This is an optimization exercise on Yosys and OpenROAD, whose aim is small area and a short achievable clock period, not a production implementation.
The RTL was checked by simulation tests, not by an equivalence proof against the original design.
Not every run is shown, and edits may drop behaviour that the tests do not exercise.
Power and IR drop assume default switching activity.

==> design.v <==
module mux_2x1 #(parameter W=4) (in0,in1,sel,out);
	input [(W-1):0] in0,in1;
	input sel;
	output [(W-1):0] out;
	assign out = sel ? in1 : in0;
endmodule
module mux_4x1 #(parameter W=32) (in0,in1,in2,in3,sel,out);
	input [(W-1):0] in0,in1,in2,in3;
	input [1:0] sel;
	output reg [(W-1):0] out;
	always @(in0,in1,in2,in3,sel)
		case(sel)
			2'b00: out = in0;
			2'b01: out = in1;
			2'b10: out = in2;
			2'b11: out = in3;
		endcase
endmodule
module register_r #(parameter W=32)(clk, reset, in, out);
	input clk;
	input wire [(W-1):0] in;
	input wire reset;
	output reg [(W-1):0] out;
	always @(posedge clk)
		out <= (reset==1) ? 0 : in;
endmodule
module register_we #(parameter W=8) (clk, reset, en, in, out);
	input clk, reset, en;
	input [(W-1):0] in;
	output reg [(W-1):0] out;
	always @(posedge clk)
		begin
			if (reset) begin
				out <= 0;
			end
			else if (en) begin
				out <= in;
			end
		end
endmodule
  module add_four (in,out);
	input [31:0] in;
	output [31:0] out;
	assign out = in + 2'b01;
endmodule 
module ALU #(parameter W=32)(A,B,control,C,V,N,Z,out);
	input [(W-1):0] A,B;
	input [2:0] control;
	output reg C,V,N,Z;
	output reg [(W-1):0] out;
	wire [(W-1):0] A_comp,B_comp;
	assign A_comp = ~A + 1;
	assign B_comp = ~B + 1;
	always @(*)
		begin
		case(control)
			3'b000: begin
				{C,out} = A + B;
				V = (A[W-1] ~^ B[W-1]) & (A[W-1] ^ out[W-1]);
				end
			3'b001: begin
				{C,out} = A + B_comp;
				V = (A[W-1] ~^ B_comp[W-1]) & (A[W-1] ^ out[W-1]);
				end
			3'b010: begin 
				{C,out} = B + A_comp;
				V = (A_comp[W-1] ~^ B[W-1]) & (A_comp[W-1] ^ out[W-1]);
				end
			3'b011: begin
				out = A & ~B;
				C = 0;
				V = 0;
				end
			3'b100: begin 
				out = A & B;
				C = 0;
				V = 0;
				end
			3'b101: begin 
				out = A | B;
				C = 0;
				V = 0;
				end
			3'b110: begin 
				out = A ^ B;
				C = 0;
				V = 0;
				end
			3'b111: begin 
				out = ~(A ^ B);
				C = 0;
				V = 0;
				end
		endcase
		Z = (out==0);
		N = out[W-1];
		end
endmodule
module shifter(A,B,dir_sel,out);
	input [31:0] A,B;
	input dir_sel;
	output reg [31:0] out;
	always @(*)begin
			if(dir_sel==0)begin
				out=A<<B;
			end else begin
				out=A>>B;
			end
	end
endmodule
module extend(in,len_sel,out);
	input [11:0] in;
	input len_sel;
	output reg [31:0] out;
	always @ (*)
	begin
		if(len_sel==0)begin
			if(in[11]==0)begin
			out={24'b0, in[7:0]};			
			end
			else begin
			out={24'b1, in[7:0]};
			end
		end
		else begin
			if(in[11]==0)begin
			out={20'b0, in};			
			end
			else begin
			out={20'b1, in};
			end
		end
	end
endmodule
module register_file(CLK,reset,A1,A2,A3,WE3,WD3,R15,RD1,RD2);
input CLK, reset, WE3;
input [3:0] A1, A2, A3;
input [31:0]  WD3, R15;
output [31:0] RD1, RD2;
wire [31:0] r0,r1,r2,r3,r4,r5,r6,r7,r8,r9,r10,r11,r12,r13,r14,r15, o10,o11,o12,o13,o20,o21,o22,o23; 
wire [15:0] we;
assign we[0] = ~A3[3] & ~A3[2] & ~A3[1] & ~A3[0] & WE3; 
assign we[1] = ~A3[3] & ~A3[2] & ~A3[1] &  A3[0] & WE3; 
assign we[2] = ~A3[3] & ~A3[2] &  A3[1] & ~A3[0] & WE3; 
assign we[3] = ~A3[3] & ~A3[2] &  A3[1] &  A3[0] & WE3; 
assign we[4] = ~A3[3] &  A3[2] & ~A3[1] & ~A3[0] & WE3; 
assign we[5] = ~A3[3] &  A3[2] & ~A3[1] &  A3[0] & WE3; 
assign we[6] = ~A3[3] &  A3[2] &  A3[1] & ~A3[0] & WE3; 
assign we[7] = ~A3[3] &  A3[2] &  A3[1] &  A3[0] & WE3; 
assign we[8] =  A3[3] & ~A3[2] & ~A3[1] & ~A3[0] & WE3; 
assign we[9] =  A3[3] & ~A3[2] & ~A3[1] &  A3[0] & WE3; 
assign we[10] = A3[3] & ~A3[2] &  A3[1] & ~A3[0] & WE3; 
assign we[11] = A3[3] & ~A3[2] &  A3[1] &  A3[0] & WE3; 
assign we[12] = A3[3] &  A3[2] & ~A3[1] & ~A3[0] & WE3; 
assign we[13] = A3[3] &  A3[2] & ~A3[1] &  A3[0] & WE3; 
assign we[14] = A3[3] &  A3[2] &  A3[1] & ~A3[0] & WE3; 
assign we[15] = A3[3] &  A3[2] &  A3[1] &  A3[0] & WE3;
register_we #(32) R0(.clk(CLK), .reset(reset), .en(we[0]), .in(WD3), .out(r0));
register_we #(32) R1(.clk(CLK), .reset(reset), .en(we[1]), .in(WD3), .out(r1));
register_we #(32) R2(.clk(CLK), .reset(reset), .en(we[2]), .in(WD3), .out(r2));
register_we #(32) R3(.clk(CLK), .reset(reset), .en(we[3]), .in(WD3), .out(r3));
register_we #(32) R4(.clk(CLK), .reset(reset), .en(we[4]), .in(WD3), .out(r4));
register_we #(32) R5(.clk(CLK), .reset(reset), .en(we[5]), .in(WD3), .out(r5));
register_we #(32) R6(.clk(CLK), .reset(reset), .en(we[6]), .in(WD3), .out(r6));
register_we #(32) R7(.clk(CLK), .reset(reset), .en(we[7]), .in(WD3), .out(r7));
register_we #(32) R8(.clk(CLK), .reset(reset), .en(we[8]), .in(WD3), .out(r8));
register_we #(32) R9(.clk(CLK), .reset(reset), .en(we[9]), .in(WD3), .out(r9));
register_we #(32) R10(.clk(CLK), .reset(reset), .en(we[10]), .in(WD3), .out(r10));
register_we #(32) R11(.clk(CLK), .reset(reset), .en(we[11]), .in(WD3), .out(r11));
register_we #(32) R12(.clk(CLK), .reset(reset), .en(we[12]), .in(WD3), .out(r12));
register_we #(32) R13(.clk(CLK), .reset(reset), .en(we[13]), .in(WD3), .out(r13));
register_we #(32) R14(.clk(CLK), .reset(reset), .en(we[14]), .in(WD3), .out(r14));
register_we #(32) R15_reg(.clk(CLK), .reset(reset), .en(1'b1), .in(R15), .out(r15));
mux_4x1 #(32) m10(.in0(r0),.in1(r1),.in2(r2),.in3(r3),.sel(A1[1:0]),.out(o10));
mux_4x1 #(32) m11(.in0(r4),.in1(r5),.in2(r6),.in3(r7),.sel(A1[1:0]),.out(o11));
mux_4x1 #(32) m12(.in0(r8),.in1(r9),.in2(r10),.in3(r11),.sel(A1[1:0]),.out(o12));
mux_4x1 #(32) m13(.in0(r12),.in1(r13),.in2(r14),.in3(r15),.sel(A1[1:0]),.out(o13));
mux_4x1 #(32) m14(.in0(o10),.in1(o11),.in2(o12),.in3(o13),.sel(A1[3:2]),.out(RD1));
mux_4x1 #(32) m20(.in0(r0),.in1(r1),.in2(r2),.in3(r3),.sel(A2[1:0]),.out(o20));
mux_4x1 #(32) m21(.in0(r4),.in1(r5),.in2(r6),.in3(r7),.sel(A2[1:0]),.out(o21));
mux_4x1 #(32) m22(.in0(r8),.in1(r9),.in2(r10),.in3(r11),.sel(A2[1:0]),.out(o22));
mux_4x1 #(32) m23(.in0(r12),.in1(r13),.in2(r14),.in3(r15),.sel(A2[1:0]),.out(o23));
mux_4x1 #(32) m24(.in0(o20),.in1(o21),.in2(o22),.in3(o23),.sel(A2[3:2]),.out(RD2));
endmodule
module datapath(
	reg_Write,
	alu_srcB,
	shift_dir,
	alu_or_shift,
	mem_to_reg,
	clk,
	A2src,
	pcsrc,
	extend_length,
	pc_reset,
	alu_op,
	aluflags,
	cond,
	funct,
	op,
	imem_addr,
	imem_data,
	dmem_addr,
	dmem_wdata,
	dmem_rdata
);
input wire	reg_Write;
input wire	alu_srcB;
input wire	shift_dir;
input wire	alu_or_shift;
input wire	mem_to_reg;
input wire	clk;
input wire	A2src;
input wire	pcsrc;
input wire	extend_length;
input wire	pc_reset;
input wire	[2:0] alu_op;
output wire	[3:0] aluflags;
output wire	[3:0] cond;
output wire	[5:0] funct;
output wire	[1:0] op;
output wire	[31:0] imem_addr;
input wire	[31:0] imem_data;
output wire	[31:0] dmem_addr;
output wire	[31:0] dmem_wdata;
input wire	[31:0] dmem_rdata;
wire	[3:0] aluflags_ALTERA_SYNTHESIZED;
wire	[31:0] instr;
wire	[31:0] SYNTHESIZED_WIRE_21;
wire	[31:0] SYNTHESIZED_WIRE_22;
wire	[31:0] SYNTHESIZED_WIRE_23;
wire	[31:0] SYNTHESIZED_WIRE_3;
wire	[31:0] SYNTHESIZED_WIRE_24;
wire	[31:0] SYNTHESIZED_WIRE_5;
wire	[31:0] SYNTHESIZED_WIRE_25;
wire	[31:0] SYNTHESIZED_WIRE_9;
wire	[31:0] SYNTHESIZED_WIRE_10;
wire	[31:0] SYNTHESIZED_WIRE_11;
wire	[31:0] SYNTHESIZED_WIRE_26;
wire	[3:0] SYNTHESIZED_WIRE_14;
wire	[31:0] SYNTHESIZED_WIRE_15;
wire	[31:0] SYNTHESIZED_WIRE_27;
add_four	b2v_adder4_1(
	.in(SYNTHESIZED_WIRE_21),
	.out(SYNTHESIZED_WIRE_22));
add_four	b2v_adder4_2(
	.in(SYNTHESIZED_WIRE_22),
	.out(SYNTHESIZED_WIRE_15));
ALU	b2v_alu(
	.A(SYNTHESIZED_WIRE_23),
	.B(SYNTHESIZED_WIRE_3),
	.control(alu_op),
	.C(aluflags_ALTERA_SYNTHESIZED[1]),
	.V(aluflags_ALTERA_SYNTHESIZED[0]),
	.N(aluflags_ALTERA_SYNTHESIZED[3]),
	.Z(aluflags_ALTERA_SYNTHESIZED[2]),
	.out(SYNTHESIZED_WIRE_24));
	defparam	b2v_alu.W = 32;
mux_2x1	b2v_aluorshft(
	.sel(alu_or_shift),
	.in0(SYNTHESIZED_WIRE_24),
	.in1(SYNTHESIZED_WIRE_5),
	.out(SYNTHESIZED_WIRE_10));
	defparam	b2v_aluorshft.W = 32;
assign	dmem_addr = SYNTHESIZED_WIRE_24;
assign	dmem_wdata = SYNTHESIZED_WIRE_25;
assign	SYNTHESIZED_WIRE_9 = dmem_rdata;
extend	b2v_inst1(
	.len_sel(extend_length),
	.in(instr[11:0]),
	.out(SYNTHESIZED_WIRE_27));
assign	imem_addr = SYNTHESIZED_WIRE_21;
assign	instr = imem_data;
mux_2x1	b2v_memtoreg(
	.sel(mem_to_reg),
	.in0(SYNTHESIZED_WIRE_9),
	.in1(SYNTHESIZED_WIRE_10),
	.out(SYNTHESIZED_WIRE_26));
	defparam	b2v_memtoreg.W = 32;
register_r	b2v_PC(
	.clk(clk),
	.reset(pc_reset),
	.in(SYNTHESIZED_WIRE_11),
	.out(SYNTHESIZED_WIRE_21));
	defparam	b2v_PC.W = 32;
mux_2x1	b2v_PC_src(
	.sel(pcsrc),
	.in0(SYNTHESIZED_WIRE_26),
	.in1(SYNTHESIZED_WIRE_22),
	.out(SYNTHESIZED_WIRE_11));
	defparam	b2v_PC_src.W = 32;
mux_2x1	b2v_reg_A2src(
	.sel(A2src),
	.in0(instr[3:0]),
	.in1(instr[15:12]),
	.out(SYNTHESIZED_WIRE_14));
	defparam	b2v_reg_A2src.W = 4;
register_file	b2v_regfile(
	.CLK(clk),
	.reset(pc_reset),
	.WE3(reg_Write),
	.A1(instr[19:16]),
	.A2(SYNTHESIZED_WIRE_14),
	.A3(instr[15:12]),
	.R15(SYNTHESIZED_WIRE_15),
	.WD3(SYNTHESIZED_WIRE_26),
	.RD1(SYNTHESIZED_WIRE_23),
	.RD2(SYNTHESIZED_WIRE_25));
shifter	b2v_shifter(
	.dir_sel(shift_dir),
	.A(SYNTHESIZED_WIRE_23),
	.B(SYNTHESIZED_WIRE_27),
	.out(SYNTHESIZED_WIRE_5));
mux_2x1	b2v_srcB(
	.sel(alu_srcB),
	.in0(SYNTHESIZED_WIRE_25),
	.in1(SYNTHESIZED_WIRE_27),
	.out(SYNTHESIZED_WIRE_3));
	defparam	b2v_srcB.W = 32;
assign	aluflags = aluflags_ALTERA_SYNTHESIZED;
assign	cond[3:0] = instr[31:28];
assign	funct[5:0] = instr[25:20];
assign	op[1:0] = instr[27:26];
endmodule
module controller_decoder(op,funct,flagW,pcs,reg_A2src,regW,immsrc,alu_srcB,alu_op,shift_dir,memW,aluorshft,memtoreg);
	input [1:0] op;
	input [5:0] funct;
	output reg pcs,reg_A2src,regW,immsrc,alu_srcB,shift_dir,flagW,memW,aluorshft,memtoreg;
	output reg [2:0] alu_op;
	parameter add=6'b001000,sub=6'b000100,and_op=6'b000000,orr=6'b011000,lsr=6'b111110,lsl=6'b111100,cmp=6'b010101;
	parameter str=6'b011000,ldr=6'b011001;
	always @(*)begin
		pcs=1;
		reg_A2src=0;
		regW=0;
		immsrc=0;
		alu_srcB=0;
		shift_dir=0;
		flagW=0;
		memW=0;
		aluorshft=0;
		memtoreg=1;
		alu_op=3'b000;
		case(op)
			2'b00:begin
						reg_A2src=0;
						immsrc=0;
						alu_srcB=0;
						memW=0;
						memtoreg=1;
						if(funct==cmp)begin
							regW=0;
							flagW=1;
						end else begin
							regW=1;
							flagW=0;
						end
						if(funct==lsr)begin
							shift_dir=1;
							aluorshft=1;
						end else if(funct==lsl)begin
							shift_dir=0;
							aluorshft=1;
						end else begin
							shift_dir=0;
							aluorshft=0;
						end
						case(funct)
							add: alu_op=3'b000;
							sub: alu_op=3'b001;
							and_op: alu_op=3'b100;
							orr: alu_op=3'b101;
							lsr: alu_op=3'b000;
							lsl: alu_op=3'b000;
							cmp: alu_op=3'b001;
						endcase
					end
			2'b01:begin
						reg_A2src=1;
						immsrc=1;
						alu_srcB=1;
						alu_op=3'b000;
						shift_dir=0;
						aluorshft=0;
						memtoreg=0;
						flagW=0;
						if(funct==str)begin
							regW=0;
							memW=1;
						end else if(funct==ldr)begin
							regW=1;
							memW=0;
						end
					end				
		endcase
	end
endmodule
module controller_conditional_logic(clk,ALU_flags,cond,flagW,pcs,regW,memW,pc_src,regWrite,memWrite);
	input clk;
	input [3:0] ALU_flags;
	input [3:0] cond;
	input flagW,pcs,regW,memW;
	output wire pc_src,regWrite,memWrite;
	assign pc_src = pcs & (cond==4'b0000);
	assign regWrite = regW & (cond==4'b0000);
	assign memWrite = memW & (cond==4'b0000);
endmodule
module controller(clk,cond,op,funct,ALU_flags,pc_src,reg_A2src,regWrite,immsrc,alu_srcB,alu_op,shift_dir,memWrite,aluorshft,memtoreg);
	input clk;
	input [3:0] cond;
	input [1:0] op;
	input [5:0] funct;
	input [3:0] ALU_flags;
	output wire [2:0] alu_op;
	output wire pc_src,reg_A2src,regWrite,immsrc,alu_srcB,shift_dir,memWrite,aluorshft,memtoreg;
	wire flag_en,pcs_pcsrc,regw_regWrite,memW_memWrite;
	controller_decoder cd(.op(op),
								 .funct(funct),
								 .flagW(flag_en),
								 .pcs(pcs_pcsrc),
								 .reg_A2src(reg_A2src),
								 .regW(regw_regWrite),
								 .immsrc(immsrc),
								 .alu_srcB(alu_srcB),
								 .alu_op(alu_op),
								 .shift_dir(shift_dir),
								 .memW(memW_memWrite),
								 .aluorshft(aluorshft),
								 .memtoreg(memtoreg)
								 );
	controller_conditional_logic ccl(.clk(clk),
											  .ALU_flags(ALU_flags),
											  .cond(cond),
											  .flagW(flag_en),
											  .pcs(pcs_pcsrc),
											  .regW(regw_regWrite),
											  .memW(memW_memWrite),
											  .pc_src(pc_src),
											  .regWrite(regWrite),
											  .memWrite(memWrite)
											  );
endmodule
module single_cycle_processor(clk,reset,imem_addr,imem_data,dmem_addr,dmem_wdata,dmem_we,dmem_rdata);
	input clk;
	input reset;
	output [31:0] imem_addr;
	input [31:0] imem_data;
	output [31:0] dmem_addr;
	output [31:0] dmem_wdata;
	output dmem_we;
	input [31:0] dmem_rdata;
	wire [3:0] condwire;
	wire [1:0] opwire;
	wire [5:0] functwire;
	wire [3:0] alu_flags_wire;
	wire [2:0] alu_op_wire;
	wire PCSwire,reg_A2src_wire,regWrite_wire,immsrc_wire,alu_srcB_wire,shftdir_wire,memWrite_wire,aluorshft_wire,memtoreg_wire;
	assign dmem_we = memWrite_wire;
	controller CU(.clk(clk),
					  .cond(condwire),
					  .op(opwire),
					  .funct(functwire),
					  .ALU_flags(alu_flags_wire),
					  .pc_src(PCSwire),
					  .reg_A2src(reg_A2src_wire),
					  .regWrite(regWrite_wire),
					  .immsrc(immsrc_wire),
					  .alu_srcB(alu_srcB_wire),
					  .alu_op(alu_op_wire),
					  .shift_dir(shftdir_wire),
					  .memWrite(memWrite_wire),
					  .aluorshft(aluorshft_wire),
					  .memtoreg(memtoreg_wire)
						);
	datapath DP(.reg_Write(regWrite_wire),
					.alu_srcB(alu_srcB_wire),
					.shift_dir(shftdir_wire),
					.alu_or_shift(aluorshft_wire),
					.mem_to_reg(memtoreg_wire),
					.clk(clk),
					.A2src(reg_A2src_wire),
					.pcsrc(PCSwire),
					.extend_length(immsrc_wire),
					.pc_reset(reset),
					.alu_op(alu_op_wire),
					.aluflags(alu_flags_wire),
					.cond(condwire),
					.funct(functwire),
					.op(opwire),
					.imem_addr(imem_addr),
					.imem_data(imem_data),
					.dmem_addr(dmem_addr),
					.dmem_wdata(dmem_wdata),
					.dmem_rdata(dmem_rdata)
					);
endmodule
==> run.sh <==
#!/bin/bash
# synth_recipe.tcl (not shown) runs the flow's synth.tcl, then flattens the netlist and writes it again
# the make line also repeats each setting of config.mk as NAME=value (left out here)
make -C /OpenROAD-flow-scripts/flow DESIGN_CONFIG=/design/flow/config.mk WORK_HOME=/design/flow/orfs CLKGATE_MAP_FILE= SYNTH_SCRIPT=/design/flow/synth_recipe.tcl finish
==> config.mk <==
export PLATFORM = sky130hd
export DESIGN_NAME = single_cycle_processor
export DESIGN_NICKNAME = single_cycle_processor
export VERILOG_FILES = /design/flow/design.v
export SDC_FILE = /design/flow/constraint.sdc
export NUM_CORES = 4
export LEC_CHECK = 0
export CAP_MARGIN = 20
export CORE_MARGIN = 2
export CORE_UTILIZATION = 40
export SLEW_MARGIN = 20
==> constraint.sdc <==
create_clock -name core_clock -period 12.0 [get_ports {clk}]
set_input_delay 2.4000 -clock core_clock [delete_from_list [all_inputs] [get_ports {clk}]]
set_output_delay 2.4000 -clock core_clock [all_outputs]
set_load 0.01 [all_outputs]
==> results.sh, run 1 <==
export IMPL_start_util_pct=40.26
export IMPL_rr_endpoint="DP.b2v_regfile.R6.out[12]"
export IMPL_setup_viol=0
export IMPL_power_total_mw=5.389
export IMPL_die_w_um=321.3
export IMPL_fill_cells=10040
export IMPL_seq_power_mw=1.87
export IMPL_cts_num_sinks=544
export IMPL_dr_pass1_iters=6
export IMPL_grt_use_met2_pct=58.96
export IMPL_status="no timing/DRC/antenna violations"
export IMPL_place_inst=6372
export IMPL_place_area_um2=43550
export IMPL_use_met3_pct=8.336
export IMPL_avgSynthCellArea_um2=7.809
export IMPL_rows=116
export IMPL_fin_area_um2=45650
export IMPL_slowest_delay_ns=0.79
export IMPL_worstPathRequired_ns=9.60
export IMPL_cts_root_buf="clkbuf_16"
export IMPL_ys_async_sr_fraction_pct=0
export IMPL_post_route_util_pct=45.65
export IMPL_finalNonFillerCells=6481
export IMPL_synth_top_area_share_pct=27.05
export IMPL_drv_cap=0
export IMPL_gp_congestion=1.066
export IMPL_wl_met2_um=89500
export IMPL_synth_top_family_by_area="compound AO/OA/AOI/OAI gates"
export IMPL_place_hpwl_um=152300
export IMPL_routedWlPerCell_um=32.27
export IMPL_sh_seq_area_pct=23.86
export IMPL_drive_gt1_share_pct=13.24
export IMPL_holdPathEnd="DP.b2v_regfile.R14.out[17]"
export IMPL_tightest_slew_ns=1.308
export IMPL_combinationalPowerShare_pct=28.5
export IMPL_max_slew_margin_rel_pct=12.79
export IMPL_cpLargestDelayFamily="simple AND/OR/NAND/NOR gates"
export IMPL_period_share_pct=96.51
export IMPL_comb_multi_input_count=3977
export IMPL_p_sw_mw=1.895
export IMPL_yosysMostFrequentCell="nor2_1"
export IMPL_post_cts_buffers=0
export IMPL_ff_latch_area_um2=10890
export IMPL_final_nets=5298
export IMPL_syn_nets=5321
export IMPL_clockBufferDepth=3
export IMPL_multi_input_area_um2=26850
export IMPL_yosys_area_share_xor_xnor_pct=1.501
export IMPL_rsz0062_at_grt="no"
export IMPL_grt_overflow_total=0
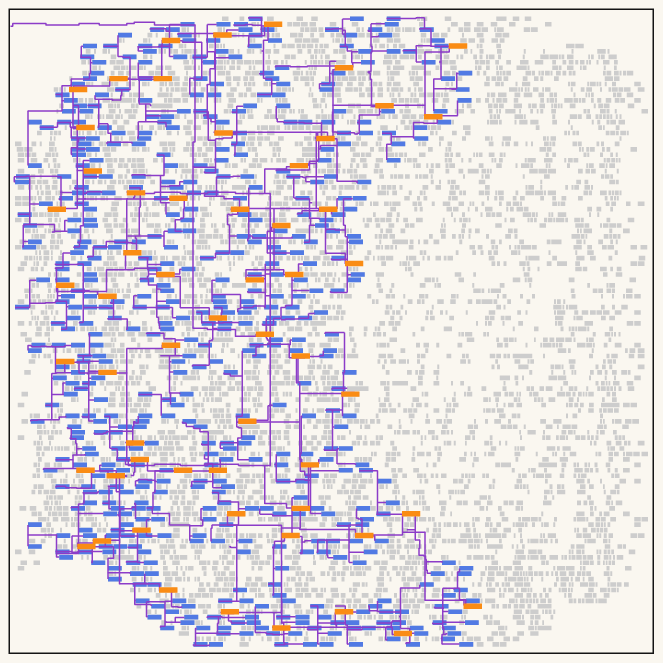
Figure 1: run 1, clock wires, drivers and flops.
Drawn at 2 px/um.
legend:
  orange:
    item: cells driving clock nets
    count: 57
  purple:
    item: clock wires
    length: 7540 um
  blue:
    item: flip-flops
    count: 544
routed clock nets: 58
clk_skew: 0.04558 ns
Clk power: 1.98 mW
worst skew pair latency: 0.65 ns
clock share of power: 36.8%

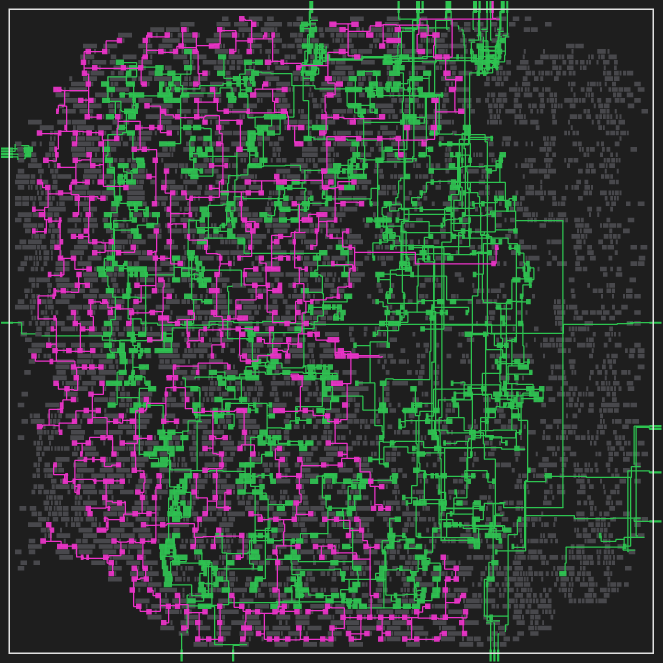
Figure 2: run 1, I/O nets highlighted.
Drawn at 2 px/um.
legend:
  green:
    port: imem_data
    bits: 32
    direction: input
    end_cells: 882
    buffers: 52
    wire: 12600 um
  magenta:
    port: reset
    bits: 1
    direction: input
    end_cells: 573
    buffers: 5
    wire: 5190 um
IO Pins: 163
Port Buffers: 162

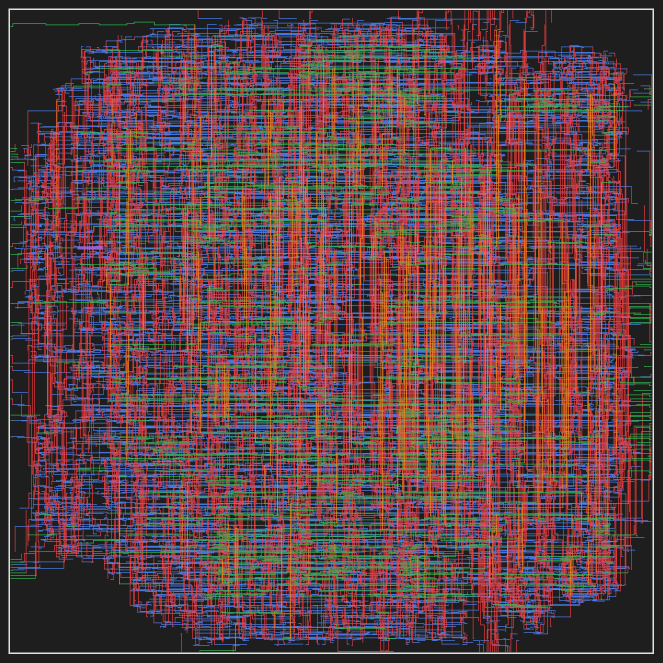
Figure 3: run 1, wiring by layer.
Drawn at 2 px/um.
legend:
  blue:
    layer: met1
    wire_length: 84.1 mm
  green:
    layer: met3
    wire_length: 23.0 mm
  red:
    layer: met2
    wire_length: 89.5 mm
  purple:
    layer: met5
    wire_length: 11.0 um
  orange:
    layer: met4
    wire_length: 12600 um

--- run 2 (changed files replaced; the others as in run 1) ---
==> design.v <==
module single_cycle_processor(clk,reset,imem_addr,imem_data,dmem_addr,dmem_wdata,dmem_we,dmem_rdata);
	input clk;
	input reset;
	output [31:0] imem_addr;
	input [31:0] imem_data;
	output [31:0] dmem_addr;
	output [31:0] dmem_wdata;
	output dmem_we;
	input [31:0] dmem_rdata;
	wire [31:0] ins = imem_data;
	wire [3:0] cond = ins[31:28];
	wire [1:0] op = ins[27:26];
	wire [5:0] funct = ins[25:20];
	wire [3:0] rn = ins[19:16];
	wire [3:0] rd = ins[15:12];
	wire [3:0] rm = ins[3:0];
	reg [31:0] pc;
	reg [31:0] r15;
	wire [511:0] rq;    
	wire cond0 = (cond == 4'b0000);
	wire is_dp = (op == 2'b00);
	wire is_mem = (op == 2'b01);
	wire f_sub = (funct == 6'b000100) | (funct == 6'b010101);
	wire f_and = (funct == 6'b000000);
	wire f_orr = (funct == 6'b011000);
	wire f_lsr = (funct == 6'b111110);
	wire f_lsl = (funct == 6'b111100);
	wire f_cmp = (funct == 6'b010101);
	wire big = ins[11] | ins[7] | ins[6] | ins[5];    
	wire s_mem = is_mem;
	wire s_and = is_dp & f_and;
	wire s_orr = is_dp & f_orr;
	wire s_lsr = is_dp & f_lsr & ~big;
	wire s_lsl = is_dp & f_lsl & ~big;
	wire s_sum = ~is_mem & ~(is_dp & (f_and | f_orr | f_lsr | f_lsl));
	wire sub = is_dp & f_sub;
	wire reg_we = cond0 & ((is_dp & ~f_cmp) | (is_mem & (funct == 6'b011001)));
	assign dmem_we = cond0 & is_mem & (funct == 6'b011000);
	wire [3:0] a2 = is_mem ? rd : rm;
	wire [31:0] ra, rb;
	rf_read u_rda(.sel(rn), .rq(rq), .out(ra));
	rf_read u_rdb(.sel(a2), .rq(rq), .out(rb));
	wire [31:0] imm12 = {19'b0, ins[11], ins[11:0]};
	addr_add u_aadd(.a(ra), .b(imm12), .s(dmem_addr));
	assign dmem_wdata = rb;
	assign imem_addr = pc;
	wire [31:0] sum;
	alu_add u_alu(.a(ra), .b(rb ^ {32{sub}}), .cin(sub), .s(sum));
	wire [31:0] sr, sl;
	shifter u_sh(.a(ra), .left(~funct[1]), .amt(ins[4:0]), .sr(sr), .sl(sl));
	wire [31:0] result = ({32{s_mem}} & dmem_rdata)
	                   | ({32{s_and}} & (ra & rb))
	                   | ({32{s_orr}} & (ra | rb))
	                   | ({32{s_lsr}} & sr)
	                   | ({32{s_lsl}} & sl)
	                   | ({32{s_sum}} & sum);
	wire [31:0] pc1, pc2;
	pc_inc u_inc(.pc(pc), .pc1(pc1), .pc2(pc2));
	always @(posedge clk) begin
		pc <= reset ? 32'd0 : (cond0 ? pc1 : result);
		r15 <= reset ? 32'd0 : pc2;
	end
	assign rq[511:480] = r15;
	wire [31:0] wd = result & {32{~reset}};
	genvar i;
	generate for (i = 0; i < 15; i = i + 1) begin : g_rf
		reg [31:0] q;
		wire en = reset | (reg_we & (rd == i));
		always @(posedge clk)
			if (en) q <= wd;
		assign rq[32*i+31:32*i] = q;
	end endgenerate
endmodule
module rf_read(sel, rq, out);
	input [3:0] sel;
	input [511:0] rq;
	output reg [31:0] out;
	wire [15:0] oh = 16'd1 << sel;
	integer k;
	always @(*) begin
		out = 32'd0;
		for (k = 0; k < 16; k = k + 1)
			out = out | ({32{oh[k]}} & rq[32*k +: 32]);
	end
endmodule
module pc_inc(pc, pc1, pc2);
	input [31:0] pc;
	output [31:0] pc1, pc2;
	wire [31:0] t;
	assign t[0] = 1'b0;
	assign t[1] = 1'b1;
	genvar i;
	generate for (i = 2; i < 32; i = i + 1) begin : g_inc
		assign t[i] = t[i-1] & pc[i-1];
	end endgenerate
	assign pc2 = {pc[31:1] ^ t[31:1], pc[0]};
	assign pc1 = pc[0] ? {pc2[31:1], 1'b0} : {pc[31:1], 1'b1};
endmodule
module shifter(a, left, amt, sr, sl);
	input [31:0] a;
	input left;
	input [4:0] amt;
	output [31:0] sr, sl;
	wire [31:0] a_rev;
	genvar i;
	generate for (i = 0; i < 32; i = i + 1) begin : g_rev
		assign a_rev[i] = a[31 - i];
		assign sl[i] = sr[31 - i];
	end endgenerate
	wire [31:0] sh0 = left ? a_rev : a;
	wire [31:0] sh1 = amt[0] ? {1'b0, sh0[31:1]} : sh0;
	wire [31:0] sh2 = amt[1] ? {2'b0, sh1[31:2]} : sh1;
	wire [31:0] sh3 = amt[2] ? {4'b0, sh2[31:4]} : sh2;
	wire [31:0] sh4 = amt[3] ? {8'b0, sh3[31:8]} : sh3;
	assign sr = amt[4] ? {16'b0, sh4[31:16]} : sh4;
endmodule
module addr_add(a, b, s);
	input [31:0] a, b;
	output [31:0] s;
	prefix_add #(.N(32), .BK(0)) u(.a(a), .b(b), .cin(1'b0), .s(s));
endmodule
module alu_add(a, b, cin, s);
	input [31:0] a, b;
	input cin;
	output [31:0] s;
	prefix_add #(.N(32), .BK(1)) u(.a(a), .b(b), .cin(cin), .s(s));
endmodule
module prefix_add #(parameter N = 32, parameter BK = 0) (a, b, cin, s);
	input [N-1:0] a, b;
	input cin;
	output [N-1:0] s;
	reg [N-1:0] g, p, gg, pp;
	reg [N:0] c;
	integer i, j, d;
	always @(*) begin
		g = a & b;
		p = a ^ b;
		g[0] = g[0] | (p[0] & cin);
		gg = g;
		pp = p;
		if (BK == 0) begin
			for (d = 1; d < N; d = d * 2)
				for (i = 0; i < N; i = i + 1)
					if ((i / d) % 2 == 1) begin
						j = (i / d) * d - 1;
						gg[i] = gg[i] | (pp[i] & gg[j]);
						pp[i] = pp[i] & pp[j];
					end
		end else begin
			for (d = 1; d < N; d = d * 2)
				for (i = 2 * d - 1; i < N; i = i + 2 * d) begin
					gg[i] = gg[i] | (pp[i] & gg[i - d]);
					pp[i] = pp[i] & pp[i - d];
				end
			for (d = N / 2; d >= 1; d = d / 2)
				for (i = 3 * d - 1; i < N; i = i + 2 * d) begin
					gg[i] = gg[i] | (pp[i] & gg[i - d]);
					pp[i] = pp[i] & pp[i - d];
				end
		end
		c[0] = cin;
		for (i = 0; i < N; i = i + 1)
			c[i + 1] = gg[i];
	end
	assign s = p ^ c[N-1:0];
endmodule
==> config.mk <==
export PLATFORM = sky130hd
export DESIGN_NAME = single_cycle_processor
export DESIGN_NICKNAME = single_cycle_processor
export VERILOG_FILES = /design/flow/design.v
export SDC_FILE = /design/flow/constraint.sdc
export NUM_CORES = 4
export LEC_CHECK = 0
export CAP_MARGIN = 20
export CORE_MARGIN = 2
export CORE_UTILIZATION = 40
export SETUP_SLACK_MARGIN = 3
export SLEW_MARGIN = 20
==> results.sh, run 2 <==
export IMPL_yosys_area_share_xor_xnor_pct=1.881
export IMPL_fill_cells=7305
export IMPL_avgSynthCellArea_um2=10.82
export IMPL_multi_input_area_um2=17110
export IMPL_synth_top_area_share_pct=43.61
export IMPL_skew_ns=0.02807
export IMPL_grt_overflow_total=0
export IMPL_die_w_um=291.5
export IMPL_ff_latch_area_um2=15700
export IMPL_clockBufferDepth=3
export IMPL_comb_multi_input_count=2190
export IMPL_place_inst=4340
export IMPL_setup_viol=0
export IMPL_combinationalPowerShare_pct=41.1
export IMPL_p_sw_mw=3.291
export IMPL_powerClk_mw=1.85
export IMPL_use_met3_pct=20.48
export IMPL_cts_root_buf="clkbuf_16"
export IMPL_worstSkewPairLatency_ns=0.66
export IMPL_cts_num_sinks=544
export IMPL_slowest_delay_ns=0.63
export IMPL_rsz0062_at_grt="yes"
export IMPL_place_hpwl_um=149200
export IMPL_routedWlPerCell_um=46.73
export IMPL_drive_gt1_share_pct=24.13
export IMPL_status="no timing/DRC/antenna violations"
export IMPL_wl_met2_um=86930
export IMPL_worstPathRequired_ns=9.60
export IMPL_dr_pass1_iters=9
export IMPL_gp_congestion=1.098
export IMPL_io_pins=163
export IMPL_power_total_mw=8.148
export IMPL_clockPowerShare_pct=22.7
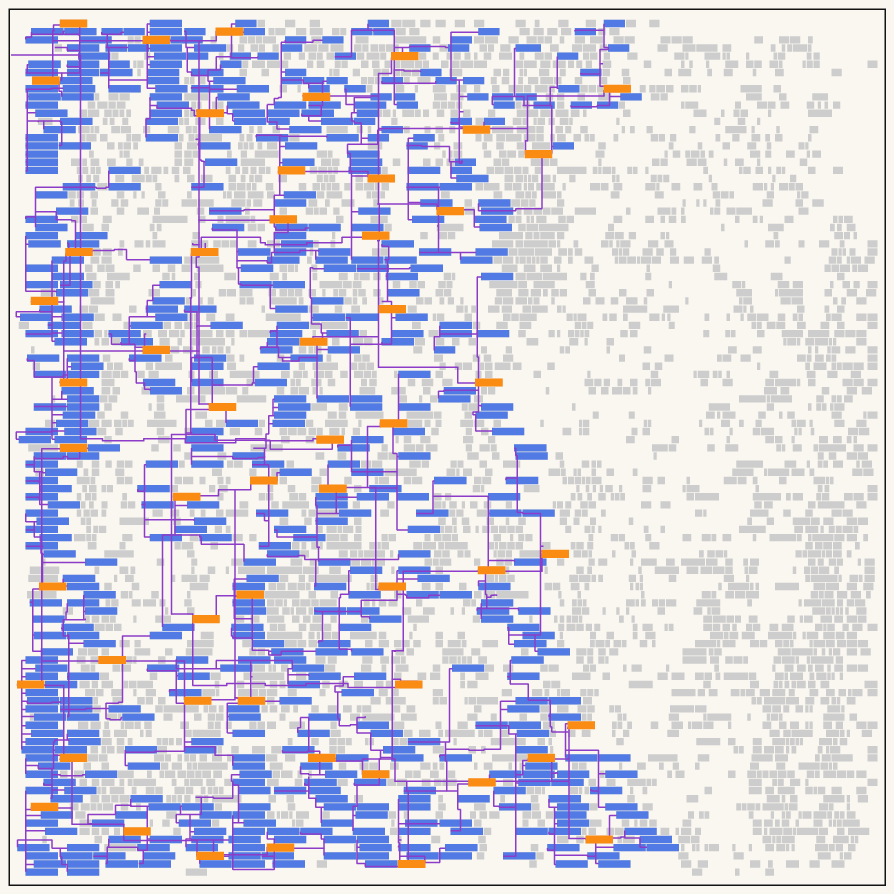
Figure 4: run 2, clock wires, drivers and flops.
Drawn at 3 px/um.
legend:
  blue:
    item: flip-flops
    count: 544
  purple:
    item: clock wires
    length: 6900 um
  orange:
    item: cells driving clock nets
    count: 53
routed clock nets: 54

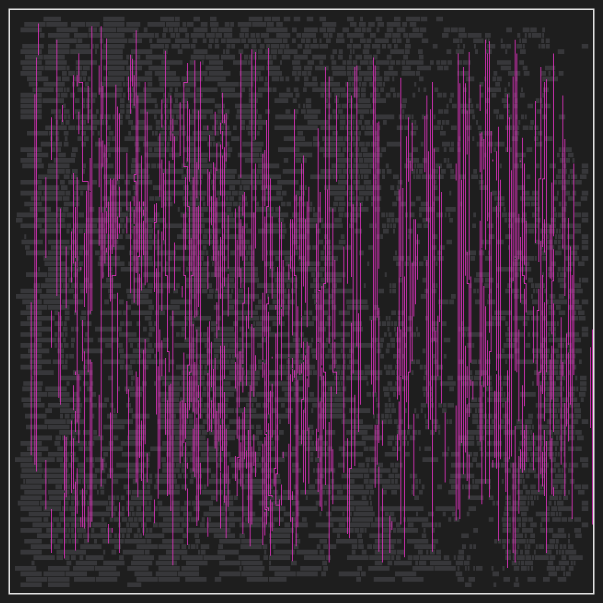
Figure 5: run 2, M4 wires.
Drawn at 2 px/um. Cells faint in the background.
share of all routed wire: 11%
longest straight run: 235 um
main direction: vertical
nets with wire on the layer: 336
routed wire length: 214700 um
vias after detailed routing: 34260

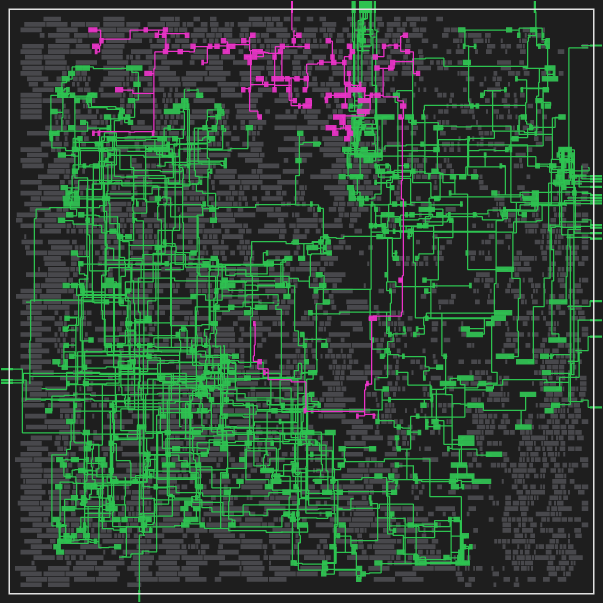
Figure 6: run 2, I/O nets highlighted.
Drawn at 2 px/um.
legend:
  green:
    port: imem_data
    bits: 32
    direction: input
    end_cells: 600
    buffers: 100
    wire: 20.5 mm
  magenta:
    port: reset
    bits: 1
    direction: input
    end_cells: 112
    buffers: 2
    wire: 1080 um

--- run 3 (diff from run 2) ---
--- a/config.mk
+++ b/config.mk
@@ -9,4 +9,3 @@
 export CORE_MARGIN = 2
 export CORE_UTILIZATION = 40
-export SETUP_SLACK_MARGIN = 3
 export SLEW_MARGIN = 20
==> results.sh, run 3 <==
export IMPL_dr_pass1_iters=9
export IMPL_yosysMostFrequentCell="edfxtp_1"
export IMPL_use_met3_pct=14.14
export IMPL_cts_num_sinks=544
export IMPL_final_nets=3461
export IMPL_fill_cells=7550
export IMPL_gp_congestion=1.091
export IMPL_start_util_pct=40.32
export IMPL_io_pins=163
export IMPL_grt_use_met2_pct=68.94
export IMPL_syn_nets=3212
export IMPL_combinationalPowerShare_pct=39.0
export IMPL_die_w_um=291.5
export IMPL_worstSkewPairLatency_ns=0.65
export IMPL_power_total_mw=7.907
export IMPL_yosys_area_share_xor_xnor_pct=1.881
export IMPL_drive_gt1_share_pct=16.64
export IMPL_finalNonFillerCells=4427
export IMPL_synth_top_area_share_pct=43.61
export IMPL_avgSynthCellArea_um2=10.82
export IMPL_cpLargestDelayFamily="simple AND/OR/NAND/NOR gates"
export IMPL_seq_power_mw=2.96
export IMPL_cts_root_buf="clkbuf_16"
export IMPL_synth_top_family_by_area="compound AO/OA/AOI/OAI gates"
export IMPL_place_area_um2=37210
export IMPL_max_slew_margin_rel_pct=13.75
export IMPL_rr_endpoint="g_rf[8].q[31]"
export IMPL_rows=105
export IMPL_multi_input_area_um2=16200
export IMPL_setup_viol=0
export IMPL_io_buffers=162
export IMPL_clockBufferDepth=3
export IMPL_grt_overflow_total=0
export IMPL_drv_cap=0
export IMPL_post_cts_buffers=0
export IMPL_sh_seq_area_pct=40.01
export IMPL_status="no timing/DRC/antenna violations"
export IMPL_place_inst=4314
export IMPL_slowest_delay_ns=0.87
export IMPL_ff_latch_area_um2=15700
export IMPL_fin_area_um2=39230
export IMPL_wl_met2_um=84420
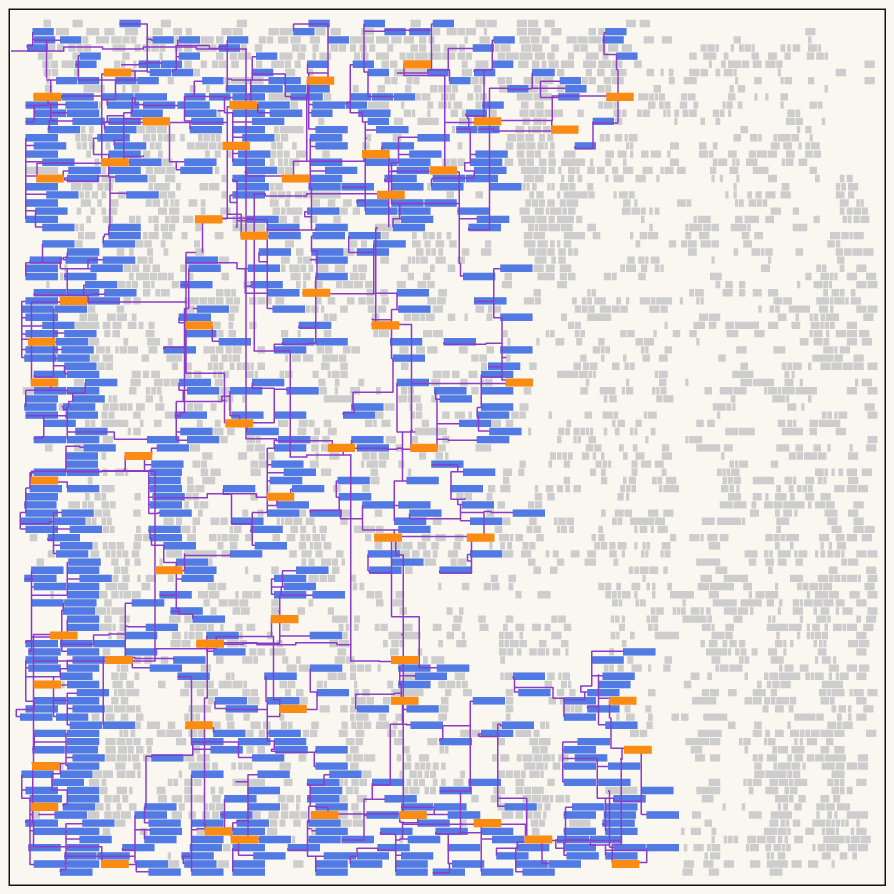
Figure 7: run 3, clock wires, drivers and flops.
Drawn at 3 px/um.
Clk power: 1.86 mW
clk_skew: 0.03298 ns
clock share of power: 23.5%

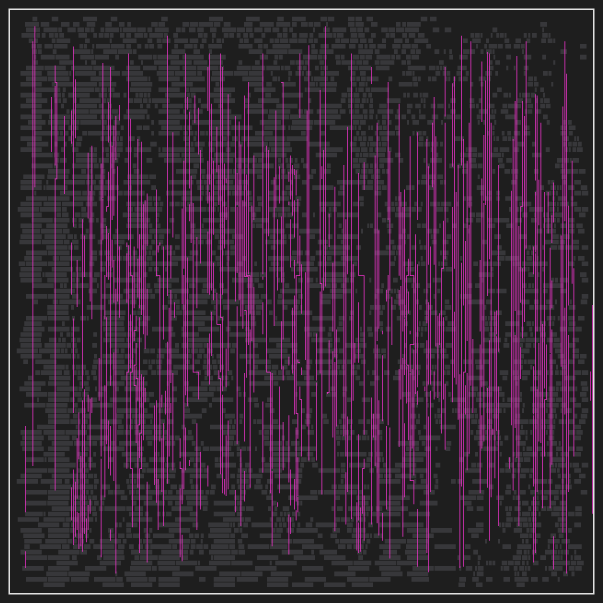
Figure 8: run 3, M4 wires.
Drawn at 2 px/um. Cells faint in the background.
wire length on this layer: 21.4 mm
main direction: vertical
longest straight run: 250 um
share of all routed wire: 10%
nets with wire on the layer: 280
routed wire length: 204100 um
vias after detailed routing: 32810

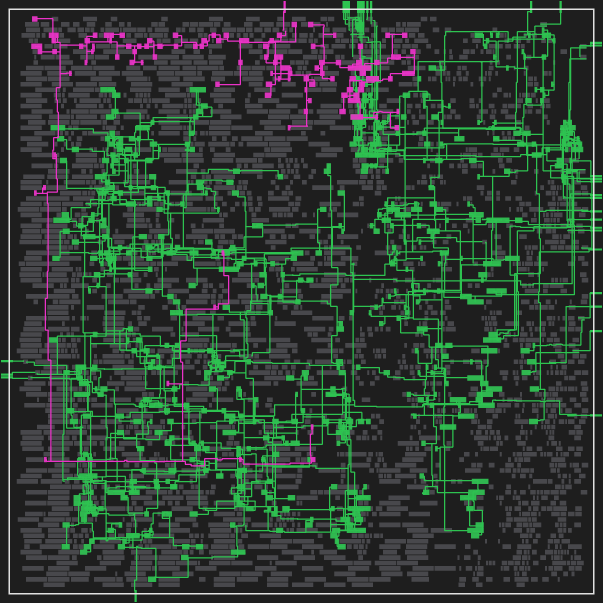
Figure 9: run 3, I/O nets highlighted.
Drawn at 2 px/um.
legend:
  magenta:
    port: reset
    bits: 1
    direction: input
    end_cells: 111
    buffers: 2
    wire: 1300 um
  green:
    port: imem_data
    bits: 32
    direction: input
    end_cells: 600
    buffers: 60
    wire: 14100 um

## Run 4: files that changed since run 3, shown whole
==> design.v <==
module single_cycle_processor(clk,reset,imem_addr,imem_data,dmem_addr,dmem_wdata,dmem_we,dmem_rdata);
	input clk;
	input reset;
	output [31:0] imem_addr;
	input [31:0] imem_data;
	output [31:0] dmem_addr;
	output [31:0] dmem_wdata;
	output dmem_we;
	input [31:0] dmem_rdata;
	wire [31:0] ins = imem_data;
	wire [3:0] cond = ins[31:28];
	wire [1:0] op = ins[27:26];
	wire [5:0] funct = ins[25:20];
	wire [3:0] rn = ins[19:16];
	wire [3:0] rd = ins[15:12];
	wire [3:0] rm = ins[3:0];
	reg [31:0] pc;
	reg [31:0] r15;
	wire [511:0] rq;    
	wire cond0 = (cond == 4'b0000);
	wire is_dp = (op == 2'b00);
	wire is_mem = (op == 2'b01);
	wire f_sub = (funct == 6'b000100) | (funct == 6'b010101);
	wire f_and = (funct == 6'b000000);
	wire f_orr = (funct == 6'b011000);
	wire f_lsr = (funct == 6'b111110);
	wire f_lsl = (funct == 6'b111100);
	wire f_cmp = (funct == 6'b010101);
	wire big = ins[11] | ins[7] | ins[6] | ins[5];    
	wire nrst = ~reset;
	wire s_mem = nrst & is_mem;
	wire s_g   = nrst & is_dp & (f_and | f_orr);
	wire s_orr = nrst & is_dp & f_orr;
	wire s_sh  = nrst & is_dp & (f_lsr | f_lsl) & ~big;
	wire s_sum = nrst & ~is_mem & ~(is_dp & (f_and | f_orr | f_lsr | f_lsl));
	wire sub = is_dp & f_sub;
	wire reg_we = cond0 & ((is_dp & ~f_cmp) | (is_mem & (funct == 6'b011001)));
	assign dmem_we = cond0 & is_mem & (funct == 6'b011000);
	wire [3:0] a2 = is_mem ? rd : rm;
	wire [15:0] oha = 16'd1 << rn;
	wire [15:0] ohb = 16'd1 << a2;
	wire [31:0] ra, rb;
	rd_port u_rda(.oh(oha), .rq(rq), .out(ra));
	rd_port u_rdb(.oh(ohb), .rq(rq), .out(rb));
	addr_add u_aadd(.a(ra), .b({ins[11], ins[11:0]}), .s(dmem_addr));
	assign dmem_wdata = rb;
	assign imem_addr = pc;
	wire [31:0] sum, g, p;
	alu_add u_alu(.a(ra), .b(rb), .sub(sub), .s(sum), .g(g), .p(p));
	wire left = ~funct[1];
	wire [31:0] sh_n;
	shifter u_sh(.a(ra), .amt(ins[4:0]), .left(left), .y_n(sh_n));
	wire [31:0] result;
	result_mux u_res(.s_mem(s_mem), .s_g(s_g), .s_orr(s_orr), .s_sh_n(~s_sh), .s_sum(s_sum),
		.rdata(dmem_rdata), .g(g), .p(p), .sh_n(sh_n), .sum(sum), .y(result));
	wire [31:0] t;    
	assign t[0] = 1'b0;
	assign t[1] = 1'b1;
	genvar i;
	generate for (i = 2; i < 32; i = i + 1) begin : g_inc
		g_and2 u(.a(t[i-1]), .b(pc[i-1]), .y(t[i]));
	end endgenerate
	wire [31:0] pc2 = {pc[31:1] ^ t[31:1], pc[0]};
	wire s_inc1 = cond0 & nrst & pc[0];     
	wire s_inc0 = cond0 & nrst & ~pc[0];    
	wire s_jmp = ~cond0;                    
	wire [31:0] pc_next;
	assign pc_next[0] = s_inc0 | (s_jmp & result[0]);
	generate for (i = 1; i < 32; i = i + 1) begin : g_pcn
		wire n;
		g_a222oi u(.a1(s_inc1), .a2(pc2[i]), .b1(s_inc0), .b2(pc[i]), .c1(s_jmp), .c2(result[i]), .y(n));
		g_inv v(.a(n), .y(pc_next[i]));
	end endgenerate
	always @(posedge clk) begin
		pc <= pc_next;
		r15 <= pc2 & {32{nrst}};
	end
	assign rq[511:480] = r15;
	generate for (i = 0; i < 15; i = i + 1) begin : g_rf
		reg [31:0] q;
		wire en = reset | (reg_we & (rd == i));
		always @(posedge clk)
			if (en) q <= result;
		assign rq[32*i+31:32*i] = q;
	end endgenerate
endmodule
module rd_port(oh, rq, out);
	input [15:0] oh;
	input [511:0] rq;
	output [31:0] out;
	genvar i, k;
	generate for (i = 0; i < 32; i = i + 1) begin : b
		wire [15:0] r;
		for (k = 0; k < 16; k = k + 1) begin : w
			assign r[k] = rq[32*k + i];
		end
		rd_bit u(.oh(oh), .r(r), .y(out[i]));
	end endgenerate
endmodule
module rd_bit(oh, r, y);
	input [15:0] oh, r;
	output y;
	wire [5:0] n;
	wire x0, x1;
	genvar k;
	generate for (k = 0; k < 5; k = k + 1) begin : g
		g_a222oi u(.a1(oh[3*k]), .a2(r[3*k]), .b1(oh[3*k+1]), .b2(r[3*k+1]), .c1(oh[3*k+2]), .c2(r[3*k+2]), .y(n[k]));
	end endgenerate
	g_nand2 u15(.a(oh[15]), .b(r[15]), .y(n[5]));
	g_nand3 ux0(.a(n[0]), .b(n[1]), .c(n[2]), .y(x0));
	g_nand3 ux1(.a(n[3]), .b(n[4]), .c(n[5]), .y(x1));
	g_or2 uo(.a(x0), .b(x1), .y(y));
endmodule
module result_mux(s_mem, s_g, s_orr, s_sh_n, s_sum, rdata, g, p, sh_n, sum, y);
	input s_mem, s_g, s_orr, s_sh_n, s_sum;
	input [31:0] rdata, g, p, sh_n, sum;
	output [31:0] y;
	genvar i;
	generate for (i = 0; i < 32; i = i + 1) begin : b
		wire n1, n2, tsh;
		g_a222oi u1(.a1(s_mem), .a2(rdata[i]), .b1(s_g), .b2(g[i]), .c1(s_orr), .c2(p[i]), .y(n1));
		g_nor2 u2(.a(s_sh_n), .b(sh_n[i]), .y(tsh));
		g_a21oi u3(.a1(s_sum), .a2(sum[i]), .b1(tsh), .y(n2));
		g_nand2 u4(.a(n1), .b(n2), .y(y[i]));
	end endgenerate
endmodule
module shifter(a, amt, left, y_n);
	input [31:0] a;
	input [4:0] amt;
	input left;
	output [31:0] y_n;
	wire [31:0] x [0:5];
	assign x[0] = a;
	genvar k, i;
	generate for (k = 0; k < 5; k = k + 1) begin : st
		localparam S = 1 << k;
		wire sl = amt[k] & left;     
		wire sr = amt[k] & ~left;    
		wire sp = ~amt[k];           
		for (i = 0; i < 32; i = i + 1) begin : b
			if (k % 2 == 0) begin : tru
				if (i - S >= 0 && i + S < 32)
					g_a222oi u(.a1(sp), .a2(x[k][i]), .b1(sl), .b2(x[k][i-S]), .c1(sr), .c2(x[k][i+S]), .y(x[k+1][i]));
				else if (i - S >= 0)
					g_a22oi u(.a1(sp), .a2(x[k][i]), .b1(sl), .b2(x[k][i-S]), .y(x[k+1][i]));
				else
					g_a22oi u(.a1(sp), .a2(x[k][i]), .b1(sr), .b2(x[k][i+S]), .y(x[k+1][i]));
			end else begin : inv
				if (i - S >= 0 && i + S < 32)
					g_a222oi u(.a1(sp), .a2(x[k][i]), .b1(sl), .b2(x[k][i-S]), .c1(sr), .c2(x[k][i+S]), .y(x[k+1][i]));
				else if (i - S >= 0)
					g_a221oi u(.a1(sp), .a2(x[k][i]), .b1(sl), .b2(x[k][i-S]), .c1(sr), .y(x[k+1][i]));
				else
					g_a221oi u(.a1(sp), .a2(x[k][i]), .b1(sr), .b2(x[k][i+S]), .c1(sl), .y(x[k+1][i]));
			end
		end
	end endgenerate
	assign y_n = x[5];
endmodule
module addr_add(a, b, s);
	input [31:0] a;
	input [12:0] b;
	output [31:0] s;
	assign s = a + {19'b0, b};
endmodule
module alu_add(a, b, sub, s, g, p);
	input [31:0] a, b;
	input sub;
	output [31:0] s;
	output reg [31:0] g, p;
	reg [31:0] gg, pp;
	reg [32:0] c;
	integer i, d;
	always @(*) begin
		g = a & (b ^ {32{sub}});
		p = a ^ (b ^ {32{sub}});
		gg = g;
		pp = p;
		gg[0] = g[0] | (p[0] & sub);
		for (d = 1; d < 32; d = d * 2)
			for (i = 2 * d - 1; i < 32; i = i + 2 * d) begin
				gg[i] = gg[i] | (pp[i] & gg[i - d]);
				pp[i] = pp[i] & pp[i - d];
			end
		for (d = 16; d >= 1; d = d / 2)
			for (i = 3 * d - 1; i < 32; i = i + 2 * d) begin
				gg[i] = gg[i] | (pp[i] & gg[i - d]);
				pp[i] = pp[i] & pp[i - d];
			end
		c[0] = sub;
		for (i = 0; i < 32; i = i + 1)
			c[i + 1] = gg[i];
	end
	assign s = p ^ c[31:0];
endmodule
module g_a222oi(input a1, a2, b1, b2, c1, c2, output y);
	assign y = ~((a1 & a2) | (b1 & b2) | (c1 & c2));
endmodule
module g_a221oi(input a1, a2, b1, b2, c1, output y);
	assign y = ~((a1 & a2) | (b1 & b2) | c1);
endmodule
module g_a22oi(input a1, a2, b1, b2, output y);
	assign y = ~((a1 & a2) | (b1 & b2));
endmodule
module g_a21oi(input a1, a2, b1, output y);
	assign y = ~((a1 & a2) | b1);
endmodule
module g_nand2(input a, b, output y);
	assign y = ~(a & b);
endmodule
module g_nand3(input a, b, c, output y);
	assign y = ~(a & b & c);
endmodule
module g_nor2(input a, b, output y);
	assign y = ~(a | b);
endmodule
module g_or2(input a, b, output y);
	assign y = a | b;
endmodule
module g_and2(input a, b, output y);
	assign y = a & b;
endmodule
module g_inv(input a, output y);
	assign y = ~a;
endmodule
==> config.mk <==
export PLATFORM = sky130hd
export DESIGN_NAME = single_cycle_processor
export DESIGN_NICKNAME = single_cycle_processor
export VERILOG_FILES = /design/flow/design.v
export SDC_FILE = /design/flow/constraint.sdc
export NUM_CORES = 4
export LEC_CHECK = 0
export CAP_MARGIN = 20
export CORE_MARGIN = 2
export CORE_UTILIZATION = 40
export SETUP_SLACK_MARGIN = 4
export SLEW_MARGIN = 20
export SYNTH_HIERARCHICAL = 1
export SYNTH_MINIMUM_KEEP_SIZE = 0
==> results.sh, run 4 <==
export IMPL_synth_top_family_by_area="compound AO/OA/AOI/OAI gates"
export IMPL_powerClk_mw=1.82
export IMPL_finalNonFillerCells=3294
export IMPL_use_met3_pct=8.059
export IMPL_die_w_um=265.9
export IMPL_io_buffers=162
export IMPL_rows=96
export IMPL_grt_overflow_total=0
export IMPL_rsz0062_at_grt="yes"
export IMPL_seq_power_mw=3.29
export IMPL_gp_congestion=0.9418
export IMPL_yosys_area_share_xor_xnor_pct=3.448
export IMPL_skew_ns=0.02313
export IMPL_place_area_um2=30740
export IMPL_combinationalPowerShare_pct=32.8
export IMPL_period_share_pct=68.40
export IMPL_syn_nets=2139
export IMPL_io_pins=163
export IMPL_place_hpwl_um=68660
export IMPL_max_slew_margin_rel_pct=18.13
export IMPL_fill_cells=5840
export IMPL_grt_use_met2_pct=48.76
export IMPL_status="no timing/DRC/antenna violations"
export IMPL_yosysMostFrequentCell="a222oi_1"
export IMPL_clockBufferDepth=3
export IMPL_setup_viol=0
export IMPL_worstPathRequired_ns=9.60
export IMPL_wl_um=115400
export IMPL_dr_pass1_iters=22
export IMPL_holdPathEnd="r15[1]"
export IMPL_fin_area_um2=34190
export IMPL_ff_latch_area_um2=15700
export IMPL_start_util_pct=40.21
export IMPL_final_nets=2489
export IMPL_tightest_slew_ns=1.228
export IMPL_cts_num_sinks=544
export IMPL_cts_root_buf="clkbuf_16"
export IMPL_multi_input_area_um2=12200
export IMPL_post_cts_buffers=65
export IMPL_drive_gt1_share_pct=22.08
export IMPL_routedWlPerCell_um=35.04
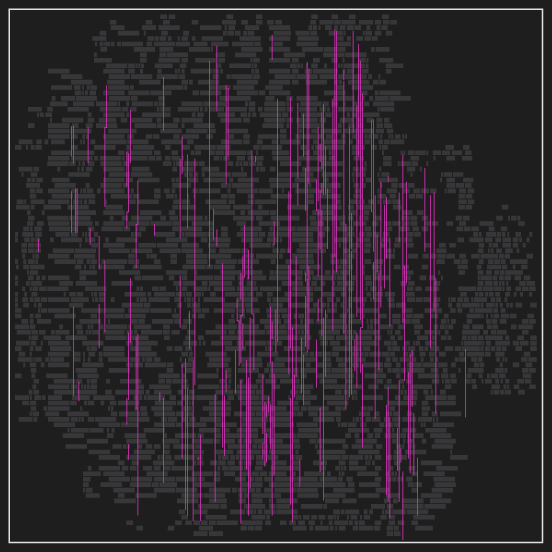
Figure 10: run 4, M4 wires.
Drawn at 2 px/um. Cells faint in the background.
share of all routed wire: 6.0%
main direction: vertical
longest straight run: 135 um

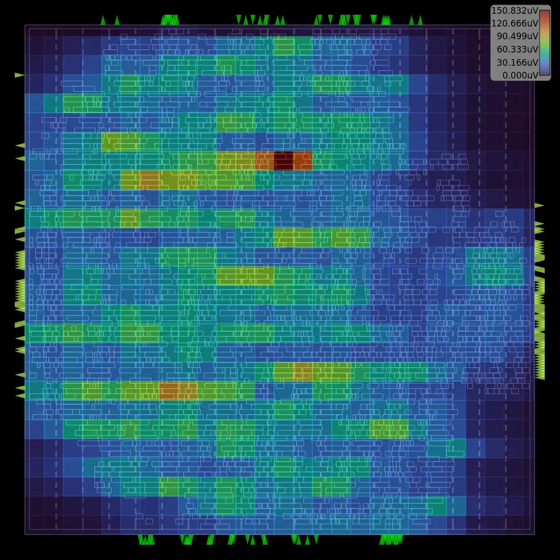
Figure 11: run 4, static IR drop.
Psw: 2.626 mW
Int Pwr: 4.975 mW

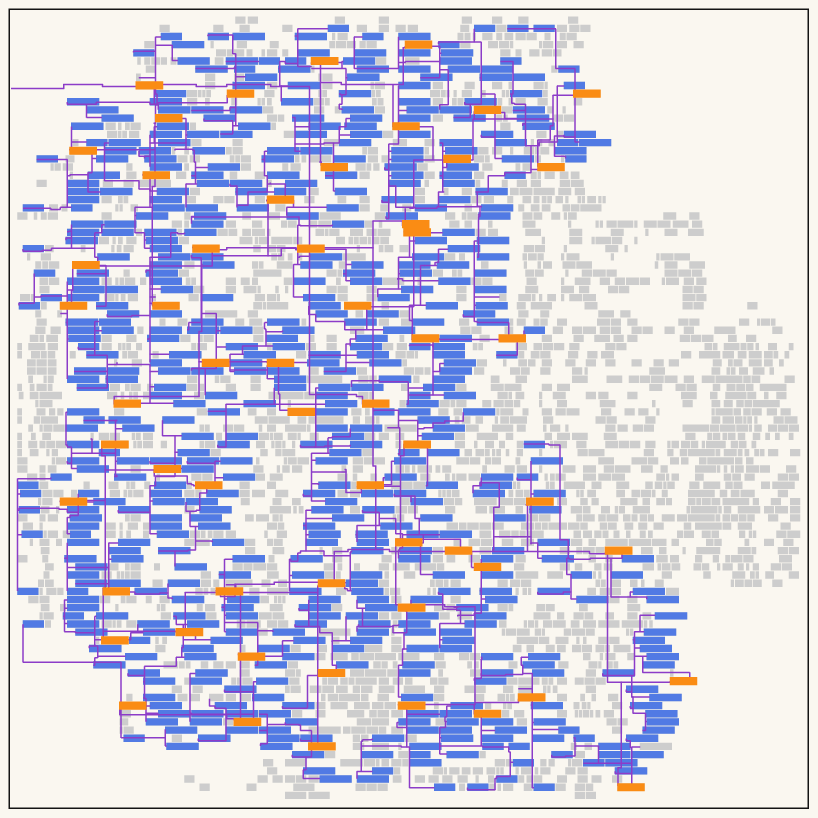
Figure 12: run 4, clock wires, drivers and flops.
Drawn at 3 px/um.
legend:
  orange:
    item: cells driving clock nets
    count: 56
  purple:
    item: clock wires
    length: 6460 um
  blue:
    item: flip-flops
    count: 544
routed clock nets: 57

--- run 5 (changed files replaced; the others as in run 4) ---
==> design.v <==
module single_cycle_processor(clk,reset,imem_addr,imem_data,dmem_addr,dmem_wdata,dmem_we,dmem_rdata);
	input clk;
	input reset;
	output [31:0] imem_addr;
	input [31:0] imem_data;
	output [31:0] dmem_addr;
	output [31:0] dmem_wdata;
	output dmem_we;
	input [31:0] dmem_rdata;
	wire [31:0] ins = imem_data;
	wire [3:0] cond = ins[31:28];
	wire [1:0] op = ins[27:26];
	wire [5:0] funct = ins[25:20];
	wire [3:0] rn = ins[19:16];
	wire [3:0] rd = ins[15:12];
	wire [3:0] rm = ins[3:0];
	reg [31:0] pc;
	reg [31:0] r15;
	wire [511:0] rq;    
	wire cond0 = (cond == 4'b0000);
	wire is_dp = (op == 2'b00);
	wire is_mem = (op == 2'b01);
	wire f_sub = (funct == 6'b000100) | (funct == 6'b010101);
	wire f_and = (funct == 6'b000000);
	wire f_orr = (funct == 6'b011000);
	wire f_lsr = (funct == 6'b111110);
	wire f_lsl = (funct == 6'b111100);
	wire f_cmp = (funct == 6'b010101);
	wire big = ins[11] | ins[7] | ins[6] | ins[5];    
	wire nrst = ~reset;
	wire s_mem = nrst & is_mem;
	wire s_g   = nrst & is_dp & (f_and | f_orr);
	wire s_orr = nrst & is_dp & f_orr;
	wire s_sh  = nrst & is_dp & (f_lsr | f_lsl) & ~big;
	wire s_sum = nrst & ~is_mem & ~(is_dp & (f_and | f_orr | f_lsr | f_lsl));
	wire sub = is_dp & f_sub;
	wire reg_we = cond0 & ((is_dp & ~f_cmp) | (is_mem & (funct == 6'b011001)));
	assign dmem_we = cond0 & is_mem & (funct == 6'b011000);
	wire [3:0] a2 = is_mem ? rd : rm;
	wire [15:0] oha = 16'd1 << rn;
	wire [15:0] ohb = 16'd1 << a2;
	wire [31:0] ra_n, rb;
	rd_port #(.INV(1)) u_rda(.oh(oha), .rq(rq), .out(ra_n));
	rd_port #(.INV(0)) u_rdb(.oh(ohb), .rq(rq), .out(rb));
	addr_add u_aadd(.a_n(ra_n), .b({ins[11], ins[11:0]}), .s(dmem_addr));
	assign dmem_wdata = rb;
	assign imem_addr = pc;
	wire [31:0] sum, g, p;
	alu_add u_alu(.a_n(ra_n), .b(rb), .sub(sub), .s(sum), .g(g), .p(p));
	wire left = ~funct[1];
	wire [31:0] sh;
	shifter u_sh(.a_n(ra_n), .amt(ins[4:0]), .left(left), .y(sh));
	wire [31:0] result;
	result_mux u_res(.s_mem(s_mem), .s_g(s_g), .s_orr(s_orr), .s_sh(s_sh), .s_sum(s_sum),
		.rdata(dmem_rdata), .g(g), .p(p), .sh(sh), .sum(sum), .y(result));
	wire [31:0] t;    
	assign t[0] = 1'b0;
	assign t[1] = 1'b1;
	genvar i;
	generate for (i = 2; i < 32; i = i + 1) begin : g_inc
		g_and2 u(.a(t[i-1]), .b(pc[i-1]), .y(t[i]));
	end endgenerate
	wire [31:0] pc2 = {pc[31:1] ^ t[31:1], pc[0]};
	wire s_inc1 = cond0 & nrst & pc[0];     
	wire s_inc0 = cond0 & nrst & ~pc[0];    
	wire s_jmp = ~cond0;                    
	wire [31:0] pc_next;
	assign pc_next[0] = s_inc0 | (s_jmp & result[0]);
	generate for (i = 1; i < 32; i = i + 1) begin : g_pcn
		wire n;
		g_a222oi u(.a1(s_inc1), .a2(pc2[i]), .b1(s_inc0), .b2(pc[i]), .c1(s_jmp), .c2(result[i]), .y(n));
		g_inv v(.a(n), .y(pc_next[i]));
	end endgenerate
	always @(posedge clk) begin
		pc <= pc_next;
		r15 <= pc2 & {32{nrst}};
	end
	assign rq[511:480] = r15;
	generate for (i = 0; i < 15; i = i + 1) begin : g_rf
		reg [31:0] q;
		wire en = reset | (reg_we & (rd == i));
		always @(posedge clk)
			if (en) q <= result;
		assign rq[32*i+31:32*i] = q;
	end endgenerate
endmodule
module rd_port #(parameter INV = 0) (oh, rq, out);
	input [15:0] oh;
	input [511:0] rq;
	output [31:0] out;
	genvar i, k;
	generate for (i = 0; i < 32; i = i + 1) begin : b
		wire [15:0] r;
		for (k = 0; k < 16; k = k + 1) begin : w
			assign r[k] = rq[32*k + i];
		end
		if (INV) begin : n
			rd_bit_n u(.oh(oh), .r(r), .y_n(out[i]));
		end else begin : t
			rd_bit u(.oh(oh), .r(r), .y(out[i]));
		end
	end endgenerate
endmodule
module rd_bit(oh, r, y);
	input [15:0] oh, r;
	output y;
	wire [5:0] n;
	wire x0, x1;
	genvar k;
	generate for (k = 0; k < 5; k = k + 1) begin : g
		g_a222oi u(.a1(oh[3*k]), .a2(r[3*k]), .b1(oh[3*k+1]), .b2(r[3*k+1]), .c1(oh[3*k+2]), .c2(r[3*k+2]), .y(n[k]));
	end endgenerate
	g_nand2 u15(.a(oh[15]), .b(r[15]), .y(n[5]));
	g_nand3 ux0(.a(n[0]), .b(n[1]), .c(n[2]), .y(x0));
	g_nand3 ux1(.a(n[3]), .b(n[4]), .c(n[5]), .y(x1));
	g_or2 uo(.a(x0), .b(x1), .y(y));
endmodule
module rd_bit_n(oh, r, y_n);
	input [15:0] oh, r;
	output y_n;
	wire x0, x1;
	rd_grp8 u0(.oh(oh[7:0]), .r(r[7:0]), .x(x0));
	rd_grp8 u1(.oh(oh[15:8]), .r(r[15:8]), .x(x1));
	g_nor2 uo(.a(x0), .b(x1), .y(y_n));
endmodule
module rd_grp8(oh, r, x);
	input [7:0] oh, r;
	output x;
	assign x = |(oh & r);
endmodule
module result_mux(s_mem, s_g, s_orr, s_sh, s_sum, rdata, g, p, sh, sum, y);
	input s_mem, s_g, s_orr, s_sh, s_sum;
	input [31:0] rdata, g, p, sh, sum;
	output [31:0] y;
	genvar i;
	generate for (i = 0; i < 32; i = i + 1) begin : b
		res_bit u(.s_mem(s_mem), .rdata(rdata[i]), .s_g(s_g), .g(g[i]), .s_orr(s_orr), .p(p[i]),
			.s_sum(s_sum), .sum(sum[i]), .s_sh(s_sh), .sh(sh[i]), .y(y[i]));
	end endgenerate
endmodule
module res_bit(s_mem, rdata, s_g, g, s_orr, p, s_sum, sum, s_sh, sh, y);
	input s_mem, rdata, s_g, g, s_orr, p, s_sum, sum, s_sh, sh;
	output y;
	assign y = (s_mem & rdata) | (s_g & g) | (s_orr & p) | (s_sum & sum) | (s_sh & sh);
endmodule
module shifter(a_n, amt, left, y);
	input [31:0] a_n;
	input [4:0] amt;
	input left;
	output [31:0] y;
	wire [31:0] x [0:5];
	assign x[0] = a_n;
	genvar k, i;
	generate for (k = 0; k < 5; k = k + 1) begin : st
		localparam B = (k == 0) ? 0 : (k == 1) ? 4 : (k == 2) ? 1 : (k == 3) ? 3 : 2;
		localparam S = 1 << B;
		wire sl = amt[B] & left;     
		wire sr = amt[B] & ~left;    
		wire sp = ~amt[B];           
		localparam [0:0] FILL = (k % 2 == 0) ? 1'b1 : 1'b0;
		for (i = 0; i < 32; i = i + 1) begin : b
			if (i - S >= 0 && i + S < 32) begin : m
				g_a222oi u(.a1(sp), .a2(x[k][i]), .b1(sl), .b2(x[k][i-S]), .c1(sr), .c2(x[k][i+S]), .y(x[k+1][i]));
			end else if (i < 16) begin : e
				if (FILL) g2_a221oi u(.a1(sp), .a2(x[k][i]), .b1(sr), .b2(x[k][i+S]), .c1(sl),
				                      .d2(x[k][31-i]), .e1(sl), .e2(x[k][31-i-S]), .f1(sr), .y(x[k+1][i]), .z(x[k+1][31-i]));
				else g2s_a22oi u(.a1(sp), .a2(x[k][i]), .b1(sr), .b2(x[k][i+S]),
				                .d2(x[k][31-i]), .e1(sl), .e2(x[k][31-i-S]), .y(x[k+1][i]), .z(x[k+1][31-i]));
			end
		end
	end endgenerate
	assign y = x[5];
endmodule
module addr_add(a_n, b, s);
	input [31:0] a_n;
	input [12:0] b;
	output [31:0] s;
	wire [12:0] bn, g, p;
	wire [12:0] gn1, pn1, g2, p2, gn3, pn3, g4;
	genvar i;
	generate for (i = 0; i < 13; i = i + 1) begin : l0
		g_inv ub(.a(b[i]), .y(bn[i]));
		g_nor2 ug(.a(a_n[i]), .b(bn[i]), .y(g[i]));       
		g_xnor2 up(.a(a_n[i]), .b(b[i]), .y(p[i]));       
	end endgenerate
	generate for (i = 0; i < 13; i = i + 1) begin : l1
		if (i >= 1) begin : c
			g_a21oi ug(.a1(p[i]), .a2(g[i-1]), .b1(g[i]), .y(gn1[i]));
			if (i >= 2) begin : pp
				g_nand2 up(.a(p[i]), .b(p[i-1]), .y(pn1[i]));
			end else begin : np
				assign pn1[i] = 1'b1;
			end
		end else begin : f
			g_inv ug(.a(g[i]), .y(gn1[i]));
			assign pn1[i] = 1'b1;
		end
	end endgenerate
	generate for (i = 0; i < 13; i = i + 1) begin : l2
		if (i >= 2) begin : c
			g_o21ai ug(.a1(pn1[i]), .a2(gn1[i-2]), .b1(gn1[i]), .y(g2[i]));
			if (i >= 4) begin : pp
				g_nor2 up(.a(pn1[i]), .b(pn1[i-2]), .y(p2[i]));
			end else begin : np
				assign p2[i] = 1'b0;
			end
		end else begin : f
			g_inv ug(.a(gn1[i]), .y(g2[i]));
			assign p2[i] = 1'b0;
		end
	end endgenerate
	generate for (i = 0; i < 13; i = i + 1) begin : l3
		if (i >= 4) begin : c
			g_a21oi ug(.a1(p2[i]), .a2(g2[i-4]), .b1(g2[i]), .y(gn3[i]));
			if (i >= 8) begin : pp
				g_nand2 up(.a(p2[i]), .b(p2[i-4]), .y(pn3[i]));
			end else begin : np
				assign pn3[i] = 1'b1;
			end
		end else begin : f
			g_inv ug(.a(g2[i]), .y(gn3[i]));
			assign pn3[i] = 1'b1;
		end
	end endgenerate
	generate for (i = 0; i < 13; i = i + 1) begin : l4
		if (i >= 8) begin : c
			g_o21ai ug(.a1(pn3[i]), .a2(gn3[i-8]), .b1(gn3[i]), .y(g4[i]));
		end else begin : f
			g_inv ug(.a(gn3[i]), .y(g4[i]));
		end
	end endgenerate
	assign s[0] = p[0];
	generate for (i = 1; i < 13; i = i + 1) begin : sm
		g_xor2 u(.a(p[i]), .b(g4[i-1]), .y(s[i]));
	end endgenerate
	wire [18:0] A;
	inc_pfx u_pfx(.a_n(a_n[30:13]), .A(A));
	generate for (i = 13; i < 32; i = i + 1) begin : up
		wire w;
		g_nand2 un(.a(g4[12]), .b(A[i-13]), .y(w));
		g_xor2 ux(.a(a_n[i]), .b(w), .y(s[i]));
	end endgenerate
endmodule
module inc_pfx(a_n, A);
	input [17:0] a_n;
	output [18:0] A;
	genvar k;
	assign A[0] = 1'b1;
	generate for (k = 1; k < 19; k = k + 1) begin : b
		assign A[k] = ~|a_n[k-1:0];
	end endgenerate
endmodule
module alu_add(a_n, b, sub, s, g, p);
	input [31:0] a_n, b;
	input sub;
	output [31:0] s;
	output reg [31:0] g, p;
	wire [31:0] a = ~a_n;
	reg [31:0] gg, pp;
	reg [32:0] c;
	integer i, d;
	always @(*) begin
		g = a & (b ^ {32{sub}});
		p = a ^ (b ^ {32{sub}});
		gg = g;
		pp = p;
		gg[0] = g[0] | (p[0] & sub);
		for (d = 1; d < 32; d = d * 2)
			for (i = 2 * d - 1; i < 32; i = i + 2 * d) begin
				gg[i] = gg[i] | (pp[i] & gg[i - d]);
				pp[i] = pp[i] & pp[i - d];
			end
		for (d = 16; d >= 1; d = d / 2)
			for (i = 3 * d - 1; i < 32; i = i + 2 * d) begin
				gg[i] = gg[i] | (pp[i] & gg[i - d]);
				pp[i] = pp[i] & pp[i - d];
			end
		c[0] = sub;
		for (i = 0; i < 32; i = i + 1)
			c[i + 1] = gg[i];
	end
	assign s = p ^ c[31:0];
endmodule
module g_a222oi(input a1, a2, b1, b2, c1, c2, output y);
	assign y = ~((a1 & a2) | (b1 & b2) | (c1 & c2));
endmodule
module g2_a221oi(input a1, a2, b1, b2, c1, d2, e1, e2, f1, output y, z);
	assign y = ~((a1 & a2) | (b1 & b2) | c1);
	assign z = ~((a1 & d2) | (e1 & e2) | f1);
endmodule
module g2s_a22oi(input a1, a2, b1, b2, d2, e1, e2, output y, z);
	assign y = ~((a1 & a2) | (b1 & b2));
	assign z = ~((a1 & d2) | (e1 & e2));
endmodule
module g_nand2(input a, b, output y);
	assign y = ~(a & b);
endmodule
module g_nand3(input a, b, c, output y);
	assign y = ~(a & b & c);
endmodule
module g_nor2(input a, b, output y);
	assign y = ~(a | b);
endmodule
module g_or2(input a, b, output y);
	assign y = a | b;
endmodule
module g_and2(input a, b, output y);
	assign y = a & b;
endmodule
module g_inv(input a, output y);
	assign y = ~a;
endmodule
module g_xnor2(input a, b, output y);
	assign y = ~(a ^ b);
endmodule
module g_xor2(input a, b, output y);
	assign y = a ^ b;
endmodule
module g_a21oi(input a1, a2, b1, output y);
	assign y = ~((a1 & a2) | b1);
endmodule
module g_o21ai(input a1, a2, b1, output y);
	assign y = ~((a1 | a2) & b1);
endmodule
==> results.sh, run 5 <==
export IMPL_fin_area_um2=34950
export IMPL_setup_viol=0
export IMPL_ys_async_sr_fraction_pct=0
export IMPL_worstPathRequired_ns=9.60
export IMPL_p_sw_mw=2.263
export IMPL_routedWlPerCell_um=36.20
export IMPL_place_hpwl_um=76330
export IMPL_clockBufferDepth=3
export IMPL_gp_congestion=0.9348
export IMPL_drive_gt1_share_pct=18.46
export IMPL_place_area_um2=31410
export IMPL_num_vias=25770
export IMPL_cts_num_sinks=544
export IMPL_status="no timing/DRC/antenna violations"
export IMPL_use_met3_pct=11.60
export IMPL_tightest_slew_ns=1.203
export IMPL_post_cts_buffers=55
export IMPL_combinationalPowerShare_pct=29.7
export IMPL_yosysMostFrequentCell="edfxtp_1"
export IMPL_yosys_area_share_xor_xnor_pct=3.939
export IMPL_wl_met2_um=54060
export IMPL_final_nets=2653
export IMPL_internal_power_mw=4.511
export IMPL_cpLargestDelayFamily="buffers and inverters"
export IMPL_sh_seq_area_pct=44.91
export IMPL_rsz0062_at_grt="yes"
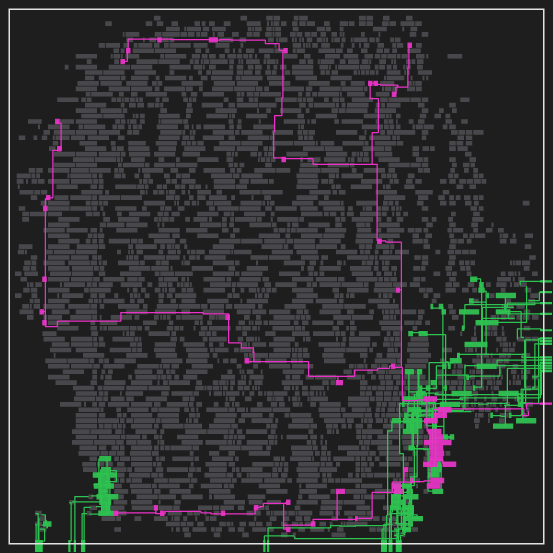
Figure 13: run 5, I/O nets highlighted.
Drawn at 2 px/um.
legend:
  green:
    port: imem_data
    bits: 32
    direction: input
    end_cells: 104
    buffers: 32
    wire: 2690 um
  magenta:
    port: reset
    bits: 1
    direction: input
    end_cells: 53
    buffers: 2
    wire: 1170 um

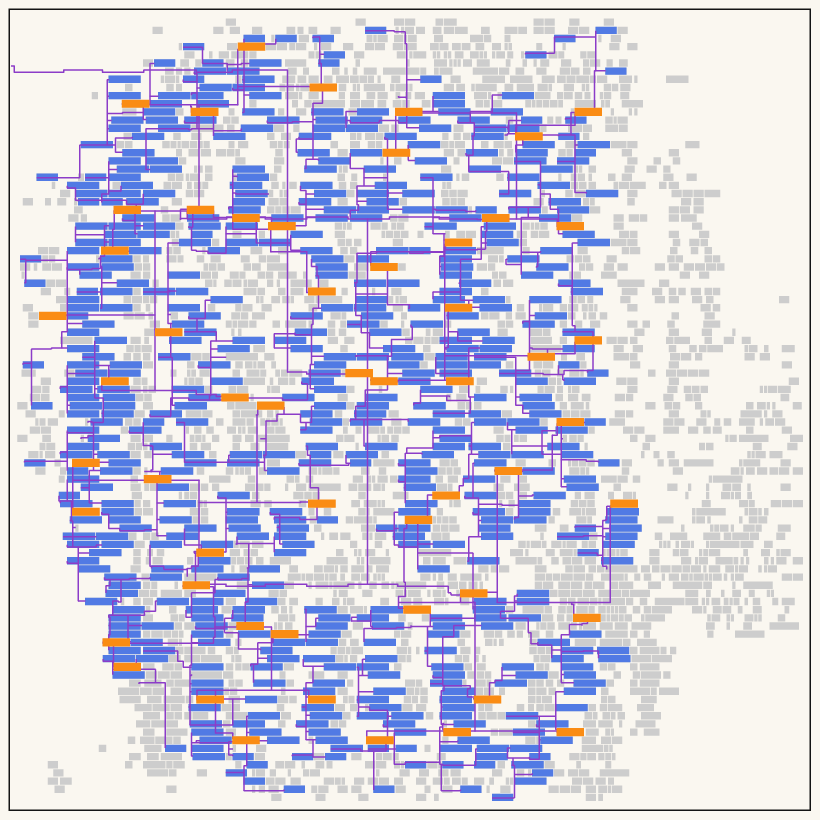
Figure 14: run 5, clock wires, drivers and flops.
Drawn at 3 px/um.
legend:
  purple:
    item: clock wires
    length: 6420 um
  orange:
    item: cells driving clock nets
    count: 54
  blue:
    item: flip-flops
    count: 544
routed clock nets: 55
Clk power: 1.83 mW
clk_skew: 0.02009 ns
clock share of power: 27.0%
worst skew pair latency: 0.62 ns

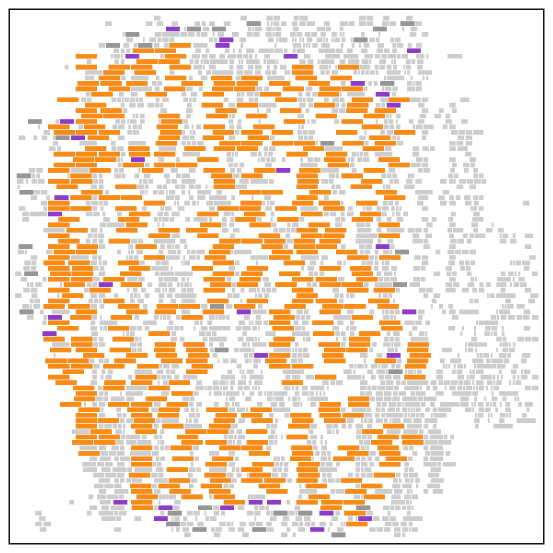
Figure 15: run 5, register map, names as in the netlist.
Drawn at 2 px/um. Other sequential cells in the stronger grey, the rest of the logic in the fainter grey.
legend:
  purple:
    netlist_name: r15
    sequential_cells: 32
    where: all over the die
  orange:
    netlist_name: g_rf.q
    sequential_cells: 480
Seq. pwr: 2.94 mW
Finished Core Util: 51.04%

--- run 6 (diff from run 5) ---
==> flow/run.sh (new file) <==
#!/bin/bash
# The standard layout (standard.sh), with the port buffers made from
# buf_2 cells instead of ORFS's default choice (a delay cell).
set -o pipefail
export BUFFER_PORTS_ARGS="-buffer_cell sky130_fd_sc_hd__buf_2"
bash standard.sh > standard.log 2>&1
==> standard.sh (new file) <==
#!/bin/bash
# synth_recipe.tcl (not shown) runs the flow's synth.tcl, then flattens the netlist and writes it again
# the make line also repeats each setting of config.mk as NAME=value (left out here)
make -C /OpenROAD-flow-scripts/flow DESIGN_CONFIG=/design/flow/config.mk WORK_HOME=/design/flow/orfs CLKGATE_MAP_FILE= SYNTH_SCRIPT=/design/flow/synth_recipe.tcl "${@:-finish}"
--- a/config.mk
+++ b/config.mk
@@ -9,4 +9,5 @@
 export CORE_MARGIN = 2
 export CORE_UTILIZATION = 40
+export CTS_BUF_LIST = sky130_fd_sc_hd__clkbuf_4 sky130_fd_sc_hd__clkbuf_8
 export SETUP_SLACK_MARGIN = 4
 export SLEW_MARGIN = 20
removed: run.sh
==> results.sh, run 6 <==
export IMPL_status="no timing/DRC/antenna violations"
export IMPL_io_pins=163
export IMPL_comb_multi_input_count=1459
export IMPL_grt_overflow_total=0
export IMPL_rr_endpoint="pc[31]"
export IMPL_start_util_pct=40.27
export IMPL_die_w_um=266.5
export IMPL_synth_edff_count=480
export IMPL_netSwitchingFraction_pct=34.04
export IMPL_io_buffers=162
export IMPL_rows=96
export IMPL_drive_gt1_share_pct=23.32
export IMPL_worstSkewPairLatency_ns=0.71
export IMPL_period_share_pct=65.80
export IMPL_multi_input_area_um2=12180
export IMPL_p_sw_mw=2.181
export IMPL_path_class="in2out"
export IMPL_rsz0062_at_grt="no"
export IMPL_holdPathEnd="r15[0]"
export IMPL_cts_root_buf="clkbuf_8"
export IMPL_whs_ns=0.5017
export IMPL_sh_seq_area_pct=47.12
export IMPL_place_area_um2=30570
export IMPL_final_nets=2602
export IMPL_synth_top_area_share_pct=52.28
export IMPL_place_inst=3266
export IMPL_powerClk_mw=1.73
export IMPL_combinationalPowerShare_pct=27.3
export IMPL_drv_cap=0
export IMPL_post_cts_buffers=1
export IMPL_netlist_area_um2=27570
export IMPL_ys_async_sr_fraction_pct=0
export IMPL_top_layer="met4"
export IMPL_max_slew_margin_rel_pct=28.47
export IMPL_place_hpwl_um=68330
export IMPL_setup_viol=0
export IMPL_fill_cells=5980
export IMPL_gp_congestion=0.9512
export IMPL_clockBufferDepth=3
export IMPL_worstPathRequired_ns=9.60
export IMPL_slowest_delay_ns=0.24
export IMPL_tightest_slew_ns=1.069
export IMPL_syn_nets=2260
export IMPL_yosys_area_share_xor_xnor_pct=3.939
export IMPL_cts_num_sinks=544
export IMPL_synth_top_family_by_area="compound AO/OA/AOI/OAI gates"
export IMPL_wl_um=119200
export IMPL_num_vias=24930
export IMPL_wl_met2_um=52440
export IMPL_fin_area_um2=33310
export IMPL_avgSynthCellArea_um2=12.85
export IMPL_yosysMostFrequentCell="edfxtp_1"
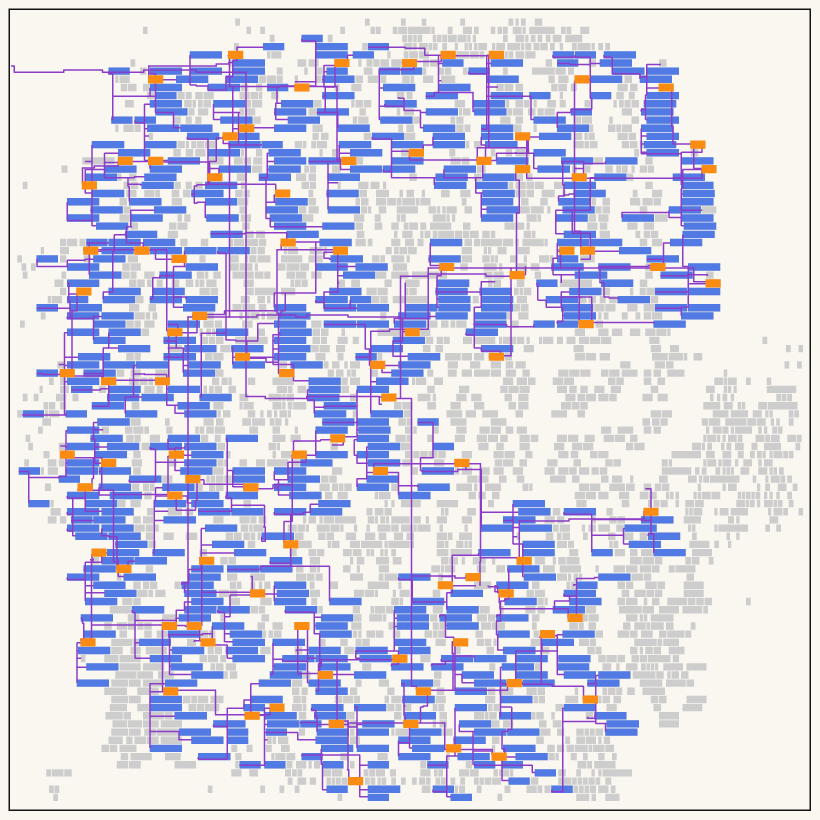
Figure 16: run 6, clock wires, drivers and flops.
Drawn at 3 px/um.
legend:
  purple:
    item: clock wires
    length: 7080 um
  orange:
    item: cells driving clock nets
    count: 90
  blue:
    item: flip-flops
    count: 544
routed clock nets: 91

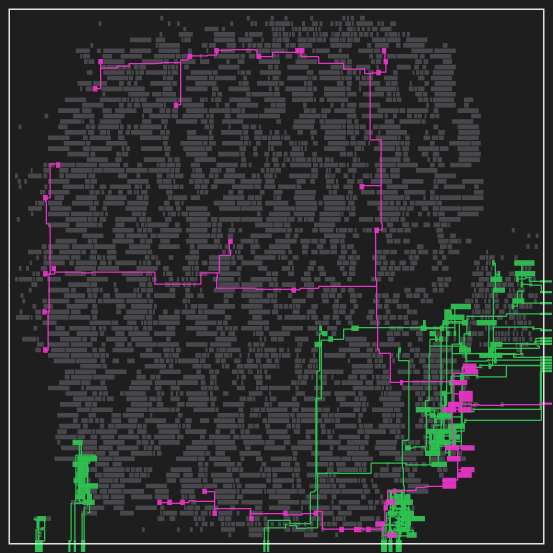
Figure 17: run 6, I/O nets highlighted.
Drawn at 2 px/um.

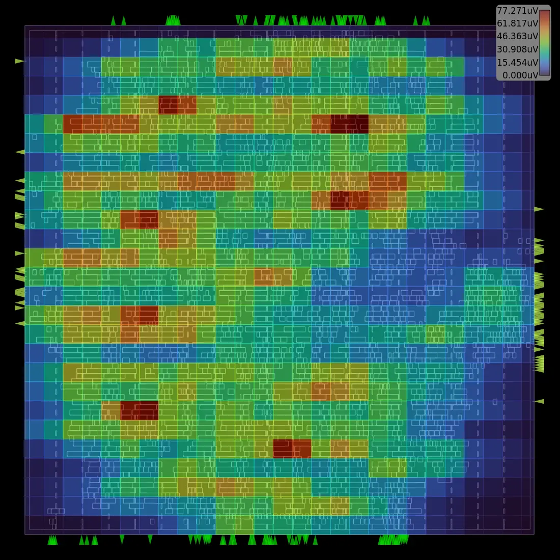
Figure 18: run 6, static IR drop.
Int Pwr: 4.227 mW
total power: 6.409 mW

--- run 7 (diff from run 6) ---
--- a/design.v
+++ b/design.v
@@ -254,31 +254,212 @@
 	input [31:0] a_n, b;
 	input sub;
-	output [31:0] s;
-	output reg [31:0] g, p;
-	wire [31:0] a = ~a_n;
-	reg [31:0] gg, pp;
-	reg [32:0] c;
-	integer i, d;
-	always @(*) begin
-		g = a & (b ^ {32{sub}});
-		p = a ^ (b ^ {32{sub}});
-		gg = g;
-		pp = p;
-		gg[0] = g[0] | (p[0] & sub);
-		for (d = 1; d < 32; d = d * 2)
-			for (i = 2 * d - 1; i < 32; i = i + 2 * d) begin
-				gg[i] = gg[i] | (pp[i] & gg[i - d]);
-				pp[i] = pp[i] & pp[i - d];
-			end
-		for (d = 16; d >= 1; d = d / 2)
-			for (i = 3 * d - 1; i < 32; i = i + 2 * d) begin
-				gg[i] = gg[i] | (pp[i] & gg[i - d]);
-				pp[i] = pp[i] & pp[i - d];
-			end
-		c[0] = sub;
-		for (i = 0; i < 32; i = i + 1)
-			c[i + 1] = gg[i];
-	end
-	assign s = p ^ c[31:0];
+	output [31:0] s, g, p;
+	wire [31:0] bxn;
+	genvar k;
+	generate for (k = 0; k < 32; k = k + 1) begin : pg
+		g_xnor2 ub(.a(b[k]), .b(sub), .y(bxn[k]));       
+		g_nor2 ug(.a(a_n[k]), .b(bxn[k]), .y(g[k]));     
+		g_xor2 up(.a(a_n[k]), .b(bxn[k]), .y(p[k]));     
+	end endgenerate
+	wire g0c_n;
+	wire i_g0c_n;
+	wire G1_3;
+	wire G3_4;
+	wire P3_4;
+	wire G5_6;
+	wire P5_6;
+	wire G7_8;
+	wire P7_8;
+	wire G9_10;
+	wire P9_10;
+	wire G11_12;
+	wire P11_12;
+	wire G13_14;
+	wire P13_14;
+	wire G15_16;
+	wire P15_16;
+	wire G17_18;
+	wire P17_18;
+	wire G19_20;
+	wire P19_20;
+	wire G21_22;
+	wire P21_22;
+	wire G23_24;
+	wire P23_24;
+	wire G25_26;
+	wire P25_26;
+	wire G27_28;
+	wire P27_28;
+	wire G29_30;
+	wire P29_30;
+	wire G3_32;
+	wire G7_33;
+	wire P7_33;
+	wire G11_35;
+	wire P11_35;
+	wire G15_37;
+	wire P15_37;
+	wire G19_39;
+	wire P19_39;
+	wire G23_41;
+	wire P23_41;
+	wire G27_43;
+	wire P27_43;
+	wire G7_45;
+	wire G15_46;
+	wire P15_46;
+	wire G23_48;
+	wire P23_48;
+	wire G15_50;
+	wire i_G15_50;
+	wire G23_52;
+	wire i_G7_45;
+	wire G11_54;
+	wire G19_55;
+	wire G27_56;
+	wire i_G3_32;
+	wire G5_58;
+	wire G9_59;
+	wire G13_60;
+	wire G17_61;
+	wire G21_62;
+	wire i_G23_52;
+	wire G25_64;
+	wire G29_65;
+	wire i_G1_3;
+	wire G2_67;
+	wire G4_68;
+	wire G6_69;
+	wire G8_70;
+	wire G10_71;
+	wire i_G11_54;
+	wire G12_73;
+	wire G14_74;
+	wire G16_75;
+	wire G18_76;
+	wire i_G19_55;
+	wire G20_78;
+	wire G22_79;
+	wire G24_80;
+	wire G26_81;
+	wire i_G27_56;
+	wire G28_83;
+	wire G30_84;
+	g_a21oi u1(.a1(p[0]), .a2(sub), .b1(g[0]), .y(g0c_n));
+	g_inv u2(.a(g0c_n), .y(i_g0c_n));
+	g_a21oi u3(.a1(p[1]), .a2(i_g0c_n), .b1(g[1]), .y(G1_3));
+	g_a21oi u4(.a1(p[3]), .a2(g[2]), .b1(g[3]), .y(G3_4));
+	g_nand2 u5(.a(p[3]), .b(p[2]), .y(P3_4));
+	g_a21oi u6(.a1(p[5]), .a2(g[4]), .b1(g[5]), .y(G5_6));
+	g_nand2 u7(.a(p[5]), .b(p[4]), .y(P5_6));
+	g_a21oi u8(.a1(p[7]), .a2(g[6]), .b1(g[7]), .y(G7_8));
+	g_nand2 u9(.a(p[7]), .b(p[6]), .y(P7_8));
+	g_a21oi u10(.a1(p[9]), .a2(g[8]), .b1(g[9]), .y(G9_10));
+	g_nand2 u11(.a(p[9]), .b(p[8]), .y(P9_10));
+	g_a21oi u12(.a1(p[11]), .a2(g[10]), .b1(g[11]), .y(G11_12));
+	g_nand2 u13(.a(p[11]), .b(p[10]), .y(P11_12));
+	g_a21oi u14(.a1(p[13]), .a2(g[12]), .b1(g[13]), .y(G13_14));
+	g_nand2 u15(.a(p[13]), .b(p[12]), .y(P13_14));
+	g_a21oi u16(.a1(p[15]), .a2(g[14]), .b1(g[15]), .y(G15_16));
+	g_nand2 u17(.a(p[15]), .b(p[14]), .y(P15_16));
+	g_a21oi u18(.a1(p[17]), .a2(g[16]), .b1(g[17]), .y(G17_18));
+	g_nand2 u19(.a(p[17]), .b(p[16]), .y(P17_18));
+	g_a21oi u20(.a1(p[19]), .a2(g[18]), .b1(g[19]), .y(G19_20));
+	g_nand2 u21(.a(p[19]), .b(p[18]), .y(P19_20));
+	g_a21oi u22(.a1(p[21]), .a2(g[20]), .b1(g[21]), .y(G21_22));
+	g_nand2 u23(.a(p[21]), .b(p[20]), .y(P21_22));
+	g_a21oi u24(.a1(p[23]), .a2(g[22]), .b1(g[23]), .y(G23_24));
+	g_nand2 u25(.a(p[23]), .b(p[22]), .y(P23_24));
+	g_a21oi u26(.a1(p[25]), .a2(g[24]), .b1(g[25]), .y(G25_26));
+	g_nand2 u27(.a(p[25]), .b(p[24]), .y(P25_26));
+	g_a21oi u28(.a1(p[27]), .a2(g[26]), .b1(g[27]), .y(G27_28));
+	g_nand2 u29(.a(p[27]), .b(p[26]), .y(P27_28));
+	g_a21oi u30(.a1(p[29]), .a2(g[28]), .b1(g[29]), .y(G29_30));
+	g_nand2 u31(.a(p[29]), .b(p[28]), .y(P29_30));
+	g_o21ai u32(.a1(P3_4), .a2(G1_3), .b1(G3_4), .y(G3_32));
+	g_o21ai u33(.a1(P7_8), .a2(G5_6), .b1(G7_8), .y(G7_33));
+	g_nor2 u34(.a(P7_8), .b(P5_6), .y(P7_33));
+	g_o21ai u35(.a1(P11_12), .a2(G9_10), .b1(G11_12), .y(G11_35));
+	g_nor2 u36(.a(P11_12), .b(P9_10), .y(P11_35));
+	g_o21ai u37(.a1(P15_16), .a2(G13_14), .b1(G15_16), .y(G15_37));
+	g_nor2 u38(.a(P15_16), .b(P13_14), .y(P15_37));
+	g_o21ai u39(.a1(P19_20), .a2(G17_18), .b1(G19_20), .y(G19_39));
+	g_nor2 u40(.a(P19_20), .b(P17_18), .y(P19_39));
+	g_o21ai u41(.a1(P23_24), .a2(G21_22), .b1(G23_24), .y(G23_41));
+	g_nor2 u42(.a(P23_24), .b(P21_22), .y(P23_41));
+	g_o21ai u43(.a1(P27_28), .a2(G25_26), .b1(G27_28), .y(G27_43));
+	g_nor2 u44(.a(P27_28), .b(P25_26), .y(P27_43));
+	g_a21oi u45(.a1(P7_33), .a2(G3_32), .b1(G7_33), .y(G7_45));
+	g_a21oi u46(.a1(P15_37), .a2(G11_35), .b1(G15_37), .y(G15_46));
+	g_nand2 u47(.a(P15_37), .b(P11_35), .y(P15_46));
+	g_a21oi u48(.a1(P23_41), .a2(G19_39), .b1(G23_41), .y(G23_48));
+	g_nand2 u49(.a(P23_41), .b(P19_39), .y(P23_48));
+	g_o21ai u50(.a1(P15_46), .a2(G7_45), .b1(G15_46), .y(G15_50));
+	g_inv u51(.a(G15_50), .y(i_G15_50));
+	g_o21ai u52(.a1(P23_48), .a2(i_G15_50), .b1(G23_48), .y(G23_52));
+	g_inv u53(.a(G7_45), .y(i_G7_45));
+	g_a21oi u54(.a1(P11_35), .a2(i_G7_45), .b1(G11_35), .y(G11_54));
+	g_a21oi u55(.a1(P19_39), .a2(G15_50), .b1(G19_39), .y(G19_55));
+	g_a21oi u56(.a1(P27_43), .a2(G23_52), .b1(G27_43), .y(G27_56));
+	g_inv u57(.a(G3_32), .y(i_G3_32));
+	g_o21ai u58(.a1(P5_6), .a2(i_G3_32), .b1(G5_6), .y(G5_58));
+	g_o21ai u59(.a1(P9_10), .a2(G7_45), .b1(G9_10), .y(G9_59));
+	g_o21ai u60(.a1(P13_14), .a2(G11_54), .b1(G13_14), .y(G13_60));
+	g_o21ai u61(.a1(P17_18), .a2(i_G15_50), .b1(G17_18), .y(G17_61));
+	g_o21ai u62(.a1(P21_22), .a2(G19_55), .b1(G21_22), .y(G21_62));
+	g_inv u63(.a(G23_52), .y(i_G23_52));
+	g_o21ai u64(.a1(P25_26), .a2(i_G23_52), .b1(G25_26), .y(G25_64));
+	g_o21ai u65(.a1(P29_30), .a2(G27_56), .b1(G29_30), .y(G29_65));
+	g_inv u66(.a(G1_3), .y(i_G1_3));
+	g_a21oi u67(.a1(p[2]), .a2(i_G1_3), .b1(g[2]), .y(G2_67));
+	g_a21oi u68(.a1(p[4]), .a2(G3_32), .b1(g[4]), .y(G4_68));
+	g_a21oi u69(.a1(p[6]), .a2(G5_58), .b1(g[6]), .y(G6_69));
+	g_a21oi u70(.a1(p[8]), .a2(i_G7_45), .b1(g[8]), .y(G8_70));
+	g_a21oi u71(.a1(p[10]), .a2(G9_59), .b1(g[10]), .y(G10_71));
+	g_inv u72(.a(G11_54), .y(i_G11_54));
+	g_a21oi u73(.a1(p[12]), .a2(i_G11_54), .b1(g[12]), .y(G12_73));
+	g_a21oi u74(.a1(p[14]), .a2(G13_60), .b1(g[14]), .y(G14_74));
+	g_a21oi u75(.a1(p[16]), .a2(G15_50), .b1(g[16]), .y(G16_75));
+	g_a21oi u76(.a1(p[18]), .a2(G17_61), .b1(g[18]), .y(G18_76));
+	g_inv u77(.a(G19_55), .y(i_G19_55));
+	g_a21oi u78(.a1(p[20]), .a2(i_G19_55), .b1(g[20]), .y(G20_78));
+	g_a21oi u79(.a1(p[22]), .a2(G21_62), .b1(g[22]), .y(G22_79));
+	g_a21oi u80(.a1(p[24]), .a2(G23_52), .b1(g[24]), .y(G24_80));
+	g_a21oi u81(.a1(p[26]), .a2(G25_64), .b1(g[26]), .y(G26_81));
+	g_inv u82(.a(G27_56), .y(i_G27_56));
+	g_a21oi u83(.a1(p[28]), .a2(i_G27_56), .b1(g[28]), .y(G28_83));
+	g_a21oi u84(.a1(p[30]), .a2(G29_65), .b1(g[30]), .y(G30_84));
+	assign s[0] = p[0] ^ sub;
+	g_xnor2 u85(.a(p[1]), .b(g0c_n), .y(s[1]));
+	g_xnor2 u86(.a(p[2]), .b(G1_3), .y(s[2]));
+	g_xnor2 u87(.a(p[3]), .b(G2_67), .y(s[3]));
+	g_xor2 u88(.a(p[4]), .b(G3_32), .y(s[4]));
+	g_xnor2 u89(.a(p[5]), .b(G4_68), .y(s[5]));
+	g_xor2 u90(.a(p[6]), .b(G5_58), .y(s[6]));
+	g_xnor2 u91(.a(p[7]), .b(G6_69), .y(s[7]));
+	g_xnor2 u92(.a(p[8]), .b(G7_45), .y(s[8]));
+	g_xnor2 u93(.a(p[9]), .b(G8_70), .y(s[9]));
+	g_xor2 u94(.a(p[10]), .b(G9_59), .y(s[10]));
+	g_xnor2 u95(.a(p[11]), .b(G10_71), .y(s[11]));
+	g_xnor2 u96(.a(p[12]), .b(G11_54), .y(s[12]));
+	g_xnor2 u97(.a(p[13]), .b(G12_73), .y(s[13]));
+	g_xor2 u98(.a(p[14]), .b(G13_60), .y(s[14]));
+	g_xnor2 u99(.a(p[15]), .b(G14_74), .y(s[15]));
+	g_xor2 u100(.a(p[16]), .b(G15_50), .y(s[16]));
+	g_xnor2 u101(.a(p[17]), .b(G16_75), .y(s[17]));
+	g_xor2 u102(.a(p[18]), .b(G17_61), .y(s[18]));
+	g_xnor2 u103(.a(p[19]), .b(G18_76), .y(s[19]));
+	g_xnor2 u104(.a(p[20]), .b(G19_55), .y(s[20]));
+	g_xnor2 u105(.a(p[21]), .b(G20_78), .y(s[21]));
+	g_xor2 u106(.a(p[22]), .b(G21_62), .y(s[22]));
+	g_xnor2 u107(.a(p[23]), .b(G22_79), .y(s[23]));
+	g_xor2 u108(.a(p[24]), .b(G23_52), .y(s[24]));
+	g_xnor2 u109(.a(p[25]), .b(G24_80), .y(s[25]));
+	g_xor2 u110(.a(p[26]), .b(G25_64), .y(s[26]));
+	g_xnor2 u111(.a(p[27]), .b(G26_81), .y(s[27]));
+	g_xnor2 u112(.a(p[28]), .b(G27_56), .y(s[28]));
+	g_xnor2 u113(.a(p[29]), .b(G28_83), .y(s[29]));
+	g_xor2 u114(.a(p[30]), .b(G29_65), .y(s[30]));
+	g_xnor2 u115(.a(p[31]), .b(G30_84), .y(s[31]));
 endmodule
 module g_a222oi(input a1, a2, b1, b2, c1, c2, output y);
==> results.sh, run 7 <==
export IMPL_place_area_um2=30280
export IMPL_final_nets=2614
export IMPL_largest_class="sequential cells"
export IMPL_clockBufferDepth=3
export IMPL_use_met3_pct=9.680
export IMPL_regMostFlops="g_rf.q"
export IMPL_yosys_area_share_xor_xnor_pct=5.532
export IMPL_dr_pass1_iters=17
export IMPL_max_slew_margin_rel_pct=10.62
export IMPL_wl_um=121400
export IMPL_top_layer="met5"
export IMPL_multi_input_area_um2=12130
export IMPL_io_buffers=162
export IMPL_combinationalPowerShare_pct=27.9
export IMPL_num_vias=25630
export IMPL_cts_root_buf="clkbuf_8"
export IMPL_routedWlPerCell_um=34.69
export IMPL_fill_cells=5872
export IMPL_synth_edff_count=480
export IMPL_netSwitchingFraction_pct=35.06
export IMPL_synth_top_family_by_area="compound AO/OA/AOI/OAI gates"
export IMPL_status="no timing/DRC/antenna violations"
export IMPL_maxPowerGroup="registers"
export IMPL_post_cts_buffers=33
export IMPL_fin_area_um2=33430
export IMPL_synth_top_area_share_pct=52.93
export IMPL_drive_gt1_share_pct=25.88
export IMPL_ys_async_sr_fraction_pct=0
export IMPL_netlist_area_um2=27230
export IMPL_slowest_delay_ns=0.35
export IMPL_gp_congestion=0.9923
export IMPL_place_hpwl_um=75700
export IMPL_cts_buffers_inserted=90
export IMPL_rr_endpoint="pc[31]"
export IMPL_period_share_pct=66.10
export IMPL_comb_multi_input_count=1509
export IMPL_rows=95
export IMPL_die_h_um=264.9
export IMPL_fmax_mhz=126.1
export IMPL_start_util_pct=40.48
export IMPL_whs_ns=0.5065
export IMPL_avgSynthCellArea_um2=12.72
export IMPL_rsz0062_at_grt="no"
export IMPL_finalNonFillerCells=3499
export IMPL_cpLargestDelayFamily="simple AND/OR/NAND/NOR gates"
export IMPL_worstPathRequired_ns=9.60
export IMPL_place_inst=3261
export IMPL_drv_cap=0
export IMPL_holdPathEnd="r15[1]"
export IMPL_die_w_um=264.9
export IMPL_cts_num_sinks=544
export IMPL_grt_use_met2_pct=48.10
export IMPL_grt_overflow_total=0
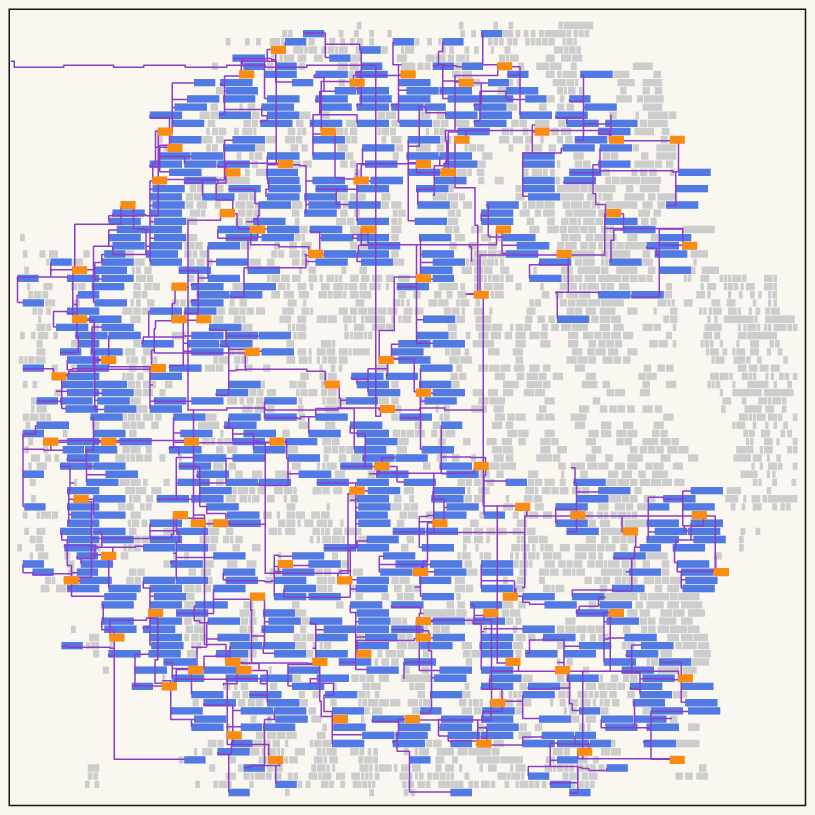
Figure 19: run 7, clock wires, drivers and flops.
Drawn at 3 px/um.
Clk power: 1.75 mW
clk_skew: 0.04912 ns
clock share of power: 26.7%
worst skew pair latency: 0.72 ns

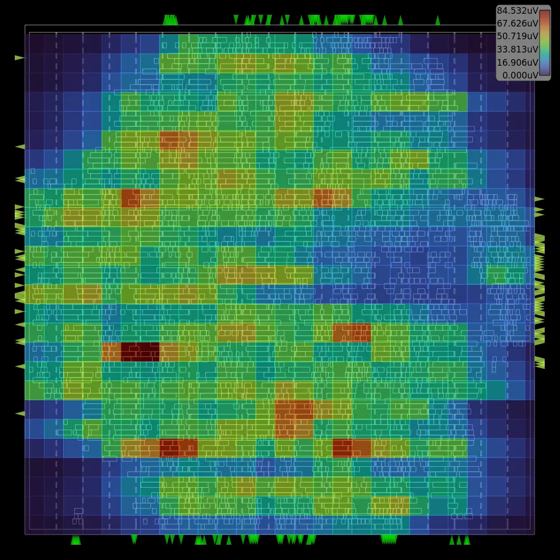
Figure 20: run 7, static IR drop.
Int Pwr: 4.259 mW
Cell Pwr Density: 196.2 nW/um^2
total power: 6.559 mW
Psw: 2.300 mW

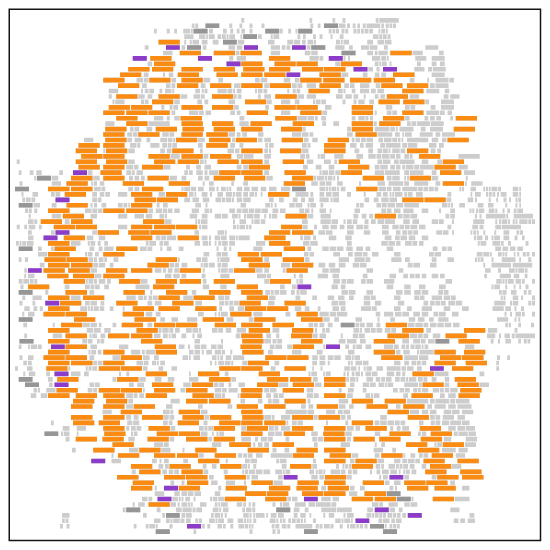
Figure 21: run 7, register map, names as in the netlist.
Drawn at 2 px/um. Other sequential cells in the stronger grey, the rest of the logic in the fainter grey.
legend:
  orange:
    netlist_name: g_rf.q
    sequential_cells: 480
    where: all over the die
  purple:
    netlist_name: r15
    sequential_cells: 32
    where: all over the die
not coloured: 32
sequential cell area share: 46.94%
register area: 15700 um^2
Seq. pwr: 2.98 mW
Finished Core Util: 49.70%

--- run 8 (diff from run 7) ---
--- a/config.mk
+++ b/config.mk
@@ -10,4 +10,6 @@
 export CORE_UTILIZATION = 40
 export CTS_BUF_LIST = sky130_fd_sc_hd__clkbuf_4 sky130_fd_sc_hd__clkbuf_8
+export CTS_CLUSTER_DIAMETER = 60
+export CTS_CLUSTER_SIZE = 12
 export SETUP_SLACK_MARGIN = 4
 export SLEW_MARGIN = 20
==> results.sh, run 8 <==
export IMPL_routedWlPerCell_um=35.13
export IMPL_power_total_mw=6.135
export IMPL_ys_async_sr_fraction_pct=0
export IMPL_holdPathEnd="r15[1]"
export IMPL_path_class="in2out"
export IMPL_wl_met2_um=50890
export IMPL_worstPathRequired_ns=9.60
export IMPL_rows=95
export IMPL_slowest_delay_ns=0.46
export IMPL_regMostFlops="g_rf.q"
export IMPL_synth_top_area_share_pct=52.93
export IMPL_synth_top_family_by_area="compound AO/OA/AOI/OAI gates"
export IMPL_yosysMostFrequentCell="edfxtp_1"
export IMPL_grt_use_met2_pct=47.79
export IMPL_place_hpwl_um=75700
export IMPL_clockPowerShare_pct=21.9
export IMPL_ff_latch_area_um2=15700
export IMPL_worstSkewPairLatency_ns=0.74
export IMPL_grt_overflow_total=0
export IMPL_fill_cells=5934
export IMPL_p_per_area_nw_per_um2=187.8
export IMPL_combinationalPowerShare_pct=29.7
export IMPL_rsz0062_at_grt="yes"
export IMPL_io_buffers=162
export IMPL_drv_cap=0
export IMPL_top_layer="met5"
export IMPL_period_share_pct=65.83
export IMPL_clockBufferDepth=3
export IMPL_io_pins=163
export IMPL_max_slew_margin_rel_pct=18.78
export IMPL_multi_input_area_um2=12110
export IMPL_cts_num_sinks=544
export IMPL_drive_gt1_share_pct=24.66
export IMPL_fin_area_um2=32670
export IMPL_status="no timing/DRC/antenna violations"
export IMPL_cts_root_buf="clkbuf_8"
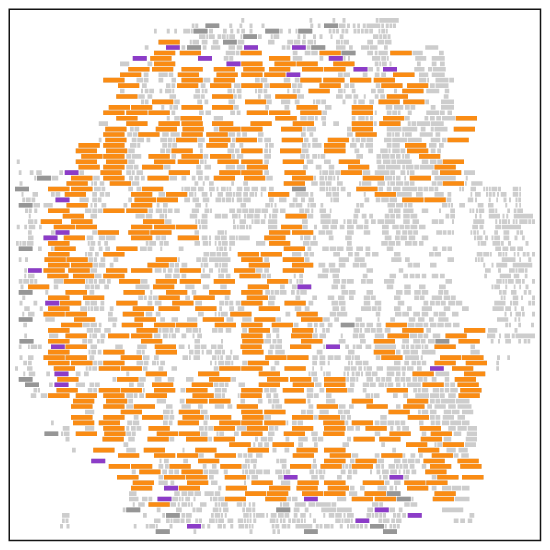
Figure 22: run 8, register map, names as in the netlist.
Drawn at 2 px/um. Other sequential cells in the stronger grey, the rest of the logic in the fainter grey.
legend:
  orange:
    netlist_name: g_rf.q
    sequential_cells: 480
    where: all over the die
  purple:
    netlist_name: r15
    sequential_cells: 32
    where: all over the die
sequential cell area share: 48.04%
Finished Core Util: 48.56%

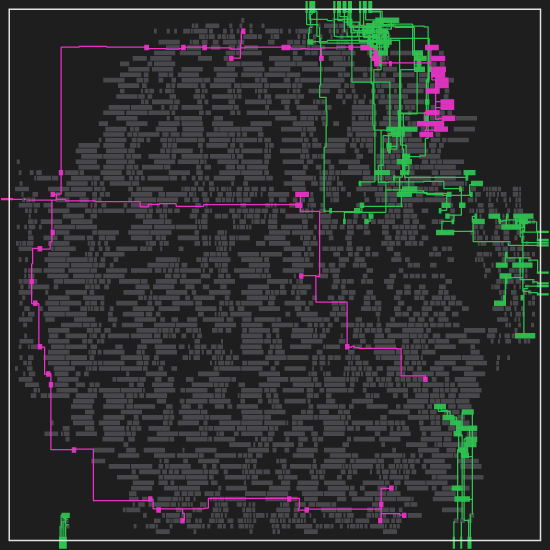
Figure 23: run 8, I/O nets highlighted.
Drawn at 2 px/um.
legend:
  green:
    port: imem_data
    bits: 32
    direction: input
    end_cells: 103
    buffers: 32
    wire: 2560 um
  magenta:
    port: reset
    bits: 1
    direction: input
    end_cells: 53
    buffers: 3
    wire: 1120 um

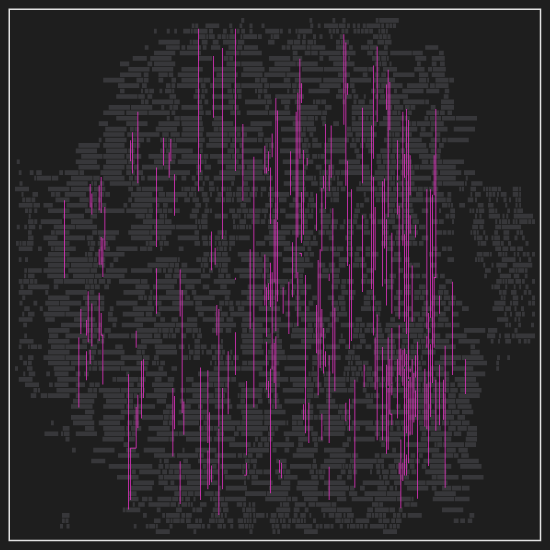
Figure 24: run 8, M4 wires.
Drawn at 2 px/um. Cells faint in the background.
share of all routed wire: 5.4%
wire length on this layer: 6520 um
longest straight run: 129 um
main direction: vertical
nets with wire on the layer: 134
routed wire length: 120500 um
vias after detailed routing: 25330

--- run 9 (diff from run 8) ---
--- a/config.mk
+++ b/config.mk
@@ -8,5 +8,5 @@
 export CAP_MARGIN = 20
 export CORE_MARGIN = 2
-export CORE_UTILIZATION = 40
+export CORE_UTILIZATION = 50
 export CTS_BUF_LIST = sky130_fd_sc_hd__clkbuf_4 sky130_fd_sc_hd__clkbuf_8
 export CTS_CLUSTER_DIAMETER = 60
==> results.sh, run 9 <==
export IMPL_start_util_pct=50.60
export IMPL_gp_congestion=0.9825
export IMPL_finalNonFillerCells=3233
export IMPL_place_area_um2=30090
export IMPL_status="no timing/DRC/antenna violations"
export IMPL_final_nets=2556
export IMPL_die_h_um=237.4
export IMPL_top_layer="met5"
export IMPL_clockPowerShare_pct=21.3
export IMPL_fin_area_um2=32200
export IMPL_place_inst=3089
export IMPL_worstPathRequired_ns=9.60
export IMPL_netlist_area_um2=27230
export IMPL_period_share_pct=66.06
export IMPL_combinationalPowerShare_pct=29.5
export IMPL_fill_cells=4344
export IMPL_yosys_area_share_xor_xnor_pct=5.532
export IMPL_maxPowerGroup="registers"
export IMPL_io_pins=163
export IMPL_setup_viol=0
export IMPL_place_hpwl_um=73840
export IMPL_netSwitchingFraction_pct=35.57
export IMPL_max_slew_margin_rel_pct=23.69
export IMPL_synth_top_area_share_pct=52.93
export IMPL_rr_endpoint="pc[31]"
export IMPL_seq_power_mw=2.96
export IMPL_comb_multi_input_count=1503
export IMPL_cpLargestDelayFamily="buffers and inverters"
export IMPL_cts_num_sinks=544
export IMPL_io_buffers=162
export IMPL_sh_seq_area_pct=48.74
export IMPL_rows=85
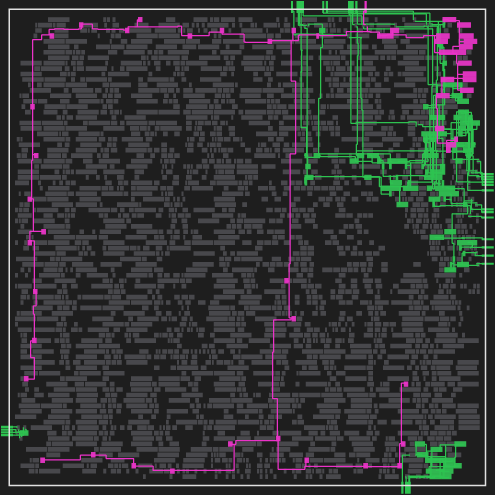
Figure 25: run 9, I/O nets highlighted.
Drawn at 2 px/um.
legend:
  magenta:
    port: reset
    bits: 1
    direction: input
    end_cells: 53
    buffers: 2
    wire: 1090 um
  green:
    port: imem_data
    bits: 32
    direction: input
    end_cells: 103
    buffers: 32
    wire: 2670 um

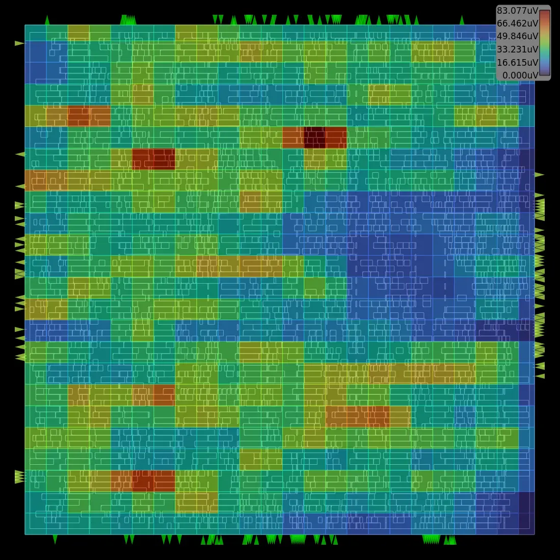
Figure 26: run 9, static IR drop.
total power: 6.022 mW
Psw: 2.142 mW
Cell Pwr Density: 187.0 nW/um^2

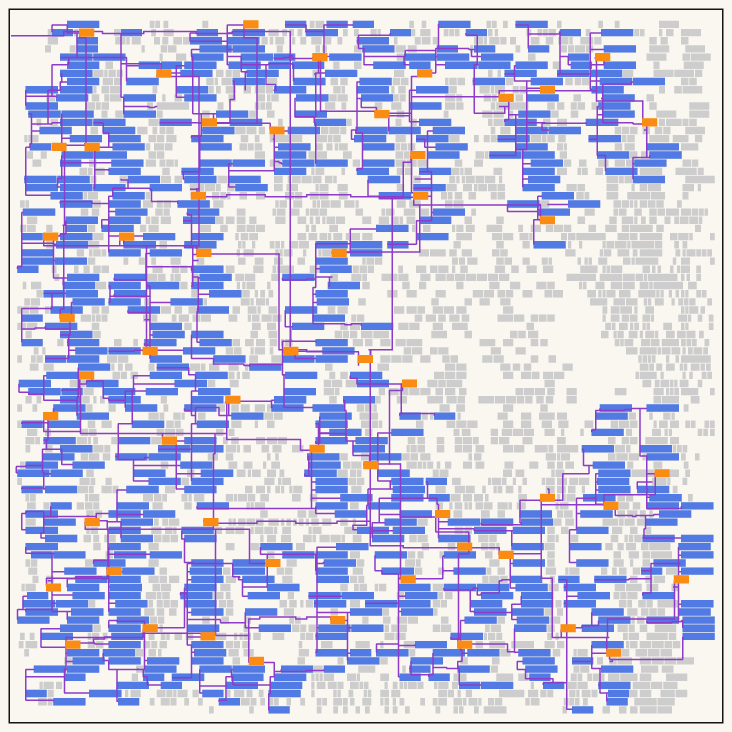
Figure 27: run 9, clock wires, drivers and flops.
Drawn at 3 px/um.
legend:
  blue:
    item: flip-flops
    count: 544
  purple:
    item: clock wires
    length: 6450 um
  orange:
    item: cells driving clock nets
    count: 54
routed clock nets: 55
flops lie: all over the die
Clk power: 1.28 mW
clk_skew: 0.05209 ns

## static timing again, ports no longer ideal
How much do the figures lean on ideal ports? The routed layouts below were timed once more, with nothing changed but the port constraints.
Step 1 sets driving cells, clkbuf_16 on the clock port and buf_2 on the other inputs (assumed; they add their load-dependent delay and slew).
Step 2 moves the port delays by t, midway between the first and last clock arrival at a register: inputs arrive t later, outputs are due t later. That takes back most of the time a late clock gives input paths.
Slacks: ideal / step 1 / step 2; pairs: ideal / step 1.
run	shift t [ns]	setup slack, ns	cell pins on the clock port's net
run 1	0.701	0.418 / 0.383 / 0.383	1
run 2	0.709	2.879 / 2.645 / 2.428	1
run 3	0.706	0.950 / 0.925 / 0.906	1
run 4	0.669	3.791 / 3.706 / 3.476	1
run 5	0.673	4.016 / 3.944 / 3.486	1
run 6	0.744	4.104 / 4.074 / 3.461	1
run 7	0.758	4.068 / 4.045 / 3.428	1
run 8	0.767	4.101 / 4.079 / 3.407	1
run 9	0.757	4.073 / 4.042 / 3.460	1
After both steps setup and hold are still met in every run listed. For run 8, which loses most, drivers alone change the setup slack by -0.022 ns; drivers and shift together by -0.694 ns.
